Source: an optimization exercise on an open RTL-to-GDS flow (aim: small area). Production flows keep margins and buffers that such runs may drop.
Where RTL was checked, it was by simulation tests only, not by an equivalence proof against the original.
The series may have gaps, and a smaller design here may also do less where the tests do not look.
Only the layout flow was run in runs 8 and 9; the RTL was not checked for function there.
Power figures rest on the tool's default switching activity, not on a simulated workload.

[run.sh]
#!/bin/bash
# synth_recipe.tcl (not shown) runs the flow's synth.tcl, then flattens the netlist and writes it again
# the make line also repeats each setting of config.mk as NAME=value (left out here)
make -C /OpenROAD-flow-scripts/flow DESIGN_CONFIG=/design/flow/config.mk WORK_HOME=/design/flow/orfs CLKGATE_MAP_FILE= SYNTH_SCRIPT=/design/flow/synth_recipe.tcl finish
[config.mk]
export PLATFORM = sky130hd
export DESIGN_NAME = timer_top
export DESIGN_NICKNAME = timer_top
export VERILOG_FILES = /design/flow/design.v
export SDC_FILE = /design/flow/constraint.sdc
export NUM_CORES = 4
export LEC_CHECK = 0
export CAP_MARGIN = 20
export CORE_MARGIN = 2
export CORE_UTILIZATION = 40
export SLEW_MARGIN = 20
[constraint.sdc]
create_clock -name core_clock -period 7.0 [get_ports {sys_clk}]
set_input_delay 1.4000 -clock core_clock [delete_from_list [all_inputs] [get_ports {sys_clk}]]
set_output_delay 1.4000 -clock core_clock [all_outputs]
set_load 0.01 [all_outputs]
[design.v]
module register_file (sys_clk, sys_rst_n, addr, wdata, strb, wr_en, rd_en, rdata, div_val, div_en, timer_en, error_res, TDR, TCMP, int_en, int_st, int_clr, halt_req, halt_ack, cnt, load_back, cnt_clr, TDR_wr, tdr_wr_en);
	input wire sys_clk, sys_rst_n;
	input wire wr_en, rd_en;		 
	input wire [3:0] strb;
	input wire [11:0] addr;			
	input wire [31:0] wdata;
	output wire[31:0] rdata;		
	output wire error_res;			 
	input wire int_st;				 
	output wire int_en;				 
	output reg int_clr;				 
	output wire [63:0] TDR, TCMP;	 
	input wire [63:0] cnt;			 
	input wire load_back;
	output reg cnt_clr;				 
	output reg tdr_wr_en;			 
	output reg [63:0] TDR_wr;			
	output wire [3:0] div_val;
	output wire div_en, timer_en;
	output wire  halt_req;
	input wire halt_ack;			 
	parameter ADDR_TCR 		= 12'h00;	 
	parameter ADDR_TDR0 	= 12'h04;	 
	parameter ADDR_TDR1 	= 12'h08;
	parameter ADDR_TCMP0	= 12'h0C;	 
	parameter ADDR_TCMP1	= 12'h10;
	parameter ADDR_TIER		= 12'h14;	 
	parameter ADDR_TISR		= 12'h18;	 
	parameter ADDR_THCSR	= 12'h1C;	 
	reg [31:0] TCR, TDR0, TDR1, TCMP0, TCMP1, TIER, TISR, THCSR;
	wire [31:0] mask 	= { {8{strb[3]}}, {8{strb[2]}}, {8{strb[1]}}, {8{strb[0]}}};
	wire [31:0] TDR0_n 	= (TDR0 & ~mask) | (wdata & mask);
	wire [31:0] TDR1_n 	= (TDR1 & ~mask) | (wdata & mask);
	wire addr_is_TCR = (addr == ADDR_TCR);
	wire b0 = strb[0];
	wire b1 = strb[1];
	wire change_div_en 	= wr_en && addr_is_TCR && b0 && (wdata[1] != TCR[1]);
	wire change_div_val	= wr_en && addr_is_TCR && b1 && (wdata[11:8] != TCR[11:8]);
	wire err_illegal_div_val = wr_en && addr_is_TCR && b1 && (wdata[11:8] > 4'd8);
	wire err_change_when_run = TCR[0] && (change_div_en || change_div_val);
	always @(posedge sys_clk or negedge sys_rst_n) begin
		if (!sys_rst_n) begin	 
			TCR 	<= 32'h0000_0100;
			TCMP0 	<= 32'hFFFF_FFFF;
			TCMP1 	<= 32'hFFFF_FFFF;
			TIER 	<= 32'd0;
			TISR[31:1]	<= 31'd0;
			THCSR[31:2]	<= 30'd0;
			THCSR[0]	<= 1'b0;
			cnt_clr		<= 1'b0;
			int_clr		<= 1'b0;
		end else begin
			int_clr	<= 1'b0;
			cnt_clr	<= 1'b0;
			if (wr_en) begin	 
				case (addr)
					ADDR_TCR:
					begin
						TCR[31:12]	<= 20'd0;
						TCR[7:2]	<= 6'd0;
						if (!error_res) begin
							if (b0)	 
								TCR[0]		<= wdata[0];
							if (b0)	 
								TCR[1]		<= wdata[1];
							if (b1)	 
								TCR[11:8]	<= wdata[11:8];
						end
						if (b0 && (TCR[0] == 1'b1) && (wdata[0] == 1'b0)) begin
							cnt_clr	<= 1'b1;
						end
					end
					ADDR_TCMP0:
					begin
						if (strb[0] == 1'b1) begin
							TCMP0[7:0]		<= wdata[7:0];
						end
						if (strb[1] == 1'b1) begin
							TCMP0[15:8]		<= wdata[15:8];
						end
						if (strb[2] == 1'b1) begin
							TCMP0[23:16]	<= wdata[23:16];
						end
						if (strb[3] == 1'b1) begin
							TCMP0[31:24]	<= wdata[31:24];
						end
					end
					ADDR_TCMP1:	
					begin
						if (strb[0] == 1'b1) begin
							TCMP1[7:0]		<= wdata[7:0];
						end
						if (strb[1] == 1'b1) begin
							TCMP1[15:8]		<= wdata[15:8];
						end
						if (strb[2] == 1'b1) begin
							TCMP1[23:16]	<= wdata[23:16];
						end
						if (strb[3] == 1'b1) begin
							TCMP1[31:24]	<= wdata[31:24];
						end
					end
					ADDR_TIER:
					begin
						TIER[31:1]		<= 31'd0;
						if (strb[0] == 1'b1) begin
							TIER[0]			<= wdata[0];	 
						end
					end
					ADDR_TISR:
					begin
						TISR[31:1]		<= 31'd0;
						if (int_st == 1'b1) begin		
							if (wdata[0] == 1'b1 && strb[0] == 1'b1) begin	 
								int_clr	<= 1'b1;
							end 
						end
					end
					ADDR_THCSR:
					begin
						THCSR[31:2]		<= 30'd0;
						if (strb[0] == 1'b1) begin
							THCSR[0]	<= wdata[0];	 
						end
					end
					default: begin
					end 
				endcase
			end 
		end	
	end
	always @(posedge sys_clk or negedge sys_rst_n) begin
		if (!sys_rst_n) begin
			TDR0	<= 32'd0;
			TDR1	<= 32'd0;
			tdr_wr_en	<= 1'b0;
			TDR_wr		<= 64'd0;
		end else begin
			tdr_wr_en	<= 1'b0;	 
			if (wr_en == 1'b1 && addr == ADDR_TDR0) begin	 
				TDR0		<= TDR0_n;	
				tdr_wr_en	<= 1'b1;
				TDR_wr		<= {TDR1, TDR0_n};
			end else if (wr_en == 1'b1 && addr == ADDR_TDR1) begin	 
				TDR1		<= TDR1_n;
				tdr_wr_en	<= 1'b1;
				TDR_wr		<= {TDR1_n, TDR0};
			end else if (load_back == 1'b1) begin	 
				TDR0		<= cnt[31:0];
				TDR1		<= cnt[63:32];
			end
		end
	end
	always @(posedge sys_clk or negedge sys_rst_n) begin
		if (!sys_rst_n)
			TISR[0]		<= 1'b0;
		else
			TISR[0]		<= int_st;
	end	
	always @(posedge sys_clk or negedge sys_rst_n) begin
		if (!sys_rst_n) 
			THCSR[1]	<= 1'b0;
		else
			THCSR[1]	<= halt_ack;
	end
	assign rdata	= 	rd_en? 
						(addr == ADDR_TCR) 	? TCR 	:
						(addr == ADDR_TDR0)	? TDR0	:
						(addr == ADDR_TDR1)	? TDR1	:
						(addr == ADDR_TCMP0)? TCMP0 :
						(addr == ADDR_TCMP1)? TCMP1 :
						(addr == ADDR_TIER)	? TIER	:
						(addr == ADDR_TISR)	? TISR	:
						(addr == ADDR_THCSR)? THCSR	: 32'd0
						:32'd0;
	assign error_res=	err_illegal_div_val || err_change_when_run;
	assign timer_en = 	TCR[0];
	assign div_en 	= 	TCR[1];
	assign div_val	= 	TCR[11:8];
	assign TDR		= 	{TDR0, TDR1};
	assign TCMP		= 	{TCMP0, TCMP1};
	assign int_en 	= 	TIER[0];
	assign halt_req	= 	THCSR[0];
endmodule
module interrupt_control (sys_clk, sys_rst_n, TDR, TCMP, int_en, int_st, int_clr, timer_int);
	input wire sys_clk, sys_rst_n;
	input wire int_en, int_clr;
	input wire [63:0] TDR, TCMP;
	output reg int_st;
	output wire timer_int;
	wire cmp_hit = (TDR == TCMP);
	always @(posedge sys_clk or negedge sys_rst_n) begin
		if (!sys_rst_n) begin
			int_st <= 1'b0;
		end else if (int_clr) begin	 
			int_st <= 1'b0;
		end else if (cmp_hit) begin	 
			int_st <= 1'b1;
		end else 
			int_st <= int_st;
	end
	assign timer_int = int_en ? int_st : 1'b0;
endmodule
module counter_control (sys_clk, sys_rst_n, timer_en, halt_req, div_en, div_val, cnt_en);
	input wire sys_clk, sys_rst_n;
	input wire timer_en, halt_req, div_en;
	input wire [3:0] div_val;
	output reg cnt_en;
	reg [7:0] cnt_div;
	reg timer_en_q;		 
	reg warm_up;		 
	reg div_en_q;		 
	reg [3:0] div_val_q; 
	always @(posedge sys_clk or negedge sys_rst_n) begin
		if (!sys_rst_n) begin
			timer_en_q	<= 1'b0;
		end else begin
			timer_en_q	<= timer_en;
		end
	end
	wire en_rise = timer_en && ~timer_en_q;
	always @(posedge sys_clk or negedge sys_rst_n) begin
		if (!sys_rst_n) begin
			div_en_q 	<= 1'b0;
			div_val_q	<= 4'd0;
		end else begin
			div_en_q	<= div_en;
			div_val_q	<= div_val;
		end
	end	
	wire div_en_rise	= div_en && ~div_en_q;
	wire div_val_chg	= (div_val != div_val_q);
	always @(posedge sys_clk or negedge sys_rst_n) begin
		if (!sys_rst_n) begin
			warm_up	<= 1'b0;
		end	else begin
			warm_up	<= en_rise;
		end
	end
	always @(posedge sys_clk or negedge sys_rst_n) begin
		if (!sys_rst_n) begin
			cnt_en	<= 1'b0;
			cnt_div	<= 8'd0;
		end else if (!timer_en) begin
			cnt_en	<= 1'b0;
			cnt_div	<= 8'd0;
		end else if (halt_req) begin
			cnt_en	<= 1'b0;
			cnt_div	<= cnt_div;
		end else begin
			if (div_val == 4'd0) begin
				if (en_rise) begin
					cnt_en	<= 1'b0;
					cnt_div	<= 8'd0;
				end else begin 
					cnt_en	<= 1'b1;
					cnt_div	<= cnt_div;
				end
			end else begin
				if (!div_en) begin
					if (en_rise) begin
						cnt_en	<= 1'b0;
						cnt_div	<= 8'd0;
					end else begin
						cnt_en	<= 1'b1;
						cnt_div	<= cnt_div;
					end
				end else if (en_rise || div_en_rise || (div_val_chg && timer_en && div_en)) begin
					cnt_en	<= 1'b0;
					cnt_div	<= 8'd0;
				end else if (cnt_div == (8'd1 << div_val) - 1) begin
					if (warm_up) begin
						cnt_en	<= 1'b0;
					end else begin
						cnt_en	<= 1'b1;
					end
					cnt_div	<= 8'd0;
				end else begin
					cnt_div	<= cnt_div + 8'd1;
					cnt_en	<= 1'b0;
				end
			end
		end
	end
endmodule
module counter (sys_clk, sys_rst_n, cnt_en, cnt, load_back, cnt_clr, tdr_wr_en, TDR_wr);
	input wire sys_clk, sys_rst_n;
	input wire cnt_en;
	input wire cnt_clr;
	input wire tdr_wr_en;
	input wire [63:0] TDR_wr;
	output reg [63:0] cnt;
	output reg load_back;
	always @(posedge sys_clk or negedge sys_rst_n) begin
		if (!sys_rst_n) begin
			cnt 		<= 64'd0;
			load_back	<= 1'b0;
		end else if (cnt_clr == 1'b1 || cnt == 64'hFFFF_FFFF_FFFF_FFFF) begin
			cnt 		<= 64'd0;
			load_back	<= 1'b1;
		end else if (tdr_wr_en == 1'b1) begin	 
			cnt			<= TDR_wr;
			load_back	<= 1'b0;
		end else if (cnt_en == 1'b1) begin		 
			cnt 		<= cnt + 1;
			load_back	<= 1'b1;
		end else begin
			load_back	<= 1'b0;
		end
	end
endmodule
module halt_gen (sys_clk, sys_rst_n, dbg_en, halt_req, halt_ack);
	input wire sys_clk, sys_rst_n;
	input wire dbg_en, halt_req;
	output reg halt_ack;
	always @(posedge sys_clk or negedge sys_rst_n) begin
		if (!sys_rst_n) begin
			halt_ack 	<= 1'b0;
		end else
			halt_ack	<= dbg_en & halt_req;		
	end
endmodule
module apb_slave (sys_clk, sys_rst_n, dbg_mode, tim_psel, tim_pwrite, tim_penable, tim_paddr, tim_pwdata, tim_pstrb, strb, tim_pslverr, tim_prdata, tim_pready, error_res, addr, wdata, rdata, wr_en, rd_en);
	input wire sys_clk, sys_rst_n;
	input wire dbg_mode, tim_psel, tim_pwrite, tim_penable;
	input wire [11:0] tim_paddr;
	input wire [31:0] tim_pwdata;
	input wire [3:0] tim_pstrb;
	output reg tim_pready, tim_pslverr;
	output wire [31:0] tim_prdata;
	output wire [11:0] addr;
	output wire [31:0] wdata;
	output reg wr_en, rd_en;
	output wire [3:0] strb;
	input wire [31:0] rdata;
	input wire error_res;
	reg [1:0] present_state, next_state;
	parameter IDLE		= 2'b00;
	parameter SETUP		= 2'b01;
	parameter ACCESS	= 2'b10;
	reg [11:0] 	addr_t;
	reg [31:0] 	wdata_t;
	reg [3:0]	strb_t;
	reg			pwrite_t;
	always @(posedge sys_clk or negedge sys_rst_n) begin
		if (!sys_rst_n) begin
			addr_t		<= 12'd0;
			wdata_t		<= 32'd0;
			pwrite_t	<= 1'b0;
			strb_t		<= 4'hF;
		end else if (tim_psel && !tim_penable) begin	 
			addr_t		<= tim_paddr;
			wdata_t		<= tim_pwdata;
			pwrite_t	<= tim_pwrite;
			strb_t		<= tim_pstrb;
		end
	end
	always @(posedge sys_clk or negedge sys_rst_n) begin
		if (!sys_rst_n)
			present_state	<= IDLE;
		else
			present_state	<= next_state;
	end
	always @(*) begin
		tim_pslverr = 1'b0;
		tim_pready 	= 1'b0;
		wr_en		= 1'b0;
		rd_en		= 1'b0;
		next_state	= present_state;
		case (present_state)
			IDLE: begin
				if (tim_psel && !tim_penable) 
					next_state	= SETUP;
				else
					next_state	= IDLE;
			end
			SETUP: begin
				if (!tim_psel) 
					next_state 	= IDLE;
				else if (tim_penable)
					next_state	= ACCESS;
				else
					next_state	= SETUP;
			end
			ACCESS: begin	
				if (pwrite_t) 
					wr_en	= 1'b1;
				else
					rd_en	= 1'b1;
				tim_pready	= 1'b1;
				tim_pslverr = error_res;
				next_state	= IDLE;
			end
			default: tim_pslverr = 1'b1;
		endcase
	end
	assign tim_prdata 	= rd_en ? rdata : 32'd0;
	assign addr 		= addr_t;
	assign wdata		= wdata_t;
	assign strb			= pwrite_t ? strb_t : 4'b0000;
endmodule
module timer_top (sys_clk, sys_rst_n, tim_psel, tim_pwrite, tim_penable, tim_paddr, tim_pwdata, tim_prdata, tim_pstrb, tim_pready, tim_pslverr, tim_int, dbg_mode); 
	input wire sys_clk, sys_rst_n;
	input wire tim_psel, tim_pwrite, tim_penable, dbg_mode;
	input wire [11:0] tim_paddr;
	input wire [31:0] tim_pwdata;
	input wire [3:0] tim_pstrb;
	output wire [31:0] tim_prdata;
	output wire tim_pready, tim_pslverr, tim_int;
	wire error_res, wr_en, rd_en;
	wire [11:0] addr;
	wire [31:0] wdata, rdata;
	wire [3:0] strb;
	wire timer_en, div_en;
	wire [3:0] div_val;
	wire [63:0] cnt;
	wire cnt_clr, tdr_wr_en;
	wire [63:0] TDR_wr;
	wire load_back;
	wire cnt_en;
	wire [63:0] TDR, TCMP;
	wire int_en, int_st, int_clr;
	wire halt_req, halt_ack;
	apb_slave apb_1 (
		.sys_clk	(sys_clk),
		.sys_rst_n	(sys_rst_n),
		.dbg_mode	(dbg_mode),
		.tim_psel	(tim_psel),
		.tim_pwrite	(tim_pwrite),
		.tim_penable(tim_penable),
		.tim_paddr	(tim_paddr),
		.tim_pwdata	(tim_pwdata),
		.tim_pstrb	(tim_pstrb),
		.tim_pslverr(tim_pslverr),
		.tim_prdata	(tim_prdata),
		.tim_pready	(tim_pready),
		.error_res	(error_res),
		.addr		(addr),
		.wdata		(wdata),
		.rdata		(rdata),
		.wr_en		(wr_en),
		.rd_en		(rd_en),
		.strb		(strb)
	);
	register_file register_1 (
		.sys_clk	(sys_clk),
		.sys_rst_n	(sys_rst_n),
		.addr		(addr),
		.wdata		(wdata),
		.rdata		(rdata),
		.wr_en		(wr_en),
		.rd_en		(rd_en),
		.div_en		(div_en),
		.div_val	(div_val),
		.timer_en	(timer_en),
		.cnt		(cnt),
		.cnt_clr	(cnt_clr),
		.tdr_wr_en	(tdr_wr_en),
		.TDR_wr		(TDR_wr),
		.error_res	(error_res),
		.TDR		(TDR),
		.TCMP		(TCMP),
		.int_en		(int_en),
		.int_st		(int_st),
		.int_clr	(int_clr),
		.halt_req	(halt_req),
		.halt_ack	(halt_ack),
		.strb		(strb),
		.load_back	(load_back)
	);
	counter_control cnt_ctrl_1 (
		.sys_clk	(sys_clk),
		.sys_rst_n	(sys_rst_n),
		.timer_en	(timer_en),
		.halt_req	(halt_ack),
		.div_en		(div_en),
		.div_val	(div_val),
		.cnt_en		(cnt_en)
	);
	counter counter_1 (
		.sys_clk	(sys_clk),
		.sys_rst_n	(sys_rst_n),
		.cnt_en		(cnt_en),
		.cnt		(cnt),
		.cnt_clr	(cnt_clr),
		.tdr_wr_en	(tdr_wr_en),
		.TDR_wr		(TDR_wr),
		.load_back	(load_back)
	);
	interrupt_control int_ctrl_1 (
		.sys_clk	(sys_clk),
		.sys_rst_n	(sys_rst_n),
		.TDR		(TDR),
		.TCMP		(TCMP),
		.int_en		(int_en),
		.int_st		(int_st),
		.int_clr	(int_clr),
		.timer_int	(tim_int)
	);
	halt_gen halt_1 (
		.sys_clk	(sys_clk),
		.sys_rst_n	(sys_rst_n),
		.dbg_en		(dbg_mode),
		.halt_req	(halt_req),
		.halt_ack	(halt_ack)
	);
endmodule
Fig. 1: run 1, metal layers overlaid
Drawn at 2 px/um. Only two layers are drawn.
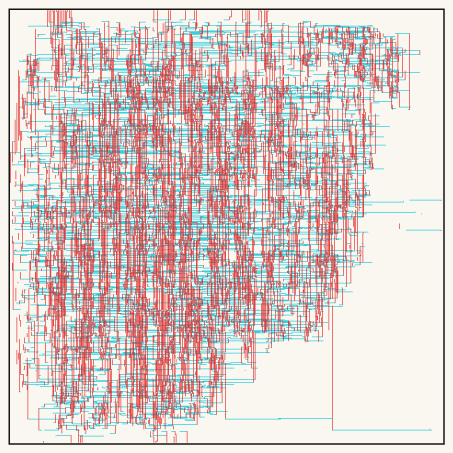
colour	layer	wire length
cyan	metal 1	26.6 mm
red	metal 2	27.4 mm

Fig. 2: run 1, placed cells, one colour a class
Drawn at 2 px/um.
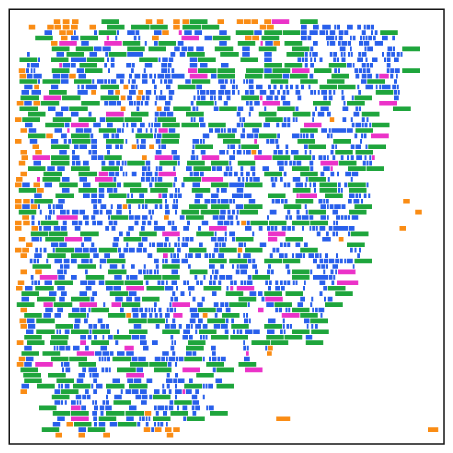
colour	class	cells	share of their area
blue	combinational and other logic	1,358	45%
magenta	clock drivers and dummy loads	70	6.5%
green	sequential cells	339	43%
orange	remaining buffers and delay cells	112	5.4%

Fig. 3: run 1, where the registers sit
Drawn at 3 px/um. Other sequential cells in the stronger grey, the rest of the logic in the fainter grey.
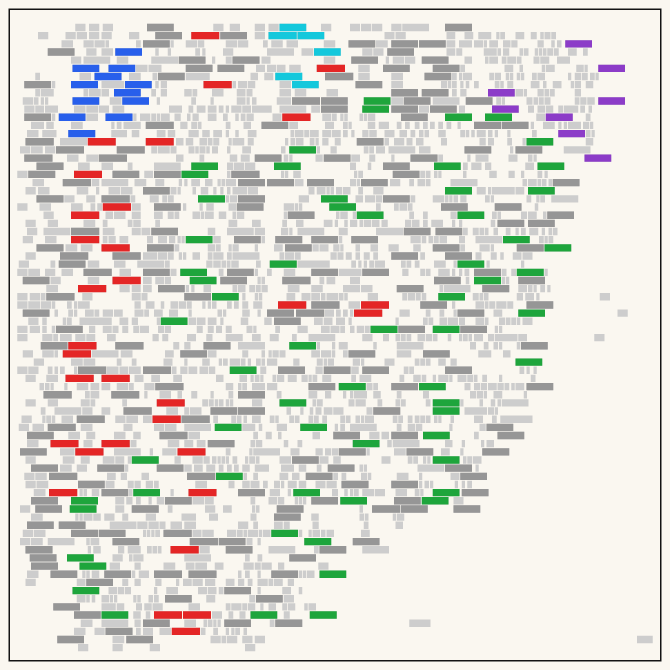
colour	name in the netlist	placed flops
green	register_1.TDR_wr	64
purple	cnt_ctrl_1.cnt_div	8
blue	apb_1.addr_t	12
red	register_1.TCMP1	32
cyan	register_1.TCR	6

Fig. 4: run 1, track usage over the die
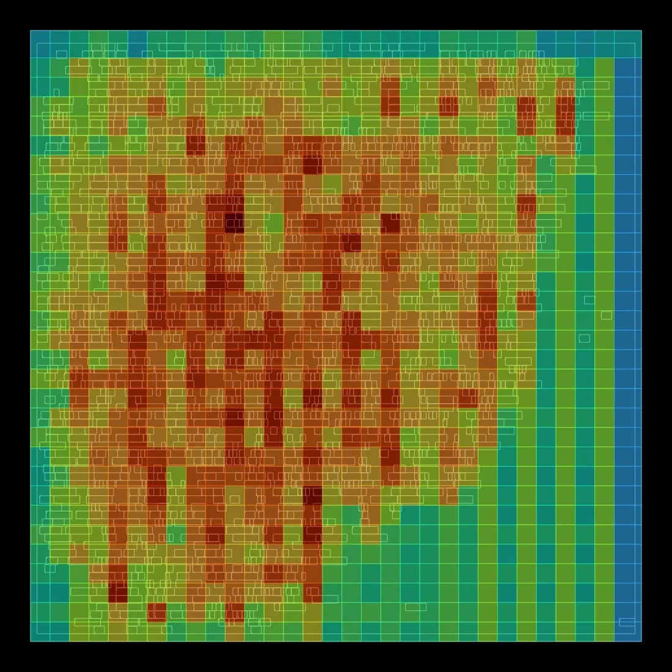
final core occ: 0.4673
GRT met3 Usage: 0.05151
GR Util All Layers: 0.2630

==> qor.yml, run 1 <==
routing:
  wl_per_cell_um: 25.09
  via_per_inst: 6.109
  ant_nets: 0
  first_iter_violations: 1490
  drc: 0
  wirelength_mm: 61.99
setup_path:
  r2r-end: "register_1.TDR0[1]$_DFFE_PN0P_"
  crit_type: "register to output pin"
  cp.depth: 9
  critPathMaxStageDelay_ns: 0.59
  crit_path_end: "tim_prdata[17]"
  crit_family: "simple AND/OR/NAND/NOR gates"
  cp_max_fo: 25
  required_ns: 5.60
  rr_worst_depth: 11
  arrival_ns: 3.77
  startpoint_type: "register"
sta:
  rsz0062_at_grt: "false"
  finalCriticalPeriod_ns: 5.168
  setup_viol: 0
  fmax_mhz: 193.5
  post-route-period-util: 0.7383
  worstMarginPinSlew_ns: 1.004
  final-max-slew-violation-count: 0
  fin_worst_skew_ns: 0.02083
  timing.setup.tns_ns: 0
  hold_violations: 0
  max-slew-margin-rel: 0.3306
cells_and_area:
  num-nets-final: 1911
  drive_gt1_frac: 0.1788
  layout_common_cells: "269 x dfrtp_1, 171 x nand2_1, 150 x nor2_1, 129 x a21oi_1, 118 x mux2_2"
  fin_cells: 2471
  area_growth_pct: 14.76
synthesis:
  syn_area_um2: 18090
  ys.warnings.count: 6
  ys_ff_latch: 339
  ys_top_cells_by_area: "dfrtp_1 37%, dfstp_2 10%, mux2_2 7.3%"
  ys_top_cells_by_count: "270 x dfrtp_1, 171 x nand2_1, 154 x nor2_1"
  yosysUniqueCellTypes: 75
  synth.avg_cell_area_um2: 10.00
  ys_async_sr_fraction: 1.000
  ys.flop_type: "dfrtp_1"
  synth.top_cell.area_share: 0.3736
  syn_nets: 1869
  synth_edf_count: 0
floorplan:
  die-area_um2: 46930
  fp.dieH_um: 216.6
  start_util: 0.4072
  io_pins: 89
  die_w_um: 216.6
clocking:
  clk_pin_slew_ns: 0.06
  clock_path_buffers: 3
  cts_htree_levels: 2
  clock-root-buffer: "clkbuf_16"
  clock_latency_ns: 0.56
  cts_resized: 0
  cts_buffers: 39
  postCtsHoldBufs: 0
  cts_sinks: 339
hold_path:
  hold_path_depth: 1
  hold_path_end: "int_ctrl_1.int_st$_DFFE_PN0P_"
  hold_class: "register to register"
  min_from: "register_1.int_clr$_DFF_PN0_"
grt:
  grt_pass1_wl_mm: 93.76
  grt_pass1_vias: 14760
  antenna_found_initial: 0
  busiest_layer: "met2"
  overflow: 0
placement:
  globalplace.congestion: 0.9357
  placed_area_um2: 19460
  portBuffers: 88
  dp_hpwl_mm: 43.69
  dp_cells: 2401
pwr:
  ir_worst_vdd_mv: 0.1686
  p_per_area_nw_per_um2: 212.4
  power.total_uw: 4409
  power.leakage_uw: 0.009192
run_status:
  status: "finished clean"
-- run 1: area by class of cell --
class / count / area [um^2]
Clock buffer: 54 / 1132
Clock inverter: 16 / 165.2
Fill cell: 4142 / 23660
Inverter: 19 / 71.32
Multi-Input combinational cell: 1339 / 8997
Sequential cell: 339 / 8571
Tap cell: 592 / 740.7
Timing Repair Buffer: 112 / 1079
-- run 1: worst register-to-register path, stage by stage (launching register included) --
cell	delay, ns
dfrtp_1	0.41
inv_1	0.07
ha_1	0.33
and2_1	0.83
buf_4	0.47
and4_1	0.24
buf_4	0.46
nor2b_2	0.30
buf_4	0.28
nor2_1	0.32
a21oi_1	0.16
o221a_2	0.31
-- run 1: where the power goes --
| group | internal (uW) | switching, uW |
|---|---|---|
| registers | 2010 | 114 |
| clock network | 1240 | 849 |
| logic | 90.2 | 109 |
-- run 1: stage by stage --
stage	hold WS, ns	worst slack [ns]
floorplan	0.3487	3.633
finish	0.3968	1.832
detailed placement	0.3942	2.477
global placement	0.3823	2.567
global route	0.4207	1.657
CTS	0.4020	1.860
-- run 1: registers in the layout, summed over array words and instances (netlist names), 2 cells and up --
| register | flops |
|---|---|
| cnt_ctrl_1.div_val_q | 4 |
| register_1.THCSR | 2 |
| register_1.TDR0 | 32 |
| apb_1.addr_t | 12 |
| register_1.TCMP0 | 32 |
| register_1.TDR_wr | 64 |
| apb_1.strb_t | 4 |
| register_1.TCR | 6 |
| apb_1.present_state | 2 |
| register_1.TDR1 | 32 |
| counter_1.cnt | 64 |
| register_1.TCMP1 | 32 |
| apb_1.wdata_t | 32 |
| cnt_ctrl_1.cnt_div | 8 |
-- run 1: metal layers --
metal / part of all wire / wire length, um
met2: 0.44 / 27380
met5: 0 / 0
met4: 0.040 / 2489
met3: 0.089 / 5508
met1: 0.43 / 26600
-- run 1: logic make-up after synthesis --
group / after synthesis / synth area share
xor+xnor: 121 / 0.05860
flops: 339 / 0.4738
compound gates: 440 / 0.1592
buf+inv: 130 / 0.03051
simple gates: 600 / 0.1696
mux: 171 / 0.1035
fa+ha+maj: 7 / 0.004842
## Run 2: files that changed since run 1, shown whole
==> design.v <==
module timer_top (sys_clk, sys_rst_n, tim_psel, tim_pwrite, tim_penable, tim_paddr, tim_pwdata, tim_prdata, tim_pstrb, tim_pready, tim_pslverr, tim_int, dbg_mode);
	input wire sys_clk, sys_rst_n;
	input wire tim_psel, tim_pwrite, tim_penable, dbg_mode;
	input wire [11:0] tim_paddr;
	input wire [31:0] tim_pwdata;
	input wire [3:0] tim_pstrb;
	output wire [31:0] tim_prdata;
	output wire tim_pready, tim_pslverr, tim_int;
	reg acc;
	always @(posedge sys_clk or negedge sys_rst_n)
		if (!sys_rst_n) acc <= 1'b0;
		else            acc <= tim_psel & tim_penable & ~acc;
	wire wr = acc &  tim_pwrite;
	wire rd = acc & ~tim_pwrite;
	wire [31:0] wdata = tim_pwdata;
	wire [3:0]  strb  = tim_pstrb;
	wire a_ok   = (tim_paddr[11:5] == 7'd0) && (tim_paddr[1:0] == 2'd0);
	wire [2:0] ai = tim_paddr[4:2];
	wire is_tcr   = a_ok && (ai == 3'd0);
	wire is_tdr0  = a_ok && (ai == 3'd1);
	wire is_tdr1  = a_ok && (ai == 3'd2);
	wire is_tcmp0 = a_ok && (ai == 3'd3);
	wire is_tcmp1 = a_ok && (ai == 3'd4);
	wire is_tier  = a_ok && (ai == 3'd5);
	wire is_tisr  = a_ok && (ai == 3'd6);
	wire is_thcsr = a_ok && (ai == 3'd7);
	reg timer_en, div_en;
	reg [3:0] div_val;
	reg int_en, halt_req, int_st;
	reg [31:0] tcmp0, tcmp1;
	reg [31:0] tdr0, tdr1;
	reg [63:0] cnt;
	reg load_back, tdr_wr_en, cnt_clr, int_clr;
	reg int_st_q, halt_ack, halt_ack_q, timer_en_q, cnt_en, rst_q;
	reg [7:0] cnt_div;
	wire tcr_wr = wr & is_tcr;
	wire err_div_val = strb[1] & (wdata[11:8] > 4'd8);
	wire err_run = timer_en & ((strb[0] & (wdata[1] != div_en)) | (strb[1] & (wdata[11:8] != div_val)));
	wire error_res = tcr_wr & (err_div_val | err_run);
	always @(posedge sys_clk or negedge sys_rst_n) begin
		if (!sys_rst_n) begin
			timer_en <= 1'b0;
			div_en   <= 1'b0;
			div_val  <= 4'd1;
			int_en   <= 1'b0;
			halt_req <= 1'b0;
		end else begin
			if (tcr_wr & ~error_res & strb[0]) begin
				timer_en <= wdata[0];
				div_en   <= wdata[1];
			end
			if (tcr_wr & ~error_res & strb[1])
				div_val <= wdata[11:8];
			if (wr & is_tier & strb[0])
				int_en <= wdata[0];
			if (wr & is_thcsr & strb[0])
				halt_req <= wdata[0];
		end
	end
	genvar b;
	generate for (b = 0; b < 4; b = b + 1) begin : g_cmp
		always @(posedge sys_clk) begin
			if (!sys_rst_n) begin
				tcmp0[8*b+7:8*b] <= 8'hFF;
				tcmp1[8*b+7:8*b] <= 8'hFF;
			end else begin
				if (wr & is_tcmp0 & strb[b]) tcmp0[8*b+7:8*b] <= wdata[8*b+7:8*b];
				if (wr & is_tcmp1 & strb[b]) tcmp1[8*b+7:8*b] <= wdata[8*b+7:8*b];
			end
		end
	end endgenerate
	wire tdr_wr = wr & (is_tdr0 | is_tdr1);
	wire tdr_lb = load_back & ~tdr_wr;
	generate for (b = 0; b < 4; b = b + 1) begin : g_tdr
		always @(posedge sys_clk) begin
			if (wr & is_tdr0 & strb[b])  tdr0[8*b+7:8*b] <= wdata[8*b+7:8*b];
			else if (tdr_lb)             tdr0[8*b+7:8*b] <= cnt[8*b+7:8*b];
			if (wr & is_tdr1 & strb[b])  tdr1[8*b+7:8*b] <= wdata[8*b+7:8*b];
			else if (tdr_lb)             tdr1[8*b+7:8*b] <= cnt[32+8*b+7:32+8*b];
		end
	end endgenerate
	always @(posedge sys_clk) begin
		tdr_wr_en  <= tdr_wr;
		cnt_clr    <= tcr_wr & strb[0] & timer_en & ~wdata[0];
		int_clr    <= wr & is_tisr & int_st & wdata[0] & strb[0];
		int_st_q   <= int_st;
		halt_ack   <= dbg_mode & halt_req;
		halt_ack_q <= halt_ack;
		timer_en_q <= timer_en;
		rst_q      <= ~sys_rst_n;
	end
	wire all_ones = &cnt;
	wire cnt_zero = cnt_clr | all_ones | ~sys_rst_n;
	always @(posedge sys_clk) begin
		if (cnt_zero) begin
			cnt       <= 64'd0;
			load_back <= 1'b1;
		end else if (tdr_wr_en) begin
			cnt       <= {tdr1, tdr0};
			load_back <= 1'b0;
		end else begin
			cnt       <= cnt + {63'd0, cnt_en};
			load_back <= cnt_en;
		end
	end
	wire en_rise = timer_en & ~timer_en_q;
	wire no_div  = ~div_en | (div_val == 4'd0);
	wire [7:0] div_mask = ~(8'hFF << div_val);
	wire div_term = ((cnt_div | ~div_mask) == 8'hFF);
	always @(posedge sys_clk) begin
		if (!timer_en) begin
			cnt_en  <= 1'b0;
			cnt_div <= 8'd0;
		end else if (halt_ack) begin
			cnt_en  <= 1'b0;
		end else if (no_div | en_rise | div_term) begin
			cnt_en  <= ~en_rise;
			cnt_div <= 8'd0;
		end else begin
			cnt_en  <= 1'b0;
			cnt_div <= cnt_div + 8'd1;
		end
	end
	wire cmp_hit = ({tdr1, tdr0} == {tcmp1, tcmp0}) & ~rst_q;
	always @(posedge sys_clk or negedge sys_rst_n)
		if (!sys_rst_n)   int_st <= 1'b0;
		else if (int_clr) int_st <= 1'b0;
		else if (cmp_hit) int_st <= 1'b1;
	assign tim_int = int_en & int_st;
	reg [31:0] rdata;
	always @(*) begin
		rdata = 32'd0;
		if (a_ok)
			case (ai)
				3'd0: rdata = {20'd0, div_val, 6'd0, div_en, timer_en};
				3'd1: rdata = tdr0;
				3'd2: rdata = tdr1;
				3'd3: rdata = tcmp0;
				3'd4: rdata = tcmp1;
				3'd5: rdata = {31'd0, int_en};
				3'd6: rdata = {31'd0, int_st_q};
				3'd7: rdata = {30'd0, halt_ack_q, halt_req};
			endcase
	end
	assign tim_prdata  = rd ? rdata : 32'd0;
	assign tim_pready  = acc;
	assign tim_pslverr = error_res;
endmodule
==> config.mk <==
export PLATFORM = sky130hd
export DESIGN_NAME = timer_top
export DESIGN_NICKNAME = timer_top
export VERILOG_FILES = /design/flow/design.v
export SDC_FILE = /design/flow/constraint.sdc
export NUM_CORES = 4
export LEC_CHECK = 0
export CAP_MARGIN = 20
export CORE_MARGIN = 2
export CORE_UTILIZATION = 40
export CTS_BUF_LIST = sky130_fd_sc_hd__clkbuf_4
export SLEW_MARGIN = 20
Fig. 5: run 2, metal layers overlaid
Drawn at 3 px/um. Only two layers are drawn.
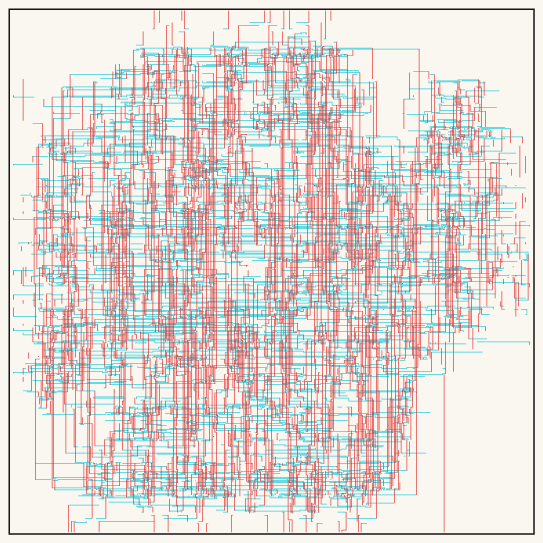
colour	layer	wire length
red	metal 2	17,800 um
cyan	metal 1	16,900 um

Fig. 6: run 2, where the registers sit
Drawn at 4 px/um. Other sequential cells in the stronger grey, the rest of the logic in the fainter grey.
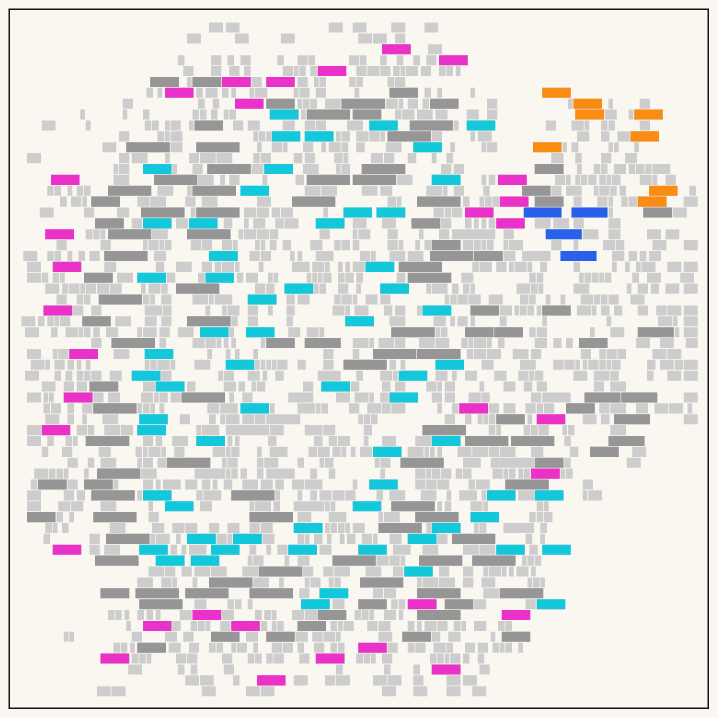
colour	name in the netlist	placed flops
blue	div_val	4
orange	cnt_div	8
magenta	tcmp1	32
cyan	cnt	64
not coloured	112
Seq area share: 0.3698
final core occ: 0.4815
Sequential Area: 5096 um^2
sequential power: 1340 uW

==> run 2 against run 1 <==
Clock power is 34% lower. Register-to-register slack improved by 0.78 ns. Synthesized cell count decreased by 30%. Fmax fell by 7.7%. Combinational power shrank 27%. Still clean on timing, DRC and antenna. Hold slack gained 0.046 ns. Total power shrank 35%. Count of clock-buffer cells in the layout is 52 higher. Largest cell class unchanged. Flip-flop and latch count decreased by 119. Non-clock buffer count is 6 lower.
==> qor.yml, run 2 <==
synthesis:
  synth_edf_count: 64  # was 0
  synth.top_cell.area_share: 0.2517  # was 0.3736
  synth.avg_cell_area_um2: 9.151  # was 10.00 um^2
  ys.flop_type: "dfxtp_1"  # was dfrtp_1
  ys.warnings.count: 1  # was 6
  ys_top_cells_by_area: "dfxtp_1 25%, edfxtp_1 17%, xnor2_1 7.2%"  # was dfrtp_1 37%, dfstp_2 10%, mux2_2 7.3%
  ys_ff_latch: 220  # was 339
  syn_nets: 1326  # was 1,869
  yosysUniqueCellTypes: 67  # was 75
clocking:
  cts_sinks: 220  # was 339
  clock_path_buffers: 3  # unchanged
  clock-root-buffer: "clkbuf_4"  # was clkbuf_16
  cts_resized: 0  # unchanged
  clk_pin_slew_ns: 0.06  # about the same
  postCtsHoldBufs: 0  # unchanged
  cts_buffers: 66  # was 39
  clock_latency_ns: 0.67  # was 0.56 ns
cells_and_area:
  fin_cells: 1806  # was 2,471
  num-nets-final: 1426  # was 1,911
  drive_gt1_frac: 0.1662  # was 0.1788
  top_register: "cnt"
  area_growth_pct: 18.68  # was 14.76%
  largest_register_ffs: 64
pwr:
  swShare: 0.2421  # was 0.2431
  p_switching_uw: 694.2  # was 1072 uW
  ir_worst_vdd_mv: 0.1175  # was 0.1686 mV
  power.leakage_uw: 0.005222  # was 0.009192 uW
  pwr-share-clk: 0.482  # was 0.474
  seq_power_share: 0.467  # was 0.481
  p_per_area_nw_per_um2: 208.0  # was 212.4 nW/um^2
  comb_power_share: 0.051  # was 0.045
setup_path:
  cp_max_fo: 18  # was 25
  crit_type: "input port to output pin"  # was register to output pin
  required_ns: 5.60  # about the same
  rr_worst_depth: 6  # was 11
  critPathMaxStageDelay_ns: 0.73  # was 0.59 ns
floorplan:
  io_pins: 89  # unchanged
  start_util: 0.4057  # was 0.4072
  die_w_um: 174.4  # was 216.6 um
  fp.dieH_um: 174.4  # was 216.6 um
  die-area_um2: 30410  # was 46,930 um^2
sta:
  timing.setup.tns_ns: 0  # unchanged
  fmax_mhz: 178.6  # was 193.5 MHz
  setup_viol: 0  # unchanged
  holdWs_ns: 0.4431  # was 0.3968 ns
  post-route-period-util: 0.8000  # was 0.7383
  fin_worst_skew_ns: 0.03260  # was 0.02083 ns
  worstMarginPinSlew_ns: 1.022  # was 1.004 ns
  final-max-slew-violation-count: 0  # unchanged
  finalCriticalPeriod_ns: 5.600  # was 5.168 ns
grt:
  grt_usage: 0.2521  # was 0.2630
  grt_pass1_wl_mm: 59.20  # was 93.76 mm
  grt_pass1_vias: 9891  # was 14,760
  overflow: 0  # unchanged
hold_path:
  hold_path_end: "acc$_DFF_PN0_"  # was int_ctrl_1.int_st$_DFFE_PN0P_
  hold_path_depth: 1  # unchanged
routing:
  met1_length_mm: 16.91  # was 26.60 mm
  ant_nets: 0  # unchanged
  wirelength_mm: 38.58  # was 61.99 mm
  wl_per_cell_um: 21.36  # was 25.09 um
  met2_length_mm: 17.79  # was 27.38 mm
  drc: 0  # unchanged
  top_layer: "met4"  # unchanged
run_status:
  status: "finished clean"  # unchanged
placement:
  portBuffers: 88  # unchanged
  dp_cells: 1685  # was 2,401
run 2: how the worst max path moves through the flow:
| stage | from | end | slack, ns | cells after the start |
|---|---|---|---|---|
| after floorplan | tim_paddr[4] | tim_prdata[21] | 2.62 | 8 |
| after global placement | tim_paddr[4] | tim_prdata[14] | 1.44 | 7 |
| after detailed placement | tim_paddr[4] | tim_prdata[7] | 1.44 | 7 |
| after CTS | tim_paddr[4] | tim_prdata[7] | 1.43 | 7 |
| after global routing | tim_paddr[4] | tim_prdata[21] | 1.17 | 7 |
| final | tim_paddr[4] | tim_prdata[20] | 1.40 | 7 |
run 2: layer usage:
| metal | up-vias | GRT usage |
|---|---|---|
| li1 | 4829 | - |
| met1 | 4968 | 0.3364 |
| met2 | 416 | 0.3965 |
| met3 | 71 | 0.04746 |
| met4 | 0 | 0.1148 |
| met5 | - | 0 |
run 2: worst reg2reg max path, stage by stage (launching register included):
cell,delay (ns)
dfrtp_1,0.36
nor4b_1,0.36
nand4_1,0.71
nor2_1,0.77
buf_4,0.35
nand2_2,0.22
nand2_1,0.40
run 2: final cells by class:
type / instances / area, um^2 / area share
multi-input combinational: 943 / 6108 / 0.4432
sequential: 220 / 5096 / 0.3698
timing repair buffer: 106 / 1049 / 0.07608
clock buffer: 106 / 795.8 / 0.05774
tap: 384 / 480.5 / 0.03486
clock inverter: 13 / 127.6 / 0.009260
inverter: 32 / 120.1 / 0.008715
antenna: 2 / 5.005 / 0.0003631
run 2: logic make-up after synthesis:
group,after synthesis,share of synthesized area
simple gates,538,0.2318
mux,87,0.08296
xor+xnor,121,0.09126
compound gates,194,0.1160
buf+inv,106,0.03588
flops,220,0.4389
fa+ha+maj,3,0.003233
run 2: power by group through the flow:
stage | registers, uW | logic, uW | clock network (uW)
floorplan | 1360 | 66.1 | 0
global placement | 1370 | 143 | 0
detailed placement | 1370 | 143 | 0
CTS | 1340 | 144 | 1400
global route | 1340 | 155 | 1480
finish | 1340 | 145 | 1380
run 2: through the flow:
step | total power [uW] | setup WS, ns
after floorplan | 1427 | 2.621
after global placement | 1511 | 1.438
after detailed placement | 1511 | 1.441
after CTS | 2888 | 1.428
after global routing | 2980 | 1.173
final | 2867 | 1.400
==> run 3, diff against run 2 <==
--- a/config.mk
+++ b/config.mk
@@ -8,5 +8,4 @@
 export CAP_MARGIN = 20
 export CORE_MARGIN = 2
 export CORE_UTILIZATION = 40
-export CTS_BUF_LIST = sky130_fd_sc_hd__clkbuf_4
 export SLEW_MARGIN = 20
==> run 3 against run 2 <==
Sequential power about the same. Hold slack about the same. Critical path depth unchanged. Routed wire length decreased by 1.7%. Flip-flop and latch count unchanged. Synthesized cell count unchanged. Still clean.
==> qor.yml, run 3 <==
pwr:
  p_per_area_nw_per_um2: 201.3  # was 208.0 nW/um^2
  power.leakage_uw: 0.005046  # was 0.005222 uW
  ir_worst_vdd_mv: 0.1588  # was 0.1175 mV
placement:
  dp_hpwl_mm: 26.82  # unchanged
  place_ws_ns: 1.441  # unchanged
  globalplace.congestion: 0.8885  # unchanged
  portBuffers: 88  # unchanged
cells_and_area:
  largest_register_ffs: 64  # unchanged
  drive_gt1_frac: 0.1199  # was 0.1662
  seq_area_um2: 5096  # unchanged
  area_growth_pct: 17.30  # was 18.68%
  final_common_cell: "nand3_1"  # unchanged
  num-nets-final: 1385  # was 1,426
  multi_input_area_um2: 6108  # unchanged
  top_register: "cnt"  # unchanged
  fillers: 2686  # was 2,727
  n_antenna_cell: 0  # was 2
  layout_common_cells: "161 x nand3_1, 146 x nand2_1, 146 x dfxtp_1, 105 x nor2_1, 96 x xnor2_1"  # was 161 x nand3_1, 146 x nand2_1, 146 x dfxtp_1, 106 x clkbuf_4, 105 x nor2_1
clocking:
  cts_resized: 0  # unchanged
  clock_path_buffers: 3  # unchanged
  cts_setup_buffers: 0  # unchanged
  clock_latency_ns: 0.52  # was 0.67 ns
  postCtsHoldBufs: 0  # unchanged
  cts_tree: "yes"  # unchanged
  clk_pin_slew_ns: 0.06  # about the same
  cts_buffers: 25  # was 66
  cts_htree_levels: 1  # was 3
  clock-root-buffer: "clkbuf_16"  # was clkbuf_4
  cts_sinks: 220  # unchanged
setup_path:
  cp_max_fo: 18  # unchanged
  crit_type: "input port to output pin"  # unchanged
  startpoint_type: "input port"  # unchanged
  r2r-end: "tdr0[13]$_DFFE_PP_"  # was tdr0[12]$_DFFE_PP_
  crit_start: "tim_paddr[4]"  # unchanged
  worstReg2RegStart: "acc$_DFF_PN0_"  # unchanged
  crit_path_end_kind: "output pin"  # unchanged
  arrival_ns: 4.21  # was 4.20 ns
  required_ns: 5.60  # about the same
  rrSetupSlack_ns: 3.47  # was 3.49 ns
  rr_worst_depth: 6  # unchanged
  crit_path_end: "tim_prdata[20]"  # unchanged
sta:
  final-max-slew-violation-count: 0  # unchanged
  setup_ws_ns: 1.385  # was 1.400 ns
  max-slew-margin-rel: 0.3273  # was 0.3184
  setup_viol: 0  # unchanged
  timing.setup.tns_ns: 0  # unchanged
  fin_worst_skew_ns: 0.01535  # was 0.03260 ns
  rsz0062_at_grt: "false"  # unchanged
  finalCriticalPeriod_ns: 5.615  # was 5.600 ns
  hold_violations: 0  # unchanged
  fmax_mhz: 178.1  # was 178.6 MHz
  worstMarginPinSlew_ns: 1.009  # was 1.022 ns
  post-route-period-util: 0.8021  # was 0.8000
  holdWs_ns: 0.4432  # was 0.4431 ns
routing:
  drc: 0  # unchanged
  vias: 9984  # was 10,280
  first_iter_violations: 1037  # was 1,007
  wirelength_mm: 37.91  # was 38.58 mm
  ant_nets: 0  # unchanged
  via_per_inst: 5.781  # was 5.694
synthesis:
  synthSimpleGateAreaFrac: 0.2318  # unchanged
  synth.avg_cell_area_um2: 9.151  # unchanged
  synth_edf_count: 64  # unchanged
  synth.area.mux_share: 0.08297  # unchanged
  synth_xor_area_frac: 0.09126  # unchanged
  yosysUniqueCellTypes: 67  # unchanged
  ys_async_sr_fraction: 0.04545  # unchanged
  synth.top_cell.area_share: 0.2517  # unchanged
  syn_area_um2: 11610  # unchanged
  yosysTopAreaCell: "dfxtp_1"  # unchanged
  synth_compound_area_frac: 0.1160  # unchanged
  synth_top_family_by_area: "simple AND/OR/NAND/NOR gates"  # unchanged
  syn_nets: 1326  # unchanged
  ys.flop_type: "dfxtp_1"  # unchanged
  synth_most_common_cell: "nand3_1"  # unchanged
  seq_area_frac_synth: 0.4389  # unchanged
  synthCells: 1269  # unchanged
  ys.warnings.count: 1  # unchanged
  ys_top_cells_by_area: "dfxtp_1 25%, edfxtp_1 17%, xnor2_1 7.2%"  # unchanged
  ys_top_cells_by_count: "161 x nand3_1, 146 x dfxtp_1, 146 x nand2_1"  # unchanged
  synth_fa_ha_area_frac: 0.003232  # unchanged
  ys_ff_latch: 220  # unchanged
job:
  maxCapViolations: 0  # unchanged
grt:
  antenna_found_initial: 0  # was 1
  grt_pass1_vias: 9518  # was 9,891
  grt_usage: 0.2458  # was 0.2521
  overflow: 0  # unchanged
  grt_start_max_net_pins: 86  # unchanged
  grt_pass1_wl_mm: 58.13  # was 59.20 mm
floorplan:
  core_um2: 28630  # unchanged
  die_w_um: 174.4  # unchanged
  die-area_um2: 30410  # unchanged
  fp.dieH_um: 174.4  # unchanged
  start_util: 0.4057  # unchanged
  rows: 62  # unchanged
  io_pins: 89  # unchanged
run_status:
  status: "finished clean"  # unchanged
hold_path:
  hold_class: "register to register"  # unchanged
  hold_path_depth: 1  # unchanged
## run 3: area by class of cell
| type | count | share of cell area |
|---|---|---|
| Tap cell | 384 | 0.03527 |
| Sequential cell | 220 | 0.3741 |
| Multi-Input combinational cell | 943 | 0.4484 |
| Clock inverter | 11 | 0.005879 |
| Inverter | 32 | 0.008818 |
| Timing Repair Buffer | 106 | 0.07697 |
| Clock buffer | 31 | 0.05052 |
## run 3: logic make-up after synthesis
group                    after synthesis
buffers and inverters                106
flip-flops                           220
adder cells (fa/ha/maj)                3
AND/OR/NAND/NOR                      538
AO/OA/AOI/OAI                        194
XOR/XNOR                             121
multiplexers                          87
## run 3: worst min-delay path by stage
stage                          from                  to
5_1_grt               acc$_DFF_PN0_       acc$_DFF_PN0_
2_1_floorplan  timer_en$_DFFE_PN0P_  timer_en_q$_DFF_P_
4_1_cts               acc$_DFF_PN0_       acc$_DFF_PN0_
6_report              acc$_DFF_PN0_       acc$_DFF_PN0_
3_5_place_dp          acc$_DFF_PN0_       acc$_DFF_PN0_
3_3_place_gp          acc$_DFF_PN0_       acc$_DFF_PN0_
## run 3: critical path, stage by stage
cell             delay [ns]
clkdlybuf4s50_1        0.74
nor2_1                 0.25
and2_1                 0.69
buf_12                 0.27
a22oi_1                0.10
a21oi_1                0.19
clkdlybuf4s50_1        0.56
## run 3: report_power, final
| part | internal [uW] | switching [uW] | total (uW) |
|---|---|---|---|
| Sequential | 1320 | 16.8 | 1340 |
| Clock | 726 | 530 | 1260 |
| Combinational | 55.1 | 90.0 | 145 |
| Total | 2100 | 637 | 2740 |
## run 3: routing by layer
metal  wire, um  share of wire  track usage
met1      16630           0.44       0.3355
met4       1586          0.042      0.09979
met5          0              0            0
met3       2725          0.072      0.04287
met2      16980           0.45       0.3857
## run 3: stage by stage
stage | power (uW) | cell area [um^2] | instances
2_1_floorplan | 1427 | 11610 | 1269
3_3_place_gp | 1511 | 12850 | 1685
3_5_place_dp | 1511 | 12850 | 1685
4_1_cts | 2752 | 13620 | 1727
5_1_grt | 2823 | 13620 | 1727
6_report | 2742 | 13620 | 1727
Fig. 7: run 3, placed cells, one colour a class
Drawn at 3 px/um.
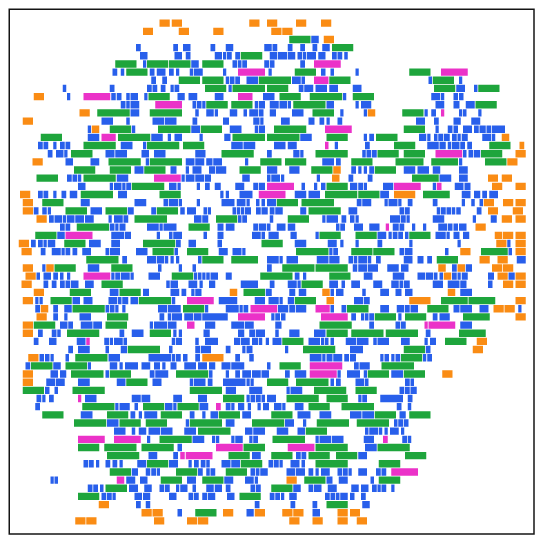
colour	class	cells	share of their area
orange	remaining buffers and delay cells	106	8.0%
green	sequential cells	220	39%
magenta	clock drivers and dummy loads	42	5.8%
blue	combinational and other logic	975	47%

Fig. 8: run 3, track usage over the die
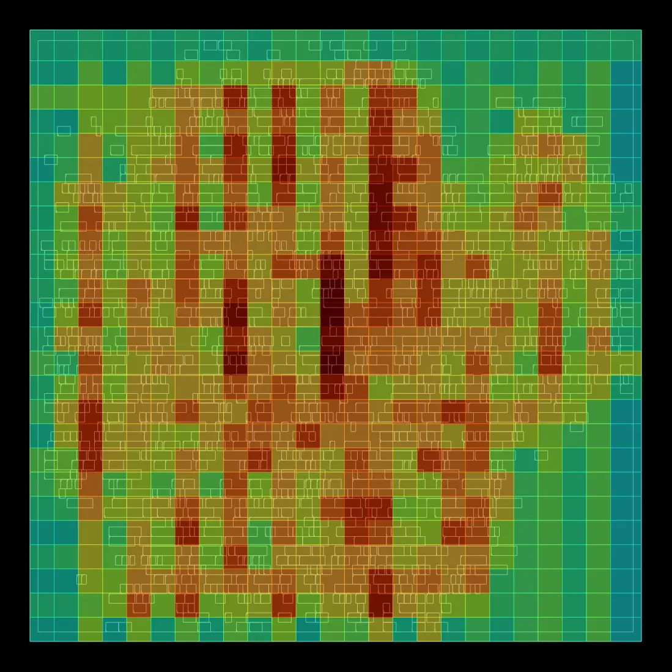
final core occ: 0.4759
WL per Instance: 21.95 um

==> run 4, diff against run 3 <==
--- a/config.mk
+++ b/config.mk
@@ -5,6 +5,7 @@
 export SDC_FILE = /design/flow/constraint.sdc
 export NUM_CORES = 4
 export LEC_CHECK = 0
+export ABC_AREA = 1
 export CAP_MARGIN = 20
 export CORE_MARGIN = 2
 export CORE_UTILIZATION = 40
Fig. 9: run 4, track usage over the die
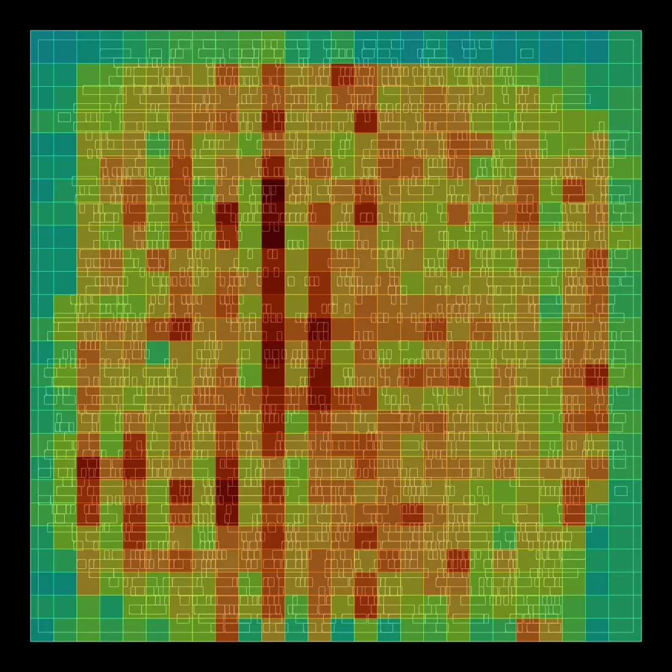
GR Util All Layers: 0.2861
GRT met3 Usage: 0.04131
grt met1 use: 0.4232
GRT Max-Usage Layer: met2

==> run 4 against run 3 <==
Still clean. Global-route usage increased by 4.0 points. Critical path depth increased by 1. Cell area increased by 9.0%. Core utilization decreased by 0.27 points. Sequential share of layout area decreased by 3.1 points. Hold slack got worse by 0.057 ns. Area after synthesis increased by 9.5%. Non-clock buffer count decreased by 7. Setup slack got worse by 0.11 ns. Clock power increased by 13%. Critical path type unchanged.
==> qor.yml, run 4 <==
sta:
  fmax_mhz: 174.7  # was 178.1 MHz
  setup_ws_ns: 1.275  # was 1.385 ns
  fin_worst_skew_ns: 0.01057  # was 0.01535 ns
  final-max-slew-violation-count: 0  # unchanged
  rsz0062_at_grt: "false"  # unchanged
  holdWs_ns: 0.3860  # was 0.4432 ns
  max-slew-margin-rel: 0.2676  # was 0.3273
  worstMarginPinSlew_ns: 1.090  # was 1.009 ns
  finalCriticalPeriod_ns: 5.725  # was 5.615 ns
  setup_viol: 0  # unchanged
  hold_violations: 0  # unchanged
  timing.setup.tns_ns: 0  # unchanged
  post-route-period-util: 0.8178  # was 0.8021
placement:
  globalplace.congestion: 1.007  # was 0.8885
  portBuffers: 88  # unchanged
  dp_hpwl_mm: 36.83  # was 26.82 mm
  placed_area_um2: 13960  # was 12,850 um^2
  place_ws_ns: 1.286  # was 1.441 ns
clocking:
  cts_tree: "yes"  # unchanged
  cts_buffers: 26  # was 25
  clk_pin_slew_ns: 0.06  # about the same
  clock_latency_ns: 0.53  # was 0.52 ns
  cts_setup_buffers: 0  # unchanged
  cts_sinks: 220  # unchanged
  cts_htree_levels: 1  # unchanged
  clock-root-buffer: "clkbuf_16"  # unchanged
  postCtsHoldBufs: 0  # unchanged
  clock_path_buffers: 3  # unchanged
  cts_resized: 0  # unchanged
run_status:
  status: "finished clean"  # unchanged
floorplan:
  io_pins: 89  # unchanged
  fp.dieH_um: 182.3  # was 174.4 um
  die-area_um2: 33230  # was 30,410 um^2
  rows: 65  # was 62
  start_util: 0.4050  # was 0.4057
  core_um2: 31390  # was 28,630 um^2
  die_w_um: 182.3  # was 174.4 um
grt:
  grt_start_max_net_pins: 85  # was 86
  grt_pass1_wl_mm: 72.41  # was 58.13 mm
  overflow: 0  # unchanged
  grt_pass1_vias: 11990  # was 9,518
  antenna_found_initial: 0  # unchanged
routing:
  drc: 0  # unchanged
  first_iter_violations: 1461  # was 1,037
  wl_per_cell_um: 19.80  # was 21.95 um
  vias: 12950  # was 9,984
  ant_nets: 0  # unchanged
  via_per_inst: 5.367  # was 5.781
  wirelength_mm: 47.79  # was 37.91 mm
  first_pass_iters: 6  # was 7
synthesis:
  synthCells: 1918  # was 1,269
  synth.top_cell.area_share: 0.2299  # was 0.2517
  synth_edf_count: 64  # unchanged
  ys_top_cells_by_area: "dfxtp_1 23%, nand2_1 16%, edfxtp_1 15%"  # was dfxtp_1 25%, edfxtp_1 17%, xnor2_1 7.2%
  synth.avg_cell_area_um2: 6.628  # was 9.151 um^2
  ys_ff_latch: 220  # unchanged
  ys.warnings.count: 1  # unchanged
  yosysTopAreaCell: "dfxtp_1"  # unchanged
  yosysUniqueCellTypes: 41  # was 67
  ys_async_sr_fraction: 0.04545  # unchanged
  seq_area_frac_synth: 0.4008  # was 0.4389
  syn_area_um2: 12710  # was 11,610 um^2
  syn_nets: 1975  # was 1,326
  ys_top_cells_by_count: "543 x nand2_1, 274 x nor2_1, 263 x inv_1"  # was 161 x nand3_1, 146 x dfxtp_1, 146 x nand2_1
  ys.flop_type: "dfxtp_1"  # unchanged
  synth_most_common_cell: "nand2_1"  # was nand3_1
cells_and_area:
  top_register: "cnt"  # unchanged
  area_growth_pct: 16.83  # was 17.30%
  fillers: 3290  # was 2,686
  layout_common_cells: "543 x nand2_1, 273 x nor2_1, 262 x inv_1, 148 x o21ai_0, 146 x dfxtp_1"  # was 161 x nand3_1, 146 x nand2_1, 146 x dfxtp_1, 105 x nor2_1, 96 x xnor2_1
  num-nets-final: 2048  # was 1,385
  largest_register_ffs: 64  # unchanged
  fin_area_um2: 14850  # was 13,620 um^2
  n_antenna_cell: 0  # unchanged
  drive_gt1_frac: 0.03879  # was 0.1199
  final_common_cell: "nand2_1"  # was nand3_1
  finalCoreUtilization: 0.4731  # was 0.4759
setup_path:
  crit_start: "tim_paddr[6]"  # was tim_paddr[4]
  startpoint_type: "input port"  # unchanged
  crit_path_end_kind: "output pin"  # unchanged
  required_ns: 5.60  # about the same
  crit_type: "input port to output pin"  # unchanged
  cp_max_fo: 26  # was 18
  worstReg2RegStart: "acc$_DFF_PN0_"  # unchanged
  arrival_ns: 4.32  # was 4.21 ns
job:
  maxCapViolations: 0  # unchanged
pwr:
  p_per_area_nw_per_um2: 196.6  # was 201.3 nW/um^2
  ir_worst_vdd_mv: 0.1414  # was 0.1588 mV
  power.leakage_uw: 0.006393  # was 0.005046 uW
hold_path:
  min_from: "int_clr$_DFF_P_"  # was acc$_DFF_PN0_
  hold_class: "register to register"  # unchanged
Fig. 10: run 4, placed cells, one colour a class
Drawn at 2 px/um.
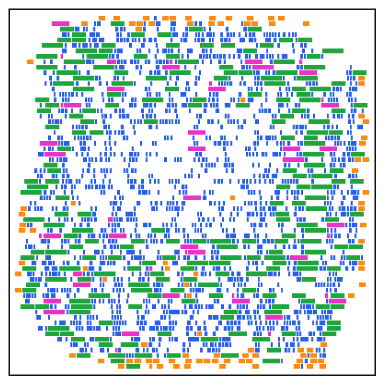
colour	class	cells	share of their area
green	sequential cells	220	36%
orange	remaining buffers and delay cells	99	6.7%
magenta	clock drivers and dummy loads	48	6.2%
blue	combinational and other logic	1,644	52%

==> run 4: changes by cell type after synthesis, sizes merged, moves of 31 or more <==
cell	delta
nor2	+176
nand3	-95
xnor2	-79
nand2	+400
a211oi	-38
a22oi	-45
mux2	-74
inv	+235
a21oi	+31
o21ai	+159
==> run 4: logic make-up (layout without fill, tap and decap cells) <==
kind of cell / after synthesis / in the layout / share of synthesized area
multiplexers: 2 / 2 / 0.001575
AND/OR/NAND/NOR: 988 / 988 / 0.3174
AO/OA/AOI/OAI: 335 / 335 / 0.1475
buffers and inverters: 321 / 414 / 0.09596
adder cells (fa/ha/maj): 3 / 3 / 0.002953
flip-flops: 220 / 220 / 0.4008
XOR/XNOR: 49 / 49 / 0.03376
==> run 4: worst paths after layout <==
path / end / slack [ns] / cells past startpoint
worst max-delay path: tim_prdata[3] / 1.28 / 8
worst min-delay path: int_st$_DFFE_PN0P_ / 0.39 / 1
worst max register to register: tdr1[14]$_DFFE_PP_ / 3.89 / 4
worst min register to register: int_st$_DFFE_PN0P_ / 0.39 / 1
max in group asynchronous: div_val[3]$_DFFE_PN0P_ / 5.35 / 1
min in group asynchronous: int_en$_DFFE_PN0P_ / 1.03 / 1
==> run 4: final cells by class <==
cell class	instances	area (um^2)	area share
multi-input combinational	1377	6400	0.4309
sequential	220	5096	0.3431
inverter	267	1002	0.06748
timing repair buffer	99	958.4	0.06453
clock buffer	34	721.9	0.04861
tap	402	503.0	0.03386
clock inverter	14	171.4	0.01154
==> run 4: metal layers <==
layer	GRT usage	share of wire	routed length, um
met1	0.4232	0.47	22450
met2	0.4386	0.43	20590
met3	0.04131	0.076	3649
met4	0.07032	0.023	1103
met5	0	0	0
==> run 4: power breakdown <==
group | internal, uW | leakage [uW] | switching (uW)
Combinational | 53.1 | 0.00398 | 97.4
Clock | 871 | 0.000443 | 555
Sequential | 1320 | 0.00197 | 18.5
==> run 4: critical path, cell delays in order <==
cell	delay, ns
clkdlybuf4s50_1	0.39
or2_1	0.22
nor2_1	0.10
nand2_1	0.26
nor3b_2	0.43
nand2_2	0.53
a41oi_1	0.41
clkdlybuf4s50_1	0.59
==> run 4: stage by stage <==
| step | cells | power [uW] |
|---|---|---|
| final | 2413 | 2920 |
| after global routing | 2413 | 3003 |
| after CTS | 2413 | 2935 |
| after detailed placement | 2365 | 1518 |
| after global placement | 2365 | 1518 |
| after floorplan | 1918 | 1433 |
Fig. 11: run 4, metal layers overlaid
Drawn at 2 px/um. Only two layers are drawn.
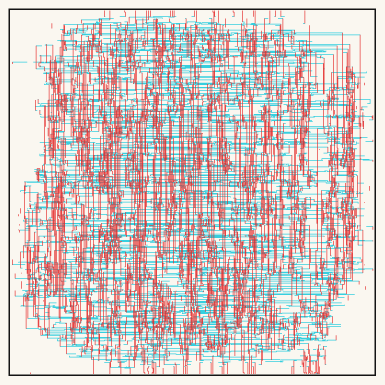

==> run 5, diff against run 4 <==
--- a/config.mk
+++ b/config.mk
@@ -5,8 +5,9 @@
 export SDC_FILE = /design/flow/constraint.sdc
 export NUM_CORES = 4
 export LEC_CHECK = 0
-export ABC_AREA = 1
 export CAP_MARGIN = 20
 export CORE_MARGIN = 2
 export CORE_UTILIZATION = 40
+export CTS_BUF_LIST = sky130_fd_sc_hd__clkbuf_2
+export CTS_CLUSTER_SIZE = 20
 export SLEW_MARGIN = 20
Fig. 12: run 5, metal layers overlaid
Drawn at 3 px/um. Only two layers are drawn.
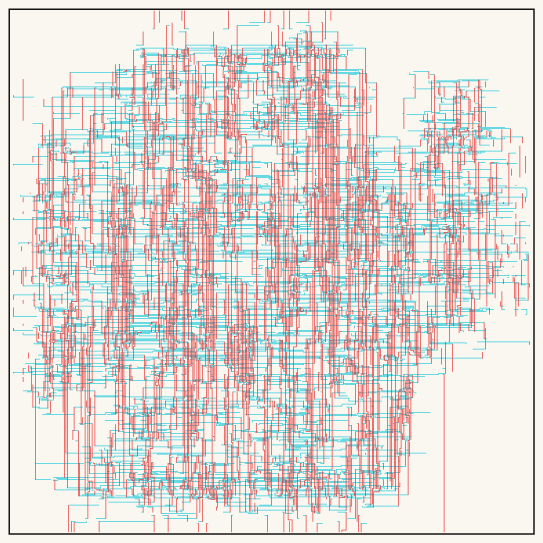
colour	layer	wire length
cyan	metal 1	16,800 um
red	metal 2	17,400 um

Fig. 13: run 5, metal 1
Drawn at 3 px/um.
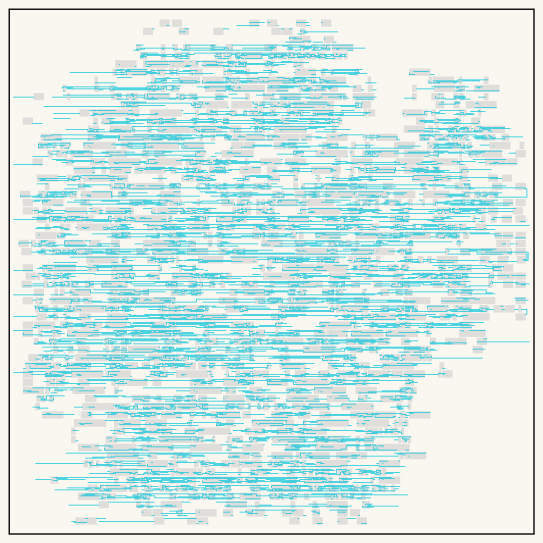
main direction	horizontal
share of all routed wire	44%
wire length on this layer	16,800 um
nets with wire on the layer	1,302
longest straight run	75.4 um

==> run 5 against run 4 <==
Routed wire length shrank 20%. Still clean. Via count is 21% lower. Global-route usage down 3.6 points. Final cell count is 26% lower. Flip-flop and latch count unchanged. Setup slack better by 0.090 ns. Core utilization decreased by 0.53 points. Synthesized cell count is 34% lower. Register-to-register slack worse by 0.42 ns. Largest cell class unchanged. Largest power group is now sequential cells. Total power is 18% lower. Critical path depth shrank 1. Hold slack better by 0.062 ns.
==> qor.yml, run 5 <==
cells_and_area:
  fin_area_um2: 13390  # was 14,850 um^2
  layout_common_cells: "161 x nand3_1, 146 x nand2_1, 146 x dfxtp_1, 105 x nor2_1, 96 x xnor2_1"  # was 543 x nand2_1, 273 x nor2_1, 262 x inv_1, 148 x o21ai_0, 146 x dfxtp_1
  final_common_cell: "nand3_1"  # was nand2_1
  drive_gt1_frac: 0.1565  # was 0.03879
  fin_cells: 1797  # was 2,413
  largest_register_ffs: 64  # unchanged
  area_growth_pct: 15.33  # was 16.83%
  num-nets-final: 1419  # was 2,048
  fillers: 2757  # was 3,290
  top_register: "cnt"  # unchanged
pwr:
  ir_worst_vdd_mv: 0.07118  # was 0.1414 mV
  p_per_area_nw_per_um2: 179.6  # was 196.6 nW/um^2
  p_int_uw: 1733  # was 2249 uW
  pwr-share-clk: 0.383  # was 0.488
  power.total_uw: 2405  # was 2920 uW
  comb_power_share: 0.060  # was 0.052
  swShare: 0.2792  # was 0.2297
  power.leakage_uw: 0.005093  # was 0.006393 uW
  p_switching_uw: 671.4  # was 670.9 uW
placement:
  placed_area_um2: 12850  # was 13,960 um^2
  globalplace.congestion: 0.8885  # was 1.007
  dp_hpwl_mm: 26.82  # was 36.83 mm
  dp_cells: 1685  # was 2,365
grt:
  grt_pass1_wl_mm: 58.97  # was 72.41 mm
  grt.met3_usage: 0.05534  # was 0.04131
  grt_start_max_net_pins: 86  # was 85
  met2_usage: 0.3879  # was 0.4386
  overflow: 0  # unchanged
  grt_usage: 0.2504  # was 0.2861
  antenna_found_initial: 1  # was 0
  busiest_layer: "met2"  # unchanged
  grt_pass1_vias: 9902  # was 11,990
clocking:
  clock-root-buffer: "clkbuf_2"  # was clkbuf_16
  cts_tree: "yes"  # unchanged
  cts_resized: 0  # unchanged
  cts_setup_buffers: 0  # unchanged
  cts_buffers: 59  # was 26
  cts_htree_levels: 2  # was 1
  postCtsHoldBufs: 0  # unchanged
  clk_pin_slew_ns: 0.10  # was 0.06 ns
  clock_latency_ns: 0.85  # was 0.53 ns
  cts_sinks: 220  # unchanged
  clock_path_buffers: 3  # unchanged
setup_path:
  cpMaxStageDelayCell: "clkdlybuf4s50_1"  # unchanged
  required_ns: 5.60  # about the same
  rrSetupSlack_ns: 3.47  # was 3.89 ns
  worstReg2RegStart: "acc$_DFF_PN0_"  # unchanged
  rr_worst_depth: 6  # was 4
  crit_top_cell: "clkdlybuf4s50_1"  # unchanged
  critPathMaxStageDelay_ns: 0.73  # was 0.59 ns
  startpoint_type: "input port"  # unchanged
  crit_path_end_kind: "output pin"  # unchanged
  arrival_ns: 4.23  # was 4.32 ns
  crit_type: "input port to output pin"  # unchanged
sta:
  timing.setup.tns_ns: 0  # unchanged
  max-slew-margin-rel: 0.3456  # was 0.2676
  hold_violations: 0  # unchanged
  fmax_mhz: 177.5  # was 174.7 MHz
  setup_ws_ns: 1.366  # was 1.275 ns
  final-max-slew-violation-count: 0  # unchanged
  fin_worst_skew_ns: 0.03447  # was 0.01057 ns
synthesis:
  yosysUniqueCellTypes: 67  # was 41
  ys_top_cells_by_area: "dfxtp_1 25%, edfxtp_1 17%, xnor2_1 7.2%"  # was dfxtp_1 23%, nand2_1 16%, edfxtp_1 15%
  seq_area_frac_synth: 0.4389  # was 0.4008
  synth_top_family_by_area: "simple AND/OR/NAND/NOR gates"  # unchanged
  ys_top_cells_by_count: "161 x nand3_1, 146 x dfxtp_1, 146 x nand2_1"  # was 543 x nand2_1, 274 x nor2_1, 263 x inv_1
  synth.top_cell.area_share: 0.2517  # was 0.2299
  ys_async_sr_fraction: 0.04545  # unchanged
  synth_most_common_cell: "nand3_1"  # was nand2_1
  synthCells: 1269  # was 1,918
  synth_edf_count: 64  # unchanged
  syn_area_um2: 11610  # was 12,710 um^2
  synth.avg_cell_area_um2: 9.151  # was 6.628 um^2
  syn_nets: 1326  # was 1,975
  ys_ff_latch: 220  # unchanged
  synth_xor_area_frac: 0.09126  # was 0.03376
floorplan:
  fp.dieH_um: 174.4  # was 182.3 um
  rows: 62  # was 65
  die-area_um2: 30410  # was 33,230 um^2
  die_w_um: 174.4  # was 182.3 um
  io_pins: 89  # unchanged
  start_util: 0.4057  # was 0.4050
run_status:
  status: "finished clean"  # unchanged
hold_path:
  hold_path_end: "cnt_en$_SDFF_PP0_"  # was int_st$_DFFE_PN0P_
  hold_class: "register to register"  # unchanged
routing:
  wl_per_cell_um: 21.33  # was 19.80 um
  ant_nets: 0  # unchanged
  first_pass_iters: 7  # was 6
  via_per_inst: 5.688  # was 5.367
## run 5: cells by family after synthesis
family | Yosys count
XOR/XNOR | 121
adder cells (fa/ha/maj) | 3
AND/OR/NAND/NOR | 538
AO/OA/AOI/OAI | 194
flip-flops | 220
multiplexers | 87
buffers and inverters | 106
## run 5: area by class of cell
type | instances | area, um^2 | share of cell area
clock inverter | 16 | 61.31 | 0.004578
inverter | 32 | 120.1 | 0.008969
sequential | 220 | 5096 | 0.3805
antenna | 1 | 2.502 | 0.0001868
timing repair buffer | 106 | 1049 | 0.07829
multi-input combinational | 943 | 6108 | 0.4561
clock buffer | 95 | 475.5 | 0.03550
tap | 384 | 480.5 | 0.03587
## run 5: power groups by stage
stage	logic (uW)	clock network [uW]	registers (uW)
final	145	921	1340
after floorplan	66.1	0	1360
after global routing	155	1020	1340
after global placement	143	0	1370
after CTS	144	946	1340
after detailed placement	143	0	1370
## run 5: critical path: cells and delay by family
family | cells | cell delay [ns]
AOI/OAI and AO/OA | 2 | 0.29
buffers and inverters | 3 | 1.56
and+or+nand+nor | 2 | 0.96
## run 5: how the worst max path moves through the flow
stage                      to         start  slack, ns  cells past startpoint
2_1_floorplan  tim_prdata[21]  tim_paddr[4]       2.62                      8
3_3_place_gp   tim_prdata[14]  tim_paddr[4]       1.44                      7
3_5_place_dp    tim_prdata[7]  tim_paddr[4]       1.44                      7
4_1_cts         tim_prdata[7]  tim_paddr[4]       1.43                      7
5_1_grt        tim_prdata[21]  tim_paddr[4]       1.16                      7
6_report       tim_prdata[20]  tim_paddr[4]       1.37                      7
## run 5: through the flow
step / util / hold WS, ns
5_1_grt: 0.4679 / 0.4704
3_3_place_gp: 0.4490 / 0.4314
3_5_place_dp: 0.4490 / 0.4339
6_report: 0.4679 / 0.4484
4_1_cts: 0.4678 / 0.4516
2_1_floorplan: - / 0.3454
## run 5: metal layers
metal | wire length [um] | vias to the layer above
met2 | 17360 | 404
met5 | 0 | -
met1 | 16810 | 4925
met3 | 2623 | 84
li1 | - | 4808
met4 | 1535 | 0
Fig. 14: run 5, placed cells, one colour a class
Drawn at 3 px/um.
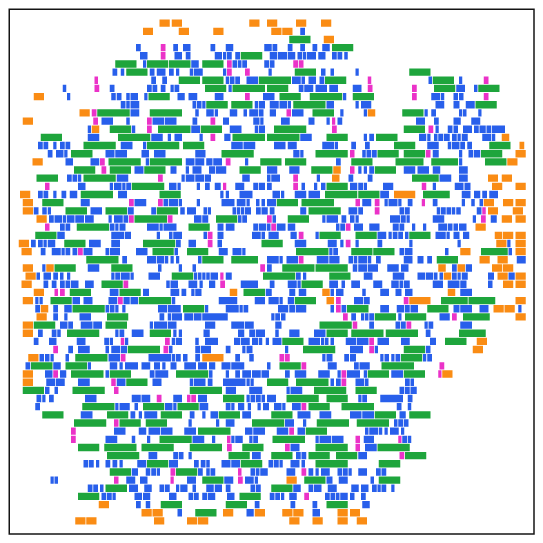

==> run 6, diff against run 5 <==
==> flow/run.sh (new file) <==
#!/bin/bash
# Standard ORFS layout with two changes: ports get sky130_fd_sc_hd__buf_1
# buffers, and CTS uses small clock buffers without dummy loads.
set -euo pipefail
export BUFFER_PORTS_ARGS="-buffer_cell sky130_fd_sc_hd__buf_1"
export CTS_ARGS="-sink_clustering_enable -repair_clock_nets -dont_use_dummy_load -buf_list sky130_fd_sc_hd__clkbuf_2 -sink_clustering_size 20"
bash standard.sh > standard.log 2>&1
==> standard.sh (new file) <==
#!/bin/bash
# synth_recipe.tcl (not shown) runs the flow's synth.tcl, then flattens the netlist and writes it again
# the make line also repeats each setting of config.mk as NAME=value (left out here)
make -C /OpenROAD-flow-scripts/flow DESIGN_CONFIG=/design/flow/config.mk WORK_HOME=/design/flow/orfs CLKGATE_MAP_FILE= SYNTH_SCRIPT=/design/flow/synth_recipe.tcl "${@:-finish}"
--- a/config.mk
+++ b/config.mk
@@ -8,6 +8,4 @@
 export CAP_MARGIN = 20
 export CORE_MARGIN = 2
 export CORE_UTILIZATION = 40
-export CTS_BUF_LIST = sky130_fd_sc_hd__clkbuf_2
-export CTS_CLUSTER_SIZE = 20
 export SLEW_MARGIN = 20
removed: run.sh
Fig. 15: run 6, placed cells, one colour a class
Drawn at 3 px/um.
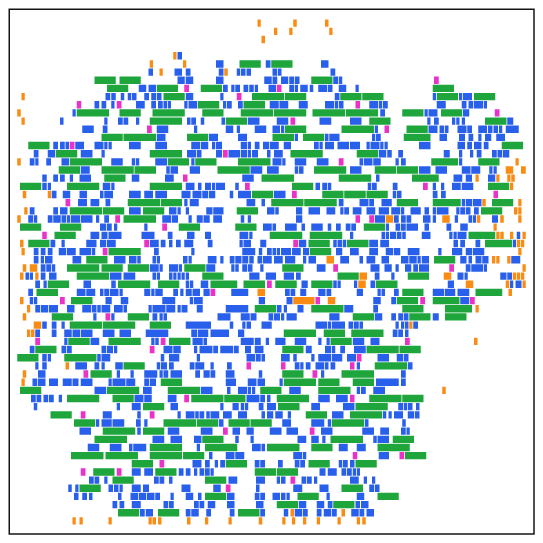
colour	class	cells	share of their area
blue	combinational and other logic	975	52%
magenta	clock drivers	60	2.5%
orange	remaining buffers and delay cells	101	3.7%
green	sequential cells	220	42%

Fig. 16: run 6, track usage over the die
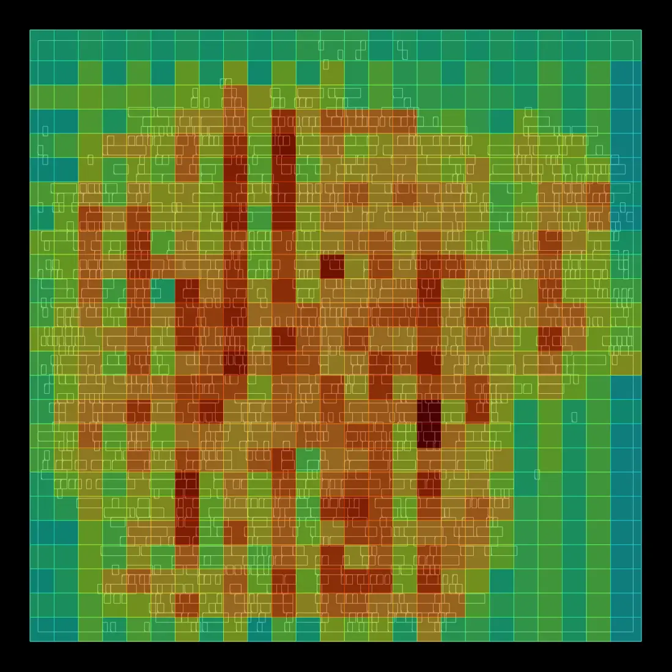
GRT met3 Usage: 0.04462
grt met1 use: 0.3349
GR Util All Layers: 0.2443
WL per Instance: 21.63 um

==> run 6 against run 5 <==
Non-clock buffer count down 5. Largest power group unchanged. Area after synthesis unchanged. Final cell count down 3.1%. Critical path depth unchanged. Flip-flop and latch count unchanged. Hold slack worse by 0.0015 ns. Register-to-register slack better by 0.34 ns. Still clean. Clock skew up 0.11 ns. Cell area down 6.3%. Sequential power about the same. Critical endpoint is now tim_prdata[30]. Critical path type unchanged.
==> qor.yml, run 6 <==
run_status:
  status: "finished clean"  # unchanged
synthesis:
  ys_top_cells_by_area: "dfxtp_1 25%, edfxtp_1 17%, xnor2_1 7.2%"  # unchanged
  syn_nets: 1326  # unchanged
  seq_area_frac_synth: 0.4389  # unchanged
  syn_area_um2: 11610  # unchanged
  ys_top_cells_by_count: "161 x nand3_1, 146 x dfxtp_1, 146 x nand2_1"  # unchanged
  ys_async_sr_fraction: 0.04545  # unchanged
  synth_edf_count: 64  # unchanged
  ys.flop_type: "dfxtp_1"  # unchanged
  ys.warnings.count: 1  # unchanged
  ys_ff_latch: 220  # unchanged
  synthCells: 1269  # unchanged
  synth.avg_cell_area_um2: 9.151  # unchanged
  yosysTopAreaCell: "dfxtp_1"  # unchanged
  synth.top_cell.area_share: 0.2517  # unchanged
  yosysUniqueCellTypes: 67  # unchanged
  synth_most_common_cell: "nand3_1"  # unchanged
sta:
  timing.setup.tns_ns: 0  # unchanged
  setup_viol: 0  # unchanged
  setup_ws_ns: 1.784  # was 1.366 ns
  final-max-slew-violation-count: 0  # unchanged
  fin_worst_skew_ns: 0.1396  # was 0.03447 ns
  rsz0062_at_grt: "false"  # unchanged
  post-route-period-util: 0.7451  # was 0.8049
  fmax_mhz: 191.7  # was 177.5 MHz
  worstMarginPinSlew_ns: 1.016  # was 0.9815 ns
  finalCriticalPeriod_ns: 5.216  # was 5.634 ns
  max-slew-margin-rel: 0.3227  # was 0.3456
  hold_violations: 0  # unchanged
routing:
  first_iter_violations: 970  # was 975
  first_pass_iters: 6  # was 7
  ant_nets: 0  # unchanged
  drc: 0  # unchanged
  wirelength_mm: 37.65  # was 38.33 mm
  vias: 10170  # was 10,220
  via_per_inst: 5.843  # was 5.688
setup_path:
  arrival_ns: 3.82  # was 4.23 ns
  crit_path_end_kind: "output pin"  # unchanged
  crit_type: "input port to output pin"  # unchanged
  required_ns: 5.60  # about the same
  cp_max_fo: 32  # was 18
  startpoint_type: "input port"  # unchanged
cells_and_area:
  drive_gt1_frac: 0.1335  # was 0.1565
  final_common_cell: "nand3_1"  # unchanged
  layout_common_cells: "161 x nand3_1, 146 x nand2_1, 146 x dfxtp_1, 105 x nor2_1, 96 x xnor2_1"  # unchanged
  largest_register_ffs: 64  # unchanged
  num-nets-final: 1415  # was 1,419
  area_growth_pct: 8.081  # was 15.33%
  top_register: "cnt"  # unchanged
  fin_area_um2: 12550  # was 13,390 um^2
clocking:
  clock_latency_ns: 0.88  # was 0.85 ns
  cts_buffers: 60  # was 59
  clk_pin_slew_ns: 0.09  # was 0.10 ns
  cts_tree: "yes"  # unchanged
  cts_resized: 0  # unchanged
  cts_sinks: 220  # unchanged
  cts_htree_levels: 2  # unchanged
  cts_setup_buffers: 0  # unchanged
  clock-root-buffer: "clkbuf_2"  # unchanged
  postCtsHoldBufs: 0  # unchanged
  clock_path_buffers: 3  # unchanged
placement:
  globalplace.congestion: 0.8717  # was 0.8885
  portBuffers: 88  # unchanged
  place_ws_ns: 1.833  # was 1.441 ns
  placed_area_um2: 12250  # was 12,850 um^2
  dp_hpwl_mm: 26.45  # was 26.82 mm
floorplan:
  die_w_um: 174.4  # unchanged
  core_um2: 28630  # unchanged
  die-area_um2: 30410  # unchanged
  io_pins: 89  # unchanged
  fp.dieH_um: 174.4  # unchanged
  rows: 62  # unchanged
  start_util: 0.4057  # unchanged
grt:
  grt_start_max_net_pins: 86  # unchanged
  antenna_found_initial: 1  # unchanged
  grt_pass1_wl_mm: 57.44  # was 58.97 mm
  overflow: 0  # unchanged
  grt_pass1_vias: 9530  # was 9,902
pwr:
  power.leakage_uw: 0.004671  # was 0.005093 uW
  p_per_area_nw_per_um2: 173.7  # was 179.6 nW/um^2
  ir_worst_vdd_mv: 0.08487  # was 0.07118 mV
  power.total_uw: 2180  # was 2405 uW
job:
  maxCapViolations: 0  # unchanged
hold_path:
  hold_class: "register to register"  # unchanged
## run 6: cell count changes in the layout (fill, tap and decap cells not counted)
cell	delta
clkdlybuf4s50_1	-87
buf_12	-2
clkbuf_2	-34
buf_4	-3
clkinv_1	-15
buf_2	-1
and2_1	-1
and2_2	+1
buf_1	+87
clkinv_2	-1
## run 6: cells by family after synthesis
kind of cell,share of synthesized area
xor gates and xnor gates,0.09126
buffers and inverters,0.03588
DFF,0.4389
AOI/OAI and AO/OA,0.1160
muxes,0.08296
adders and majority gates,0.003233
and+or+nand+nor,0.2318
## run 6: per-stage QoR
step	instances	hold WS (ns)	utilization
floorplan	1269	0.3454	-
global placement	1680	0.4288	0.4279
detailed placement	1680	0.4329	0.4279
CTS	1740	0.4436	0.4384
global route	1741	0.4632	0.4385
finish	1741	0.4470	0.4385
## run 6: final timing paths
| path | start | end | slack [ns] | depth (start not counted) |
|---|---|---|---|---|
| min | acc$_DFF_PN0_ | acc$_DFF_PN0_ | 0.45 | 1 |
| min in group asynchronous | sys_rst_n | div_val[2]$_DFFE_PN0P_ | 0.75 | 2 |
| min reg2reg | acc$_DFF_PN0_ | acc$_DFF_PN0_ | 0.45 | 1 |
| max | tim_paddr[2] | tim_prdata[30] | 1.78 | 7 |
| max reg2reg | acc$_DFF_PN0_ | tdr0[26]$_DFFE_PP_ | 3.81 | 4 |
| max in group asynchronous | sys_rst_n | timer_en$_DFFE_PN0P_ | 5.52 | 2 |
## run 6: cell type report
class,instances,area [um^2]
clock buffer,60,300.3
timing repair buffer,101,441.7
inverter,32,120.1
multi-input combinational,943,6110
tap,384,480.5
antenna,1,2.502
fill,2888,16070
sequential,220,5096
## run 6: worst max-delay path, cell delays in order
cell	delay (ns)
buf_1	0.62
nor2b_1	0.33
and2_2	0.68
buf_12	0.28
a22oi_1	0.10
a21oi_1	0.20
buf_1	0.17
## run 6: where the power goes
| group | switching [uW] | internal [uW] | total (uW) |
|---|---|---|---|
| logic | 88.9 | 33.3 | 122 |
| clock network | 496 | 222 | 719 |
| registers | 17.5 | 1320 | 1340 |
| total | 603 | 1580 | 2180 |
## run 6: per-layer routing
layer | GRT usage | up-vias | share of wire
li1 | - | 4755 | -
met1 | 0.3349 | 4935 | 0.44
met2 | 0.3841 | 417 | 0.46
met3 | 0.04462 | 66 | 0.071
met4 | 0.09069 | 0 | 0.030
met5 | 0 | - | 0
==> run 7, diff against run 6 <==
--- a/design.v
+++ b/design.v
@@ -89,6 +89,12 @@
 		timer_en_q <= timer_en;
 		rst_q      <= ~sys_rst_n;
 	end
+	wire [63:0] inc_c;
+	assign inc_c[0] = cnt_en;
+	genvar gi;
+	generate for (gi = 1; gi < 64; gi = gi + 1) begin : g_inc
+		assign inc_c[gi] = inc_c[gi-1] & cnt[gi-1];
+	end endgenerate
 	wire all_ones = &cnt;
 	wire cnt_zero = cnt_clr | all_ones | ~sys_rst_n;
 	always @(posedge sys_clk) begin
@@ -99,7 +105,7 @@
 			cnt       <= {tdr1, tdr0};
 			load_back <= 1'b0;
 		end else begin
-			cnt       <= cnt + {63'd0, cnt_en};
+			cnt <= cnt ^ inc_c;
 			load_back <= cnt_en;
 		end
 	end
@@ -121,7 +127,7 @@
 			cnt_div <= cnt_div + 8'd1;
 		end
 	end
-	wire cmp_hit = ({tdr1, tdr0} == {tcmp1, tcmp0}) & ~rst_q;
+	wire cmp_hit = ~(|({tdr1, tdr0} ^ {tcmp1, tcmp0})) & ~rst_q;
 	always @(posedge sys_clk or negedge sys_rst_n)
 		if (!sys_rst_n)   int_st <= 1'b0;
 		else if (int_clr) int_st <= 1'b0;
==> run 7 against run 6 <==
The layout now fails its checks (negative setup slack). Setup slack worse by 5.4 ns. First-iteration DRC count decreased by 26%. Non-clock buffer count grew 22. Via count is 12% lower. Sequential share of layout area decreased by 1.8 points. Sequential power hardly changed.
==> qor.yml, run 7 <==
cells_and_area:
  num-nets-final: 1309  # was 1,415
  area_growth_pct: 17.23  # was 8.081%
  top_register: "cnt"  # unchanged
  drive_gt1_frac: 0.2170  # was 0.1335
  layout_common_cells: "143 x dfxtp_1, 114 x mux2i_1, 89 x nand2_1, 87 x buf_1, 82 x nor2_1"  # was 161 x nand3_1, 146 x nand2_1, 146 x dfxtp_1, 105 x nor2_1, 96 x xnor2_1
  fillers: 2608  # was 2,888
  final_common_cell: "dfxtp_1"  # was nand3_1
  largest_register_ffs: 64  # unchanged
clocking:
  cts_htree_levels: 2  # unchanged
  clk_pin_slew_ns: 0.09  # about the same
  cts_tree: "yes"  # unchanged
  cts_sinks: 220  # unchanged
  clock_path_buffers: 3  # unchanged
  postCtsHoldBufs: 0  # unchanged
  clock-root-buffer: "clkbuf_2"  # unchanged
  clock_latency_ns: 0.92  # was 0.88 ns
  cts_buffers: 61  # was 60
  cts_setup_buffers: 0  # unchanged
grt:
  grt_start_max_net_pins: 77  # was 86
  antenna_found_initial: 1  # unchanged
  overflow: 0  # unchanged
  grt_pass1_vias: 8898  # was 9,530
  grt_pass1_wl_mm: 54.68  # was 57.44 mm
setup_path:
  startpoint_type: "register"  # was input port
  critPathBufInv: 0  # was 3
  required_ns: 7.70  # was 5.60 ns
  crit_top_cell: "ha_4"  # was buf_1
  critPathMaxStageDelay_ns: 0.34  # was 0.68 ns
  cpMaxStageDelayCell: "dfxtp_2"  # was and2_2
  arrival_ns: 11.31  # was 3.82 ns
  crit_path_end_kind: "register"  # was output pin
  rrSetupSlack_ns: -3.60  # was 3.81 ns
  cp_max_fo: 2  # was 32
  crit_family: "adder cells"  # was buffers and inverters
  crit_type: "register to register"  # was input port to output pin
floorplan:
  start_util: 0.4044  # was 0.4057
  rows: 61  # was 62
  core_um2: 27710  # was 28,630 um^2
  die-area_um2: 29360  # was 30,410 um^2
  die_w_um: 171.4  # was 174.4 um
  io_pins: 89  # unchanged
  fp.dieH_um: 171.4  # was 174.4 um
routing:
  wirelength_mm: 35.91  # was 37.65 mm
  first_pass_iters: 5  # was 6
  drc: 0  # unchanged
  ant_nets: 0  # unchanged
  first_iter_violations: 722  # was 970
  vias: 8915  # was 10,170
  via_per_inst: 5.686  # was 5.843
synthesis:
  synth.top_cell.area_share: 0.2609  # was 0.2517
  ys.warnings.count: 1  # unchanged
  ys_top_cells_by_area: "dfxtp_1 26%, edfxtp_1 17%, mux2i_1 10%"  # was dfxtp_1 25%, edfxtp_1 17%, xnor2_1 7.2%
  ys_async_sr_fraction: 0.04545  # unchanged
  synth.avg_cell_area_um2: 10.55  # was 9.151 um^2
  synth_edf_count: 64  # unchanged
  yosysTopAreaCell: "dfxtp_1"  # unchanged
  ys.flop_type: "dfxtp_1"  # unchanged
  synth_most_common_cell: "dfxtp_1"  # was nand3_1
  ys_top_cells_by_count: "146 x dfxtp_1, 115 x mux2i_1, 89 x nand2_1"  # was 161 x nand3_1, 146 x dfxtp_1, 146 x nand2_1
  syn_area_um2: 11200  # was 11,610 um^2
  yosysUniqueCellTypes: 62  # was 67
  synthCells: 1062  # was 1,269
  ys_ff_latch: 220  # unchanged
  syn_nets: 1180  # was 1,326
  seq_area_frac_synth: 0.4549  # was 0.4389
pwr:
  p_per_area_nw_per_um2: 166.4  # was 173.7 nW/um^2
  power.total_uw: 2185  # was 2180 uW
  power.leakage_uw: 0.005084  # was 0.004671 uW
  ir_worst_vdd_mv: 0.09160  # was 0.08487 mV
sta:
  holdWs_ns: 0.4097  # was 0.4470 ns
  hold_violations: 0  # unchanged
  finalCriticalPeriod_ns: 10.60  # was 5.216 ns
  setup_viol: 24  # was 0
  final-max-slew-violation-count: 0  # unchanged
  max-slew-margin-rel: 0.2681  # was 0.3227
  rsz0062_at_grt: "true"  # was false
  fin_worst_skew_ns: 0.1396  # about the same
  fmax_mhz: 94.32  # was 191.7 MHz
  worstMarginPinSlew_ns: 1.098  # was 1.016 ns
  post-route-period-util: 1.515  # was 0.7451
  setup_ws_ns: -3.602  # was 1.784 ns
hold_path:
  hold_class: "register to register"  # unchanged
job:
  maxCapViolations: 0  # unchanged
placement:
  dp_hpwl_mm: 25.05  # was 26.45 mm
  globalplace.congestion: 0.8763  # was 0.8717
  portBuffers: 88  # unchanged
run_status:
  status: "failed layout checks"  # was finished clean
  so.violations: "negative setup slack"
## run 7: worst paths after layout
check	from	to	cells past startpoint
max	cnt[0]$_SDFF_PP0_	cnt[63]$_SDFF_PP0_	67
min	halt_ack$_DFF_P_	halt_ack_q$_DFF_P_	0
max reg2reg	cnt[0]$_SDFF_PP0_	cnt[63]$_SDFF_PP0_	67
min reg2reg	halt_ack$_DFF_P_	halt_ack_q$_DFF_P_	0
max in group asynchronous	sys_rst_n	div_en$_DFFE_PN0P_	2
min in group asynchronous	sys_rst_n	int_en$_DFFE_PN0P_	2
## run 7: timing repair
| item | in CTS | in global routing |
|---|---|---|
| gates cloned | 0 | 0 |
| pin swaps | 12 | 12 |
| resized for setup | 1 | 1 |
| endpoints found under the setup margin | 24 | 25 |
| endpoints found under the hold margin | 0 | 0 |
## run 7: layout make-up
type | count | area [um^2] | area share
Multi-Input combinational cell | 754 | 6536 | 0.4977
Antenna cell | 1 | 2.502 | 0.0001905
Inverter | 31 | 116.4 | 0.008860
Tap cell | 378 | 473.0 | 0.03601
Clock buffer | 61 | 305.3 | 0.02324
Sequential cell | 220 | 5102 | 0.3885
Timing Repair Buffer | 123 | 598.1 | 0.04554
## run 7: metal layers
metal	GRT usage	routed length [um]	up-vias
met2	0.3894	16390	296
met4	0.06669	663	0
met3	0.04510	2061	60
met5	0	0	-
met1	0.3511	16800	4442
li1	-	-	4117
## run 7: logic make-up after synthesis
family,Yosys count,share of synthesized area
buffers and inverters,88,0.03350
adders and majority gates,64,0.07148
DFF,220,0.4549
xor gates and xnor gates,56,0.04378
and+or+nand+nor,301,0.1310
AOI/OAI and AO/OA,143,0.08722
muxes,190,0.1781
## run 7: through the flow
| step | worst slack (ns) | std cells | setup TNS (ns) | area [um^2] | utilization |
|---|---|---|---|---|---|
| floorplan | -3.274 | 1062 | -37.52 | 11990 | - |
| global placement | -3.630 | 1506 | -42.53 | 12810 | 0.4624 |
| detailed placement | -3.664 | 1506 | -43.97 | 12810 | 0.4624 |
| CTS | -3.585 | 1567 | -43.16 | 13120 | 0.4737 |
| global route | -3.864 | 1568 | -48.65 | 13130 | 0.4741 |
| finish | -3.602 | 1568 | -43.56 | 13130 | 0.4741 |
## run 7: where the power goes
group	leakage, uW	internal, uW	total, uW	switching (uW)
clock	0.000253	226	725	499
combinational	0.00285	33.4	121	87.9
sequential	0.00198	1320	1340	16.8
Fig. 17: run 7, where the registers sit
Drawn at 4 px/um. Other sequential cells in the stronger grey, the rest of the logic in the fainter grey.
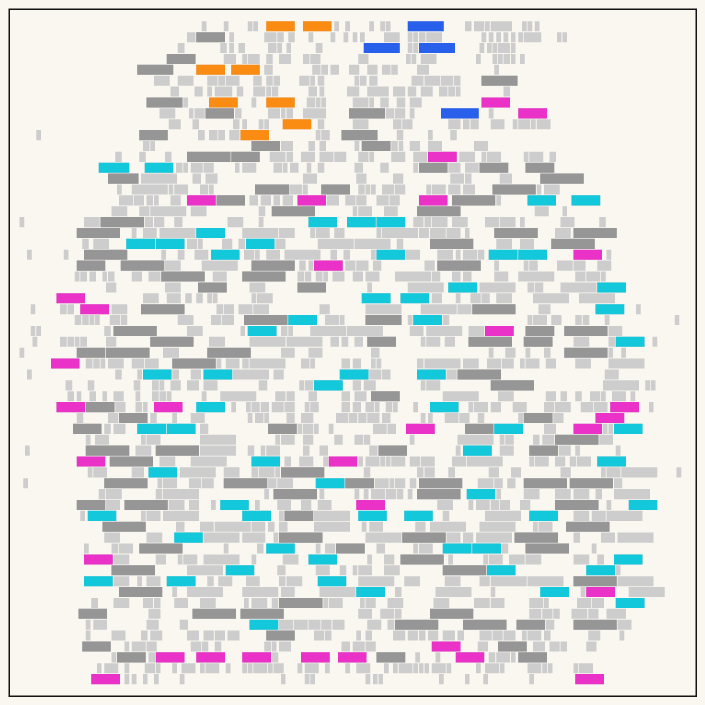
colour	name in the netlist	placed flops
cyan	cnt	64
blue	div_val	4
magenta	tcmp1	32
orange	cnt_div	8
Seq area share: 0.3885
final core occ: 0.4741

Fig. 18: run 7, track usage over the die
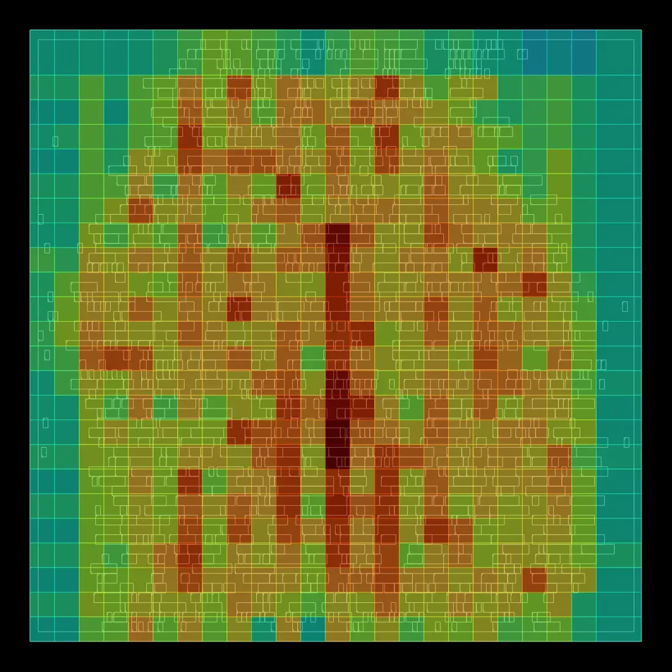
GR Util All Layers: 0.2480
grt met1 use: 0.3511
met2 Usage GRT: 0.3894
WL per Instance: 22.90 um

Fig. 19: run 7, metal layers overlaid
Drawn at 3 px/um. Only two layers are drawn.
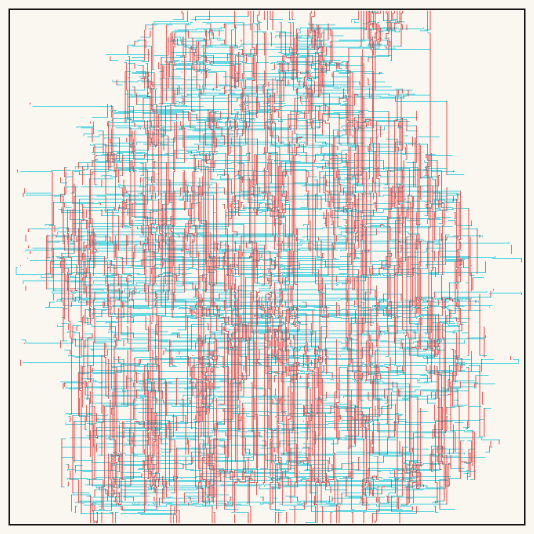

==> run 8, diff against run 7 <==
--- a/design.v
+++ b/design.v
@@ -89,13 +89,21 @@
 		timer_en_q <= timer_en;
 		rst_q      <= ~sys_rst_n;
 	end
-	wire [63:0] inc_c;
-	assign inc_c[0] = cnt_en;
-	genvar gi;
-	generate for (gi = 1; gi < 64; gi = gi + 1) begin : g_inc
-		assign inc_c[gi] = inc_c[gi-1] & cnt[gi-1];
+	localparam NB = 64 / 8;
+	wire [NB-1:0] blk_ones;
+	wire [NB:0]   blk_c;
+	wire [63:0]   inc_c;
+	assign blk_c[0] = cnt_en;
+	genvar gi, gj;
+	generate for (gi = 0; gi < NB; gi = gi + 1) begin : g_blk
+		assign blk_ones[gi] = &cnt[8*gi +: 8];
+		assign blk_c[gi+1]  = blk_c[gi] & blk_ones[gi];
+		assign inc_c[8*gi] = blk_c[gi];
+		for (gj = 1; gj < 8; gj = gj + 1) begin : g_bit
+			assign inc_c[8*gi+gj] = inc_c[8*gi+gj-1] & cnt[8*gi+gj-1];
+		end
 	end endgenerate
-	wire all_ones = &cnt;
+	wire all_ones = &blk_ones;
 	wire cnt_zero = cnt_clr | all_ones | ~sys_rst_n;
 	always @(posedge sys_clk) begin
 		if (cnt_zero) begin
Fig. 20: run 8, metal layers overlaid
Drawn at 3 px/um. Only two layers are drawn.
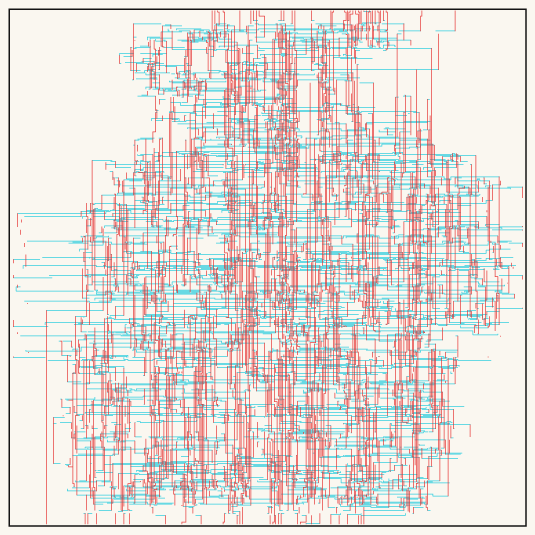
colour	layer	wire length
red	metal 2	15,000 um
cyan	metal 1	14,800 um

==> run 8 against run 7 <==
Register-to-register slack improved by 7.2 ns. Non-clock buffer count shrank 25. Highest routed layer unchanged. Critical path type is now input port to output pin. Via count is 3.6% lower. The run now finishes clean. Critical endpoint is now tim_prdata[17].
==> qor.yml, run 8 <==
run_status:
  status: "finished clean"  # was failed layout checks
routing:
  ant_nets: 0  # unchanged
  first_pass_iters: 7  # was 5
  wirelength_mm: 32.11  # was 35.91 mm
  first_iter_violations: 628  # was 722
  wl_per_cell_um: 20.89  # was 22.90 um
  drc: 0  # unchanged
clocking:
  clock_path_buffers: 3  # unchanged
  cts_sinks: 220  # unchanged
  clock-root-buffer: "clkbuf_2"  # unchanged
  clock_latency_ns: 0.91  # was 0.92 ns
  cts_buffers: 59  # was 61
  cts_setup_buffers: 0  # unchanged
grt:
  grt_usage: 0.2199  # was 0.2480
  grt_pass1_wl_mm: 49.15  # was 54.68 mm
  overflow: 0  # unchanged
  grt_start_max_net_pins: 75  # was 77
  grt_pass1_vias: 8424  # was 8,898
  antenna_found_initial: 1  # unchanged
synthesis:
  ys_async_sr_fraction: 0.04545  # unchanged
  synth_most_common_cell: "dfxtp_1"  # unchanged
  yosysUniqueCellTypes: 65  # was 62
  synth.top_cell.area_share: 0.2598  # was 0.2609
  ys.flop_type: "dfxtp_1"  # unchanged
  syn_nets: 1165  # was 1,180
  syn_area_um2: 11250  # was 11,200 um^2
  synthCells: 1054  # was 1,062
  synth.avg_cell_area_um2: 10.67  # was 10.55 um^2
  synth_edf_count: 64  # unchanged
pwr:
  power.leakage_uw: 0.005110  # was 0.005084 uW
  power.total_uw: 2152  # was 2185 uW
setup_path:
  critPathBufInv: 3  # was 0
  crit_type: "input port to output pin"  # was register to register
  required_ns: 5.60  # was 7.70 ns
  crit_top_cell: "buf_1"  # was ha_4
  cp_cell_sequence: "buf_1 > and2_1 > buf_4 > a22oi_1 > a21oi_1 > buf_1"
  cp_max_fo: 19  # was 2
  critPathMaxStageDelay_ns: 0.69  # was 0.34 ns
  startpoint_type: "input port"  # was register
floorplan:
  io_pins: 89  # unchanged
  die_w_um: 171.7  # was 171.4 um
  die-area_um2: 29480  # was 29,360 um^2
  start_util: 0.4061  # was 0.4044
placement:
  portBuffers: 88  # unchanged
  globalplace.congestion: 0.8546  # was 0.8763
  placed_area_um2: 11880  # was 12,810 um^2
  dp_hpwl_mm: 23.02  # was 25.05 mm
cells_and_area:
  drive_gt1_frac: 0.1408  # was 0.2170
  fin_area_um2: 12180  # was 13,130 um^2
  final_common_cell: "dfxtp_1"  # unchanged
  top_register: "cnt"  # unchanged
  largest_register_ffs: 64  # unchanged
  num-nets-final: 1271  # was 1,309
  layout_common_cells: "145 x dfxtp_1, 123 x mux2i_1, 92 x nor2_1, 89 x nand2_1, 87 x buf_1"  # was 143 x dfxtp_1, 114 x mux2i_1, 89 x nand2_1, 87 x buf_1, 82 x nor2_1
  area_growth_pct: 8.274  # was 17.23%
sta:
  timing.setup.tns_ns: 0  # was -43.56 ns
  post-route-period-util: 0.7148  # was 1.515
  worstMarginPinSlew_ns: 0.9750  # was 1.098 ns
  max-slew-margin-rel: 0.3475  # was 0.2681
  holdWs_ns: 0.4536  # was 0.4097 ns
  rsz0062_at_grt: "false"  # was true
  hold_violations: 0  # unchanged
  fin_worst_skew_ns: 0.1757  # was 0.1396 ns
  final-max-slew-violation-count: 0  # unchanged
  fmax_mhz: 199.9  # was 94.32 MHz
hold_path:
  hold_class: "register to register"  # unchanged
Fig. 21: run 8, where the registers sit
Drawn at 4 px/um. Other sequential cells in the stronger grey, the rest of the logic in the fainter grey.
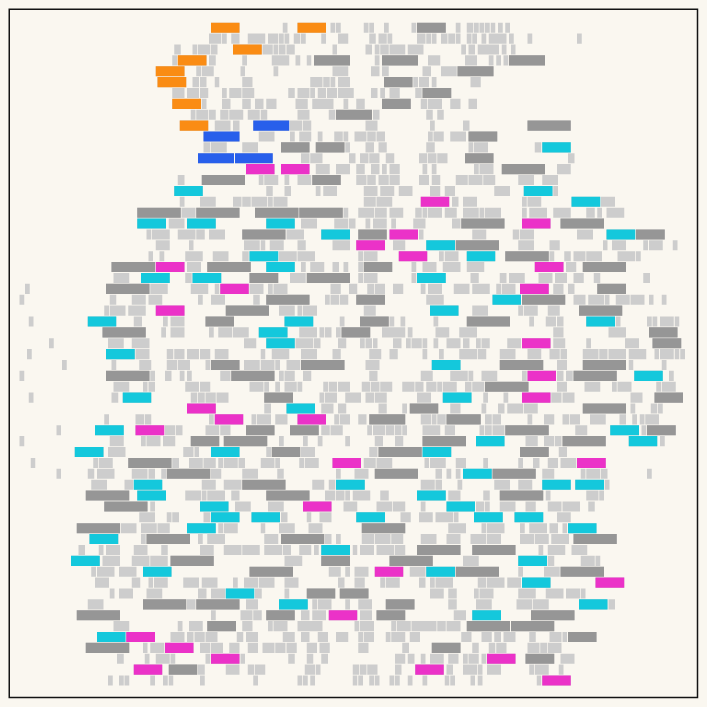
colour	name in the netlist	placed flops
cyan	cnt	64
orange	cnt_div	8
blue	div_val	4
magenta	tcmp1	32

-- run 8: cell families after synthesis --
group                    after synthesis  synth area share
adder cells (fa/ha/maj)               57           0.06339
flip-flops                           220            0.4530
XOR/XNOR                              65           0.05060
buffers and inverters                 80           0.03225
AO/OA/AOI/OAI                        141           0.08719
multiplexers                         199            0.1855
AND/OR/NAND/NOR                      292            0.1281
-- run 8: path summary, 6_finish.rpt --
kind | start | end | slack (ns) | cells after the start
setup / recovery | tim_paddr[4] | tim_prdata[17] | 2.00 | 6
setup reg to reg | cnt[18]$_SDFF_PP0_ | cnt[63]$_SDFF_PP0_ | 3.58 | 15
max in group asynchronous | sys_rst_n | halt_req$_DFFE_PN0P_ | 5.52 | 2
hold / removal | acc$_DFF_PN0_ | acc$_DFF_PN0_ | 0.45 | 1
hold reg to reg | acc$_DFF_PN0_ | acc$_DFF_PN0_ | 0.45 | 1
min in group asynchronous | sys_rst_n | int_st$_DFFE_PN0P_ | 0.82 | 2
-- run 8: area by class of cell --
cell class | count | area (um^2)
inverter | 27 | 101.3
tap | 378 | 473.0
antenna | 1 | 2.502
multi-input combinational | 754 | 5803
sequential | 220 | 5100
fill | 2709 | 15520
clock buffer | 59 | 295.3
timing repair buffer | 98 | 406.6
-- run 8: metrics by stage --
stage	utilization	std cells	setup WS, ns
after floorplan	-	1054	2.869
after global placement	0.4289	1477	2.049
after detailed placement	0.4289	1477	1.978
after CTS	0.4396	1536	1.979
after global routing	0.4397	1537	1.852
final	0.4397	1537	1.996
-- run 8: power by group --
group,internal [uW],switching (uW),leakage (uW)
Combinational,34.2,83.1,0.00289
Sequential,1320,17.2,0.00198
Clock,218,478,0.000245
-- run 8: layer usage --
| layer | up-vias | track usage | share of wire |
|---|---|---|---|
| met1 | 4227 | 0.3012 | 0.46 |
| met5 | - | 0 | 0 |
| met3 | 58 | 0.04004 | 0.053 |
| li1 | 4031 | - | - |
| met2 | 274 | 0.3494 | 0.47 |
| met4 | 0 | 0.07406 | 0.021 |
==> run 9, diff against run 8 <==
--- a/design.v
+++ b/design.v
@@ -89,18 +89,18 @@
 		timer_en_q <= timer_en;
 		rst_q      <= ~sys_rst_n;
 	end
-	localparam NB = 64 / 8;
+	localparam NB = 64 / 32;
 	wire [NB-1:0] blk_ones;
 	wire [NB:0]   blk_c;
 	wire [63:0]   inc_c;
 	assign blk_c[0] = cnt_en;
 	genvar gi, gj;
 	generate for (gi = 0; gi < NB; gi = gi + 1) begin : g_blk
-		assign blk_ones[gi] = &cnt[8*gi +: 8];
+		assign blk_ones[gi] = &cnt[32*gi +: 32];
 		assign blk_c[gi+1]  = blk_c[gi] & blk_ones[gi];
-		assign inc_c[8*gi] = blk_c[gi];
-		for (gj = 1; gj < 8; gj = gj + 1) begin : g_bit
-			assign inc_c[8*gi+gj] = inc_c[8*gi+gj-1] & cnt[8*gi+gj-1];
+		assign inc_c[32*gi] = blk_c[gi];
+		for (gj = 1; gj < 32; gj = gj + 1) begin : g_bit
+			assign inc_c[32*gi+gj] = inc_c[32*gi+gj-1] & cnt[32*gi+gj-1];
 		end
 	end endgenerate
 	wire all_ones = &blk_ones;
==> run 9 against run 8 <==
Setup slack lost 1.7 ns. Clock power decreased by 2%. Cell area rose by 0.61%. Flip-flop and latch count unchanged. Total power fell by 0.50%. Critical path type is now register to register. Highest routed layer unchanged.
==> qor.yml, run 9 <==
placement:
  dp_hpwl_mm: 24.73  # was 23.02 mm
  globalplace.congestion: 0.9152  # was 0.8546
  place_ws_ns: 0.004326  # was 1.978 ns
  portBuffers: 88  # unchanged
  placed_area_um2: 11890  # was 11,880 um^2
  dp_cells: 1482  # was 1,477
sta:
  final-max-slew-violation-count: 0  # unchanged
  post-route-period-util: 0.9540  # was 0.7148
  max-slew-margin-rel: 0.2361  # was 0.3475
  timing.setup.tns_ns: 0  # unchanged
  setup_viol: 0  # unchanged
  fmax_mhz: 149.7  # was 199.9 MHz
  worstMarginPinSlew_ns: 1.146  # was 0.9750 ns
  fin_worst_skew_ns: 0.1140  # was 0.1757 ns
  holdWs_ns: 0.4572  # was 0.4536 ns
  setup_ws_ns: 0.3217  # was 1.996 ns
  hold_violations: 0  # unchanged
  finalCriticalPeriod_ns: 6.678  # was 5.004 ns
cells_and_area:
  fillers: 2697  # was 2,709
  largest_register_ffs: 64  # unchanged
  finalCoreUtilization: 0.4424  # was 0.4397
  drive_gt1_frac: 0.1670  # was 0.1408
  area_growth_pct: 9.331  # was 8.274%
  final_common_cell: "dfxtp_1"  # unchanged
  top_register: "cnt"  # unchanged
  num-nets-final: 1281  # was 1,271
  layout_common_cells: "140 x dfxtp_1, 115 x mux2i_1, 89 x nand2_1, 87 x buf_1, 81 x nor2_1"  # was 145 x dfxtp_1, 123 x mux2i_1, 92 x nor2_1, 89 x nand2_1, 87 x buf_1
  fin_area_um2: 12260  # was 12,180 um^2
  fin_cells: 1544  # was 1,537
synthesis:
  ys.flop_type: "dfxtp_1"  # unchanged
  seq_area_frac_synth: 0.4546  # was 0.4530
  yosysTopAreaCell: "dfxtp_1"  # unchanged
  yosysUniqueCellTypes: 60  # was 65
  synth.top_cell.area_share: 0.2607  # was 0.2598
  syn_nets: 1174  # was 1,165
  ys_top_cells_by_count: "146 x dfxtp_1, 115 x mux2i_1, 89 x nand2_1"  # was 146 x dfxtp_1, 123 x mux2i_1, 92 x nor2_1
  ys_top_cells_by_area: "dfxtp_1 26%, edfxtp_1 17%, mux2i_1 10%"  # was dfxtp_1 26%, edfxtp_1 17%, mux2i_1 11%
  synthCells: 1057  # was 1,054
  synth_most_common_cell: "dfxtp_1"  # unchanged
  synth_edf_count: 64  # unchanged
  syn_area_um2: 11210  # was 11,250 um^2
  ys.warnings.count: 1  # unchanged
  ys_ff_latch: 220  # unchanged
  synth.avg_cell_area_um2: 10.61  # was 10.67 um^2
  ys_async_sr_fraction: 0.04545  # unchanged
grt:
  grt_pass1_vias: 8818  # was 8,424
  grt_start_max_net_pins: 76  # was 75
  grt_usage: 0.2384  # was 0.2199
  overflow: 0  # unchanged
  antenna_found_initial: 1  # unchanged
  grt_pass1_wl_mm: 52.82  # was 49.15 mm
setup_path:
  arrival_ns: 7.41  # was 3.60 ns
  crit_top_cell: "ha_1"  # was buf_1
  crit_type: "register to register"  # was input port to output pin
  rr_worst_depth: 38  # was 15
  critPathMaxStageDelay_ns: 0.34  # was 0.69 ns
  required_ns: 7.73  # was 5.60 ns
  startpoint_type: "register"  # was input port
  rrSetupSlack_ns: 0.32  # was 3.58 ns
  cp_max_fo: 3  # was 19
  crit_family: "adder cells"  # was buffers and inverters
  crit_path_end_kind: "register"  # was output pin
  r2r-end: "cnt[63]$_SDFF_PP0_"  # unchanged
  cpMaxStageDelayCell: "dfxtp_1"  # was and2_1
  critPathBufInv: 0  # was 3
  worstReg2RegStart: "cnt[1]$_SDFF_PP0_"  # was cnt[18]$_SDFF_PP0_
hold_path:
  hold_class: "register to register"  # unchanged
  hold_path_depth: 0  # was 1
  min_from: "halt_ack$_DFF_P_"  # was acc$_DFF_PN0_
  hold_path_end: "halt_ack_q$_DFF_P_"  # was acc$_DFF_PN0_
routing:
  wl_per_cell_um: 22.19  # was 20.89 um
  wirelength_mm: 34.26  # was 32.11 mm
  vias: 8817  # was 8,590
  ant_nets: 0  # unchanged
  via_per_inst: 5.710  # was 5.589
  drc: 0  # unchanged
  first_pass_iters: 5  # was 7
  first_iter_violations: 740  # was 628
run_status:
  status: "finished clean"  # unchanged
floorplan:
  io_pins: 89  # unchanged
  die_w_um: 171.4  # was 171.7 um
  die-area_um2: 29380  # was 29,480 um^2
  core_um2: 27710  # unchanged
  rows: 61  # unchanged
  start_util: 0.4046  # was 0.4061
  fp.dieH_um: 171.4  # was 171.7 um
pwr:
  p_per_area_nw_per_um2: 174.7  # was 176.7 nW/um^2
  ir_worst_vdd_mv: 0.1133  # was 0.08735 mV
  comb_power_share: 0.056  # was 0.054
  power.total_uw: 2142  # was 2152 uW
  p_int_uw: 1566  # was 1574 uW
  pwr-share-clk: 0.319  # was 0.324
  swShare: 0.2686  # about the same
  seq_power_share: 0.625  # was 0.622
  power.leakage_uw: 0.005103  # was 0.005110 uW
  p_switching_uw: 575.2  # was 578.2 uW
clocking:
  cts_buffers: 57  # was 59
  clock_path_buffers: 3  # unchanged
  clk_pin_slew_ns: 0.10  # was 0.08 ns
  cts_resized: 5  # was 0
  cts_sinks: 220  # unchanged
  postCtsHoldBufs: 0  # unchanged
  clock-root-buffer: "clkbuf_2"  # unchanged
  cts_htree_levels: 2  # unchanged
  cts_setup_buffers: 0  # unchanged
  cts_tree: "yes"  # unchanged
  clock_latency_ns: 0.87  # was 0.91 ns
job:
  maxCapViolations: 0  # unchanged
==> run 9: cell count changes after synthesis, moves of 6 or more <==
cell     before  now
buf_1         3   13
mux2_1        8    2
mux2_2       68   74
ha_1         57   63
nand3_1       8   41
mux2i_1     123  115
nor2_1       92   81
==> run 9: final cells by class <==
cell class,count,area [um^2],area share
multi-input combinational,754,5821,0.4749
clock buffer,57,285.3,0.02328
timing repair buffer,106,466.7,0.03808
inverter,25,93.84,0.007657
tap,378,473.0,0.03859
antenna,4,10.01,0.0008167
sequential,220,5106,0.4166
==> run 9: how the worst max path moves through the flow <==
| stage | slack (ns) | start | endpoint | cells past startpoint |
|---|---|---|---|---|
| after global placement | 0.06 | cnt[19]$_SDFF_PP0_ | cnt[63]$_SDFF_PP0_ | 38 |
| after detailed placement | 0.004 | cnt[19]$_SDFF_PP0_ | cnt[63]$_SDFF_PP0_ | 38 |
| final | 0.32 | cnt[1]$_SDFF_PP0_ | cnt[63]$_SDFF_PP0_ | 38 |
| after CTS | 0.008 | cnt[21]$_SDFF_PP0_ | cnt[63]$_SDFF_PP0_ | 38 |
| after floorplan | 0.62 | cnt[20]$_SDFF_PP0_ | cnt[63]$_SDFF_PP0_ | 38 |
| after global routing | -0.04 | cnt[0]$_SDFF_PP0_ | cnt[31]$_SDFF_PP0_ | 34 |
==> run 9: cells by family (layout without fill, tap and decap cells) <==
| logic type | count (synthesis) | in the layout | synth area share |
|---|---|---|---|
| AND/OR/NAND/NOR | 299 | 299 | 0.1305 |
| flip-flops | 220 | 220 | 0.4546 |
| multiplexers | 191 | 191 | 0.1790 |
| AO/OA/AOI/OAI | 144 | 144 | 0.08930 |
| buffers and inverters | 83 | 188 | 0.03170 |
| adder cells (fa/ha/maj) | 63 | 63 | 0.07032 |
| XOR/XNOR | 57 | 57 | 0.04454 |
| other | 0 | 4 | 0 |
==> run 9: power by group through the flow <==
stage / registers (uW) / logic [uW] / clock network [uW]
3_5_place_dp: 1370 / 121 / 0
3_3_place_gp: 1370 / 120 / 0
6_report: 1340 / 121 / 682
5_1_grt: 1340 / 131 / 766
2_1_floorplan: 1360 / 64.3 / 0
4_1_cts: 1340 / 121 / 706
==> run 9: per-layer routing <==
layer  vias to the layer above  track usage  part of all wire
li1                       4085            -                 -
met2                       330       0.3796              0.46
met4                         0      0.08585             0.029
met1                      4331       0.3188              0.44
met5                         -            0                 0
met3                        71      0.05200             0.074
Fig. 22: run 9, placed cells, one colour a class
Drawn at 3 px/um.
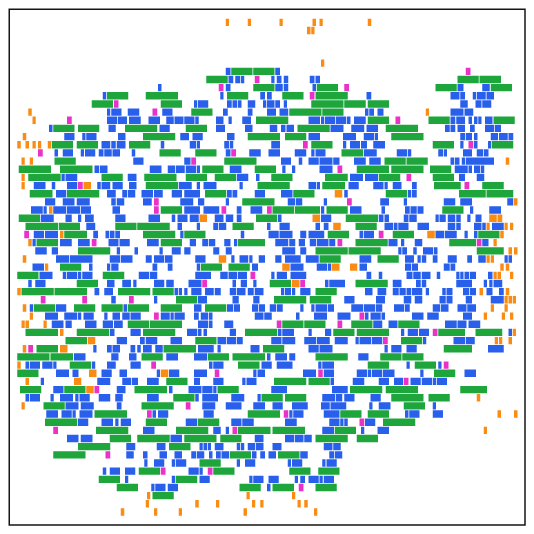
colour	class	cells	share of their area
magenta	clock drivers	57	2.4%
orange	remaining buffers and delay cells	106	4.0%
green	sequential cells	220	43%
blue	combinational and other logic	779	50%

Fig. 23: run 9, metal layers overlaid
Drawn at 3 px/um. Only two layers are drawn.
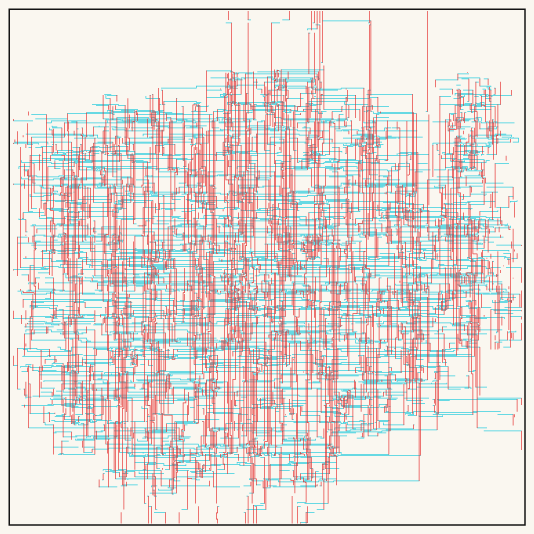
colour	layer	wire length
cyan	metal 1	15,100 um
red	metal 2	15,700 um

==> run 10, diff against run 9 <==
--- a/design.v
+++ b/design.v
@@ -89,18 +89,18 @@
 		timer_en_q <= timer_en;
 		rst_q      <= ~sys_rst_n;
 	end
-	localparam NB = 64 / 32;
+	localparam NB = 64 / 16;
 	wire [NB-1:0] blk_ones;
 	wire [NB:0]   blk_c;
 	wire [63:0]   inc_c;
 	assign blk_c[0] = cnt_en;
 	genvar gi, gj;
 	generate for (gi = 0; gi < NB; gi = gi + 1) begin : g_blk
-		assign blk_ones[gi] = &cnt[32*gi +: 32];
+		assign blk_ones[gi] = &cnt[16*gi +: 16];
 		assign blk_c[gi+1]  = blk_c[gi] & blk_ones[gi];
-		assign inc_c[32*gi] = blk_c[gi];
-		for (gj = 1; gj < 32; gj = gj + 1) begin : g_bit
-			assign inc_c[32*gi+gj] = inc_c[32*gi+gj-1] & cnt[32*gi+gj-1];
+		assign inc_c[16*gi] = blk_c[gi];
+		for (gj = 1; gj < 16; gj = gj + 1) begin : g_bit
+			assign inc_c[16*gi+gj] = inc_c[16*gi+gj-1] & cnt[16*gi+gj-1];
 		end
 	end endgenerate
 	wire all_ones = &blk_ones;
==> flow/run.sh (replaced) <==
#!/bin/bash
# Standard ORFS layout with two changes: ports get sky130_fd_sc_hd__buf_1
# buffers, and CTS uses small clock buffers without dummy loads.
set -euo pipefail
export BUFFER_PORTS_ARGS="-buffer_cell sky130_fd_sc_hd__buf_1"
export CTS_ARGS="-sink_clustering_enable -repair_clock_nets -dont_use_dummy_load -buf_list sky130_fd_sc_hd__clkbuf_4 -sink_clustering_size 40"
bash standard.sh > standard.log 2>&1
Fig. 24: run 10, where the registers sit
Drawn at 4 px/um. Other sequential cells in the stronger grey, the rest of the logic in the fainter grey.
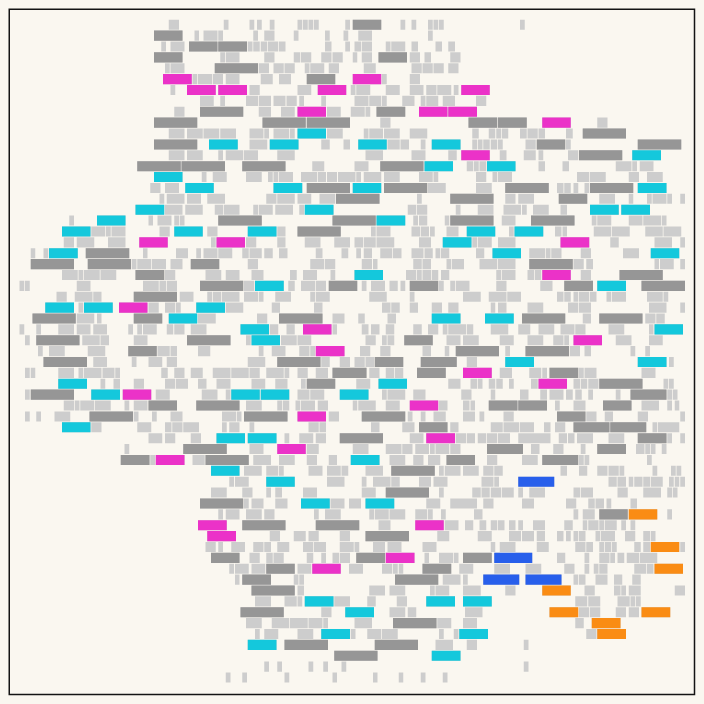
colour	name in the netlist	placed flops
orange	cnt_div	8
magenta	tcmp1	32
blue	div_val	4
cyan	cnt	64
not coloured	112
Seq area share: 0.4160
final core occ: 0.4437

==> run 10 against run 9 <==
Via count shrank 2.7%. Still clean on timing, DRC and antenna. Area after synthesis shrank 0.52%. Synthesized cell count shrank 0.57%. Cell area is essentially flat. Sequential share of layout area shrank 0.060 points. First-iteration DRC count shrank 4.9%. Critical path depth shrank 31. Combinational power is essentially flat. Count of clock-buffer cells in the layout grew 2.
==> qor.yml, run 10 <==
routing:
  drc: 0  # unchanged
  wirelength_mm: 32.64  # was 34.26 mm
  wl_per_cell_um: 21.26  # was 22.19 um
  via_per_inst: 5.592  # was 5.710
  first_pass_iters: 5  # unchanged
  ant_nets: 0  # unchanged
  vias: 8583  # was 8,817
  first_iter_violations: 704  # was 740
pwr:
  power.leakage_uw: 0.005090  # was 0.005103 uW
  power.total_uw: 2307  # was 2142 uW
  ir_worst_vdd_mv: 0.09126  # was 0.1133 mV
  p_per_area_nw_per_um2: 188.2  # was 174.7 nW/um^2
floorplan:
  rows: 61  # unchanged
  die_w_um: 171.0  # was 171.4 um
  io_pins: 89  # unchanged
  start_util: 0.4036  # was 0.4046
  die-area_um2: 29230  # was 29,380 um^2
  core_um2: 27630  # was 27,710 um^2
  fp.dieH_um: 171.0  # was 171.4 um
synthesis:
  ys.flop_type: "dfxtp_1"  # unchanged
  yosysUniqueCellTypes: 60  # unchanged
  syn_nets: 1166  # was 1,174
  synth.top_cell.area_share: 0.2621  # was 0.2607
  ys_top_cells_by_count: "146 x dfxtp_1, 113 x mux2i_1, 87 x nand2_1"  # was 146 x dfxtp_1, 115 x mux2i_1, 89 x nand2_1
  ys_top_cells_by_area: "dfxtp_1 26%, edfxtp_1 17%, mux2i_1 10%"  # unchanged
  yosysTopAreaCell: "dfxtp_1"  # unchanged
  syn_area_um2: 11150  # was 11,210 um^2
  synthCells: 1051  # was 1,057
  ys.warnings.count: 1  # unchanged
  synth_most_common_cell: "dfxtp_1"  # unchanged
  ys_async_sr_fraction: 0.04545  # unchanged
  ys_ff_latch: 220  # unchanged
  seq_area_frac_synth: 0.4570  # was 0.4546
  synth_edf_count: 64  # unchanged
  synth.avg_cell_area_um2: 10.61  # about the same
cells_and_area:
  multi_input_area_um2: 5739  # was 5821 um^2
  seq_area_um2: 5100  # was 5106 um^2
  final_common_cell: "dfxtp_1"  # unchanged
  area_growth_pct: 9.930  # was 9.331%
  num-nets-final: 1273  # was 1,281
  drive_gt1_frac: 0.1375  # was 0.1670
  top_register: "cnt"  # unchanged
  largest_register_ffs: 64  # unchanged
  layout_common_cells: "145 x dfxtp_1, 113 x mux2i_1, 87 x nand2_1, 87 x buf_1, 80 x nor2_1"  # was 140 x dfxtp_1, 115 x mux2i_1, 89 x nand2_1, 87 x buf_1, 81 x nor2_1
  fillers: 2750  # was 2,697
clocking:
  cts_setup_buffers: 0  # unchanged
  cts_tree: "yes"  # unchanged
  postCtsHoldBufs: 0  # unchanged
  clk_pin_slew_ns: 0.07  # was 0.10 ns
  clock-root-buffer: "clkbuf_4"  # was clkbuf_2
  cts_sinks: 220  # unchanged
  cts_resized: 0  # was 5
  cts_htree_levels: 2  # unchanged
  cts_buffers: 59  # was 57
  clock_path_buffers: 3  # unchanged
  clock_latency_ns: 0.70  # was 0.87 ns
sta:
  fin_worst_skew_ns: 0.1022  # was 0.1140 ns
  worstMarginPinSlew_ns: 0.9642  # was 1.146 ns
  post-route-period-util: 0.7620  # was 0.9540
  final-max-slew-violation-count: 0  # unchanged
  fmax_mhz: 187.5  # was 149.7 MHz
  timing.setup.tns_ns: 0  # unchanged
  setup_viol: 0  # unchanged
  finalCriticalPeriod_ns: 5.334  # was 6.678 ns
  max-slew-margin-rel: 0.3572  # was 0.2361
  hold_violations: 0  # unchanged
  rsz0062_at_grt: "false"
placement:
  dp_hpwl_mm: 23.75  # was 24.73 mm
  globalplace.congestion: 0.8520  # was 0.9152
  portBuffers: 88  # unchanged
grt:
  antenna_found_initial: 1  # unchanged
  grt_start_max_net_pins: 50  # was 76
  grt_usage: 0.2248  # was 0.2384
  grt_pass1_vias: 8449  # was 8,818
  grt_pass1_wl_mm: 50.09  # was 52.82 mm
  overflow: 0  # unchanged
run_status:
  status: "finished clean"  # unchanged
setup_path:
  arrival_ns: 3.93  # was 7.41 ns
  crit_path_end_kind: "output pin"  # was register
  cp_max_fo: 24  # was 3
  startpoint_type: "input port"  # was register
  required_ns: 5.60  # was 7.73 ns
  crit_type: "input port to output pin"  # was register to register
hold_path:
  hold_class: "register to register"  # unchanged
job:
  maxCapViolations: 0  # unchanged
Fig. 25: run 10, metal 1
Drawn at 3 px/um.
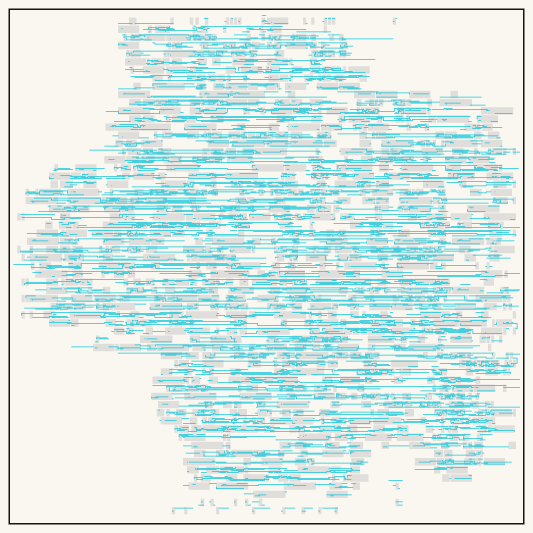
wire length on this layer	14,900 um
share of all routed wire	46%

## run 10: critical path, cell delays in order
cell	delay, ns
buf_1	0.58
nor2b_1	0.32
and2_1	0.67
buf_4	0.43
a22oi_1	0.12
a31oi_1	0.21
buf_1	0.18
## run 10: layout make-up
cell class	count	share of cell area
Timing Repair Buffer	98	0.03317
Multi-Input combinational cell	754	0.4682
Sequential cell	220	0.4160
Inverter	25	0.007655
Tap cell	378	0.03858
Clock buffer	59	0.03613
Antenna cell	1	0.0002041
## run 10: logic make-up after synthesis
family                   count (synthesis)  share of synthesized area
multiplexers                           188                     0.1782
XOR/XNOR                                64                    0.05027
AO/OA/AOI/OAI                          140                    0.08505
buffers and inverters                   77                    0.02906
flip-flops                             220                     0.4570
adder cells (fa/ha/maj)                 61                    0.06845
AND/OR/NAND/NOR                        301                     0.1320
## run 10: worst paths after layout
check / from / end / slack, ns / cells past startpoint
max in group asynchronous: sys_rst_n / int_st$_DFFE_PN0P_ / 5.23 / 2
worst min register to register: int_st$_DFFE_PN0P_ / int_st_q$_DFF_P_ / 0.41 / 0
worst max-delay path: tim_paddr[2] / tim_prdata[1] / 1.67 / 7
min in group asynchronous: sys_rst_n / div_val[1]$_DFFE_PN0P_ / 0.73 / 1
worst min-delay path: int_st$_DFFE_PN0P_ / int_st_q$_DFF_P_ / 0.41 / 0
worst max register to register: cnt[11]$_SDFF_PP0_ / cnt[63]$_SDFF_PP0_ / 2.66 / 23
## run 10: per-stage QoR
step,cell area [um^2],setup WS (ns),hold WS [ns],instances,util
5_1_grt,12260,1.391,0.4148,1535,0.4437
3_5_place_dp,11810,1.665,0.4279,1475,0.4275
4_1_cts,12260,1.655,0.3858,1534,0.4436
2_1_floorplan,11150,2.843,0.3812,1051,-
6_report,12260,1.666,0.4113,1535,0.4437
3_3_place_gp,11810,1.688,0.4274,1475,0.4275
## run 10: routing by layer
layer  track usage  vias up  share of wire  wire, um
li1              -     4062              -         -
met1        0.3132     4161           0.46     14940
met2        0.3552      300           0.46     14870
met3       0.03771       60          0.060      1968
met4       0.07185        0          0.026       852
met5             0        -              0         0
## run 10: power by group
part | switching [uW] | internal (uW) | total, uW
clock | 469 | 378 | 847
sequential | 17.6 | 1320 | 1340
combinational | 83.6 | 34.8 | 118
total | 570 | 1740 | 2310

static timing again, ports no longer ideal:
In the flow no input, the clock included, has a driving cell. The finished layouts below were timed again as built, in two steps. Step 1, drivers: a clkbuf_16 drives sys_clk and a buf_2 each remaining input, both assumed. Step 2 also shifts input and output timing later by t, the mid clock arrival at the registers, as if the neighbouring blocks saw the same clock. Slacks: no drivers / after step 1 / after step 2; pairs: no drivers / after step 1.
run | t, ns | setup WS [ns] | worst setup path at the end | worst slew at a driven data input, ns
run 1 | 0.607 | 1.832 / 1.778 / 2.386 | register to output | 0.05
run 2 | 0.706 | 1.400 / 1.363 / 1.363 | input to output | 0.05
run 3 | 0.562 | 1.385 / 1.343 / 1.343 | input to output | 0.05
run 4 | 0.581 | 1.275 / 1.252 / 1.252 | input to output | 0.04
run 5 | 0.879 | 1.366 / 1.329 / 1.329 | input to output | 0.05
run 6 | 0.861 | 1.784 / 1.747 / 1.747 | input to output | 0.05
run 7 | 0.889 | -3.602 / -3.602 / -3.602 | register to register | 0.04
run 8 | 0.863 | 1.996 / 1.961 / 1.961 | input to output | 0.04
run 9 | 0.863 | 0.322 / 0.322 / 0.322 | register to register | 0.04
run 10 | 0.695 | 1.666 / 1.616 / 1.616 | input to output | 0.05
The setup slack of run 10, which loses most, moves by -0.050 ns with the drivers and by -0.050 ns with both steps.
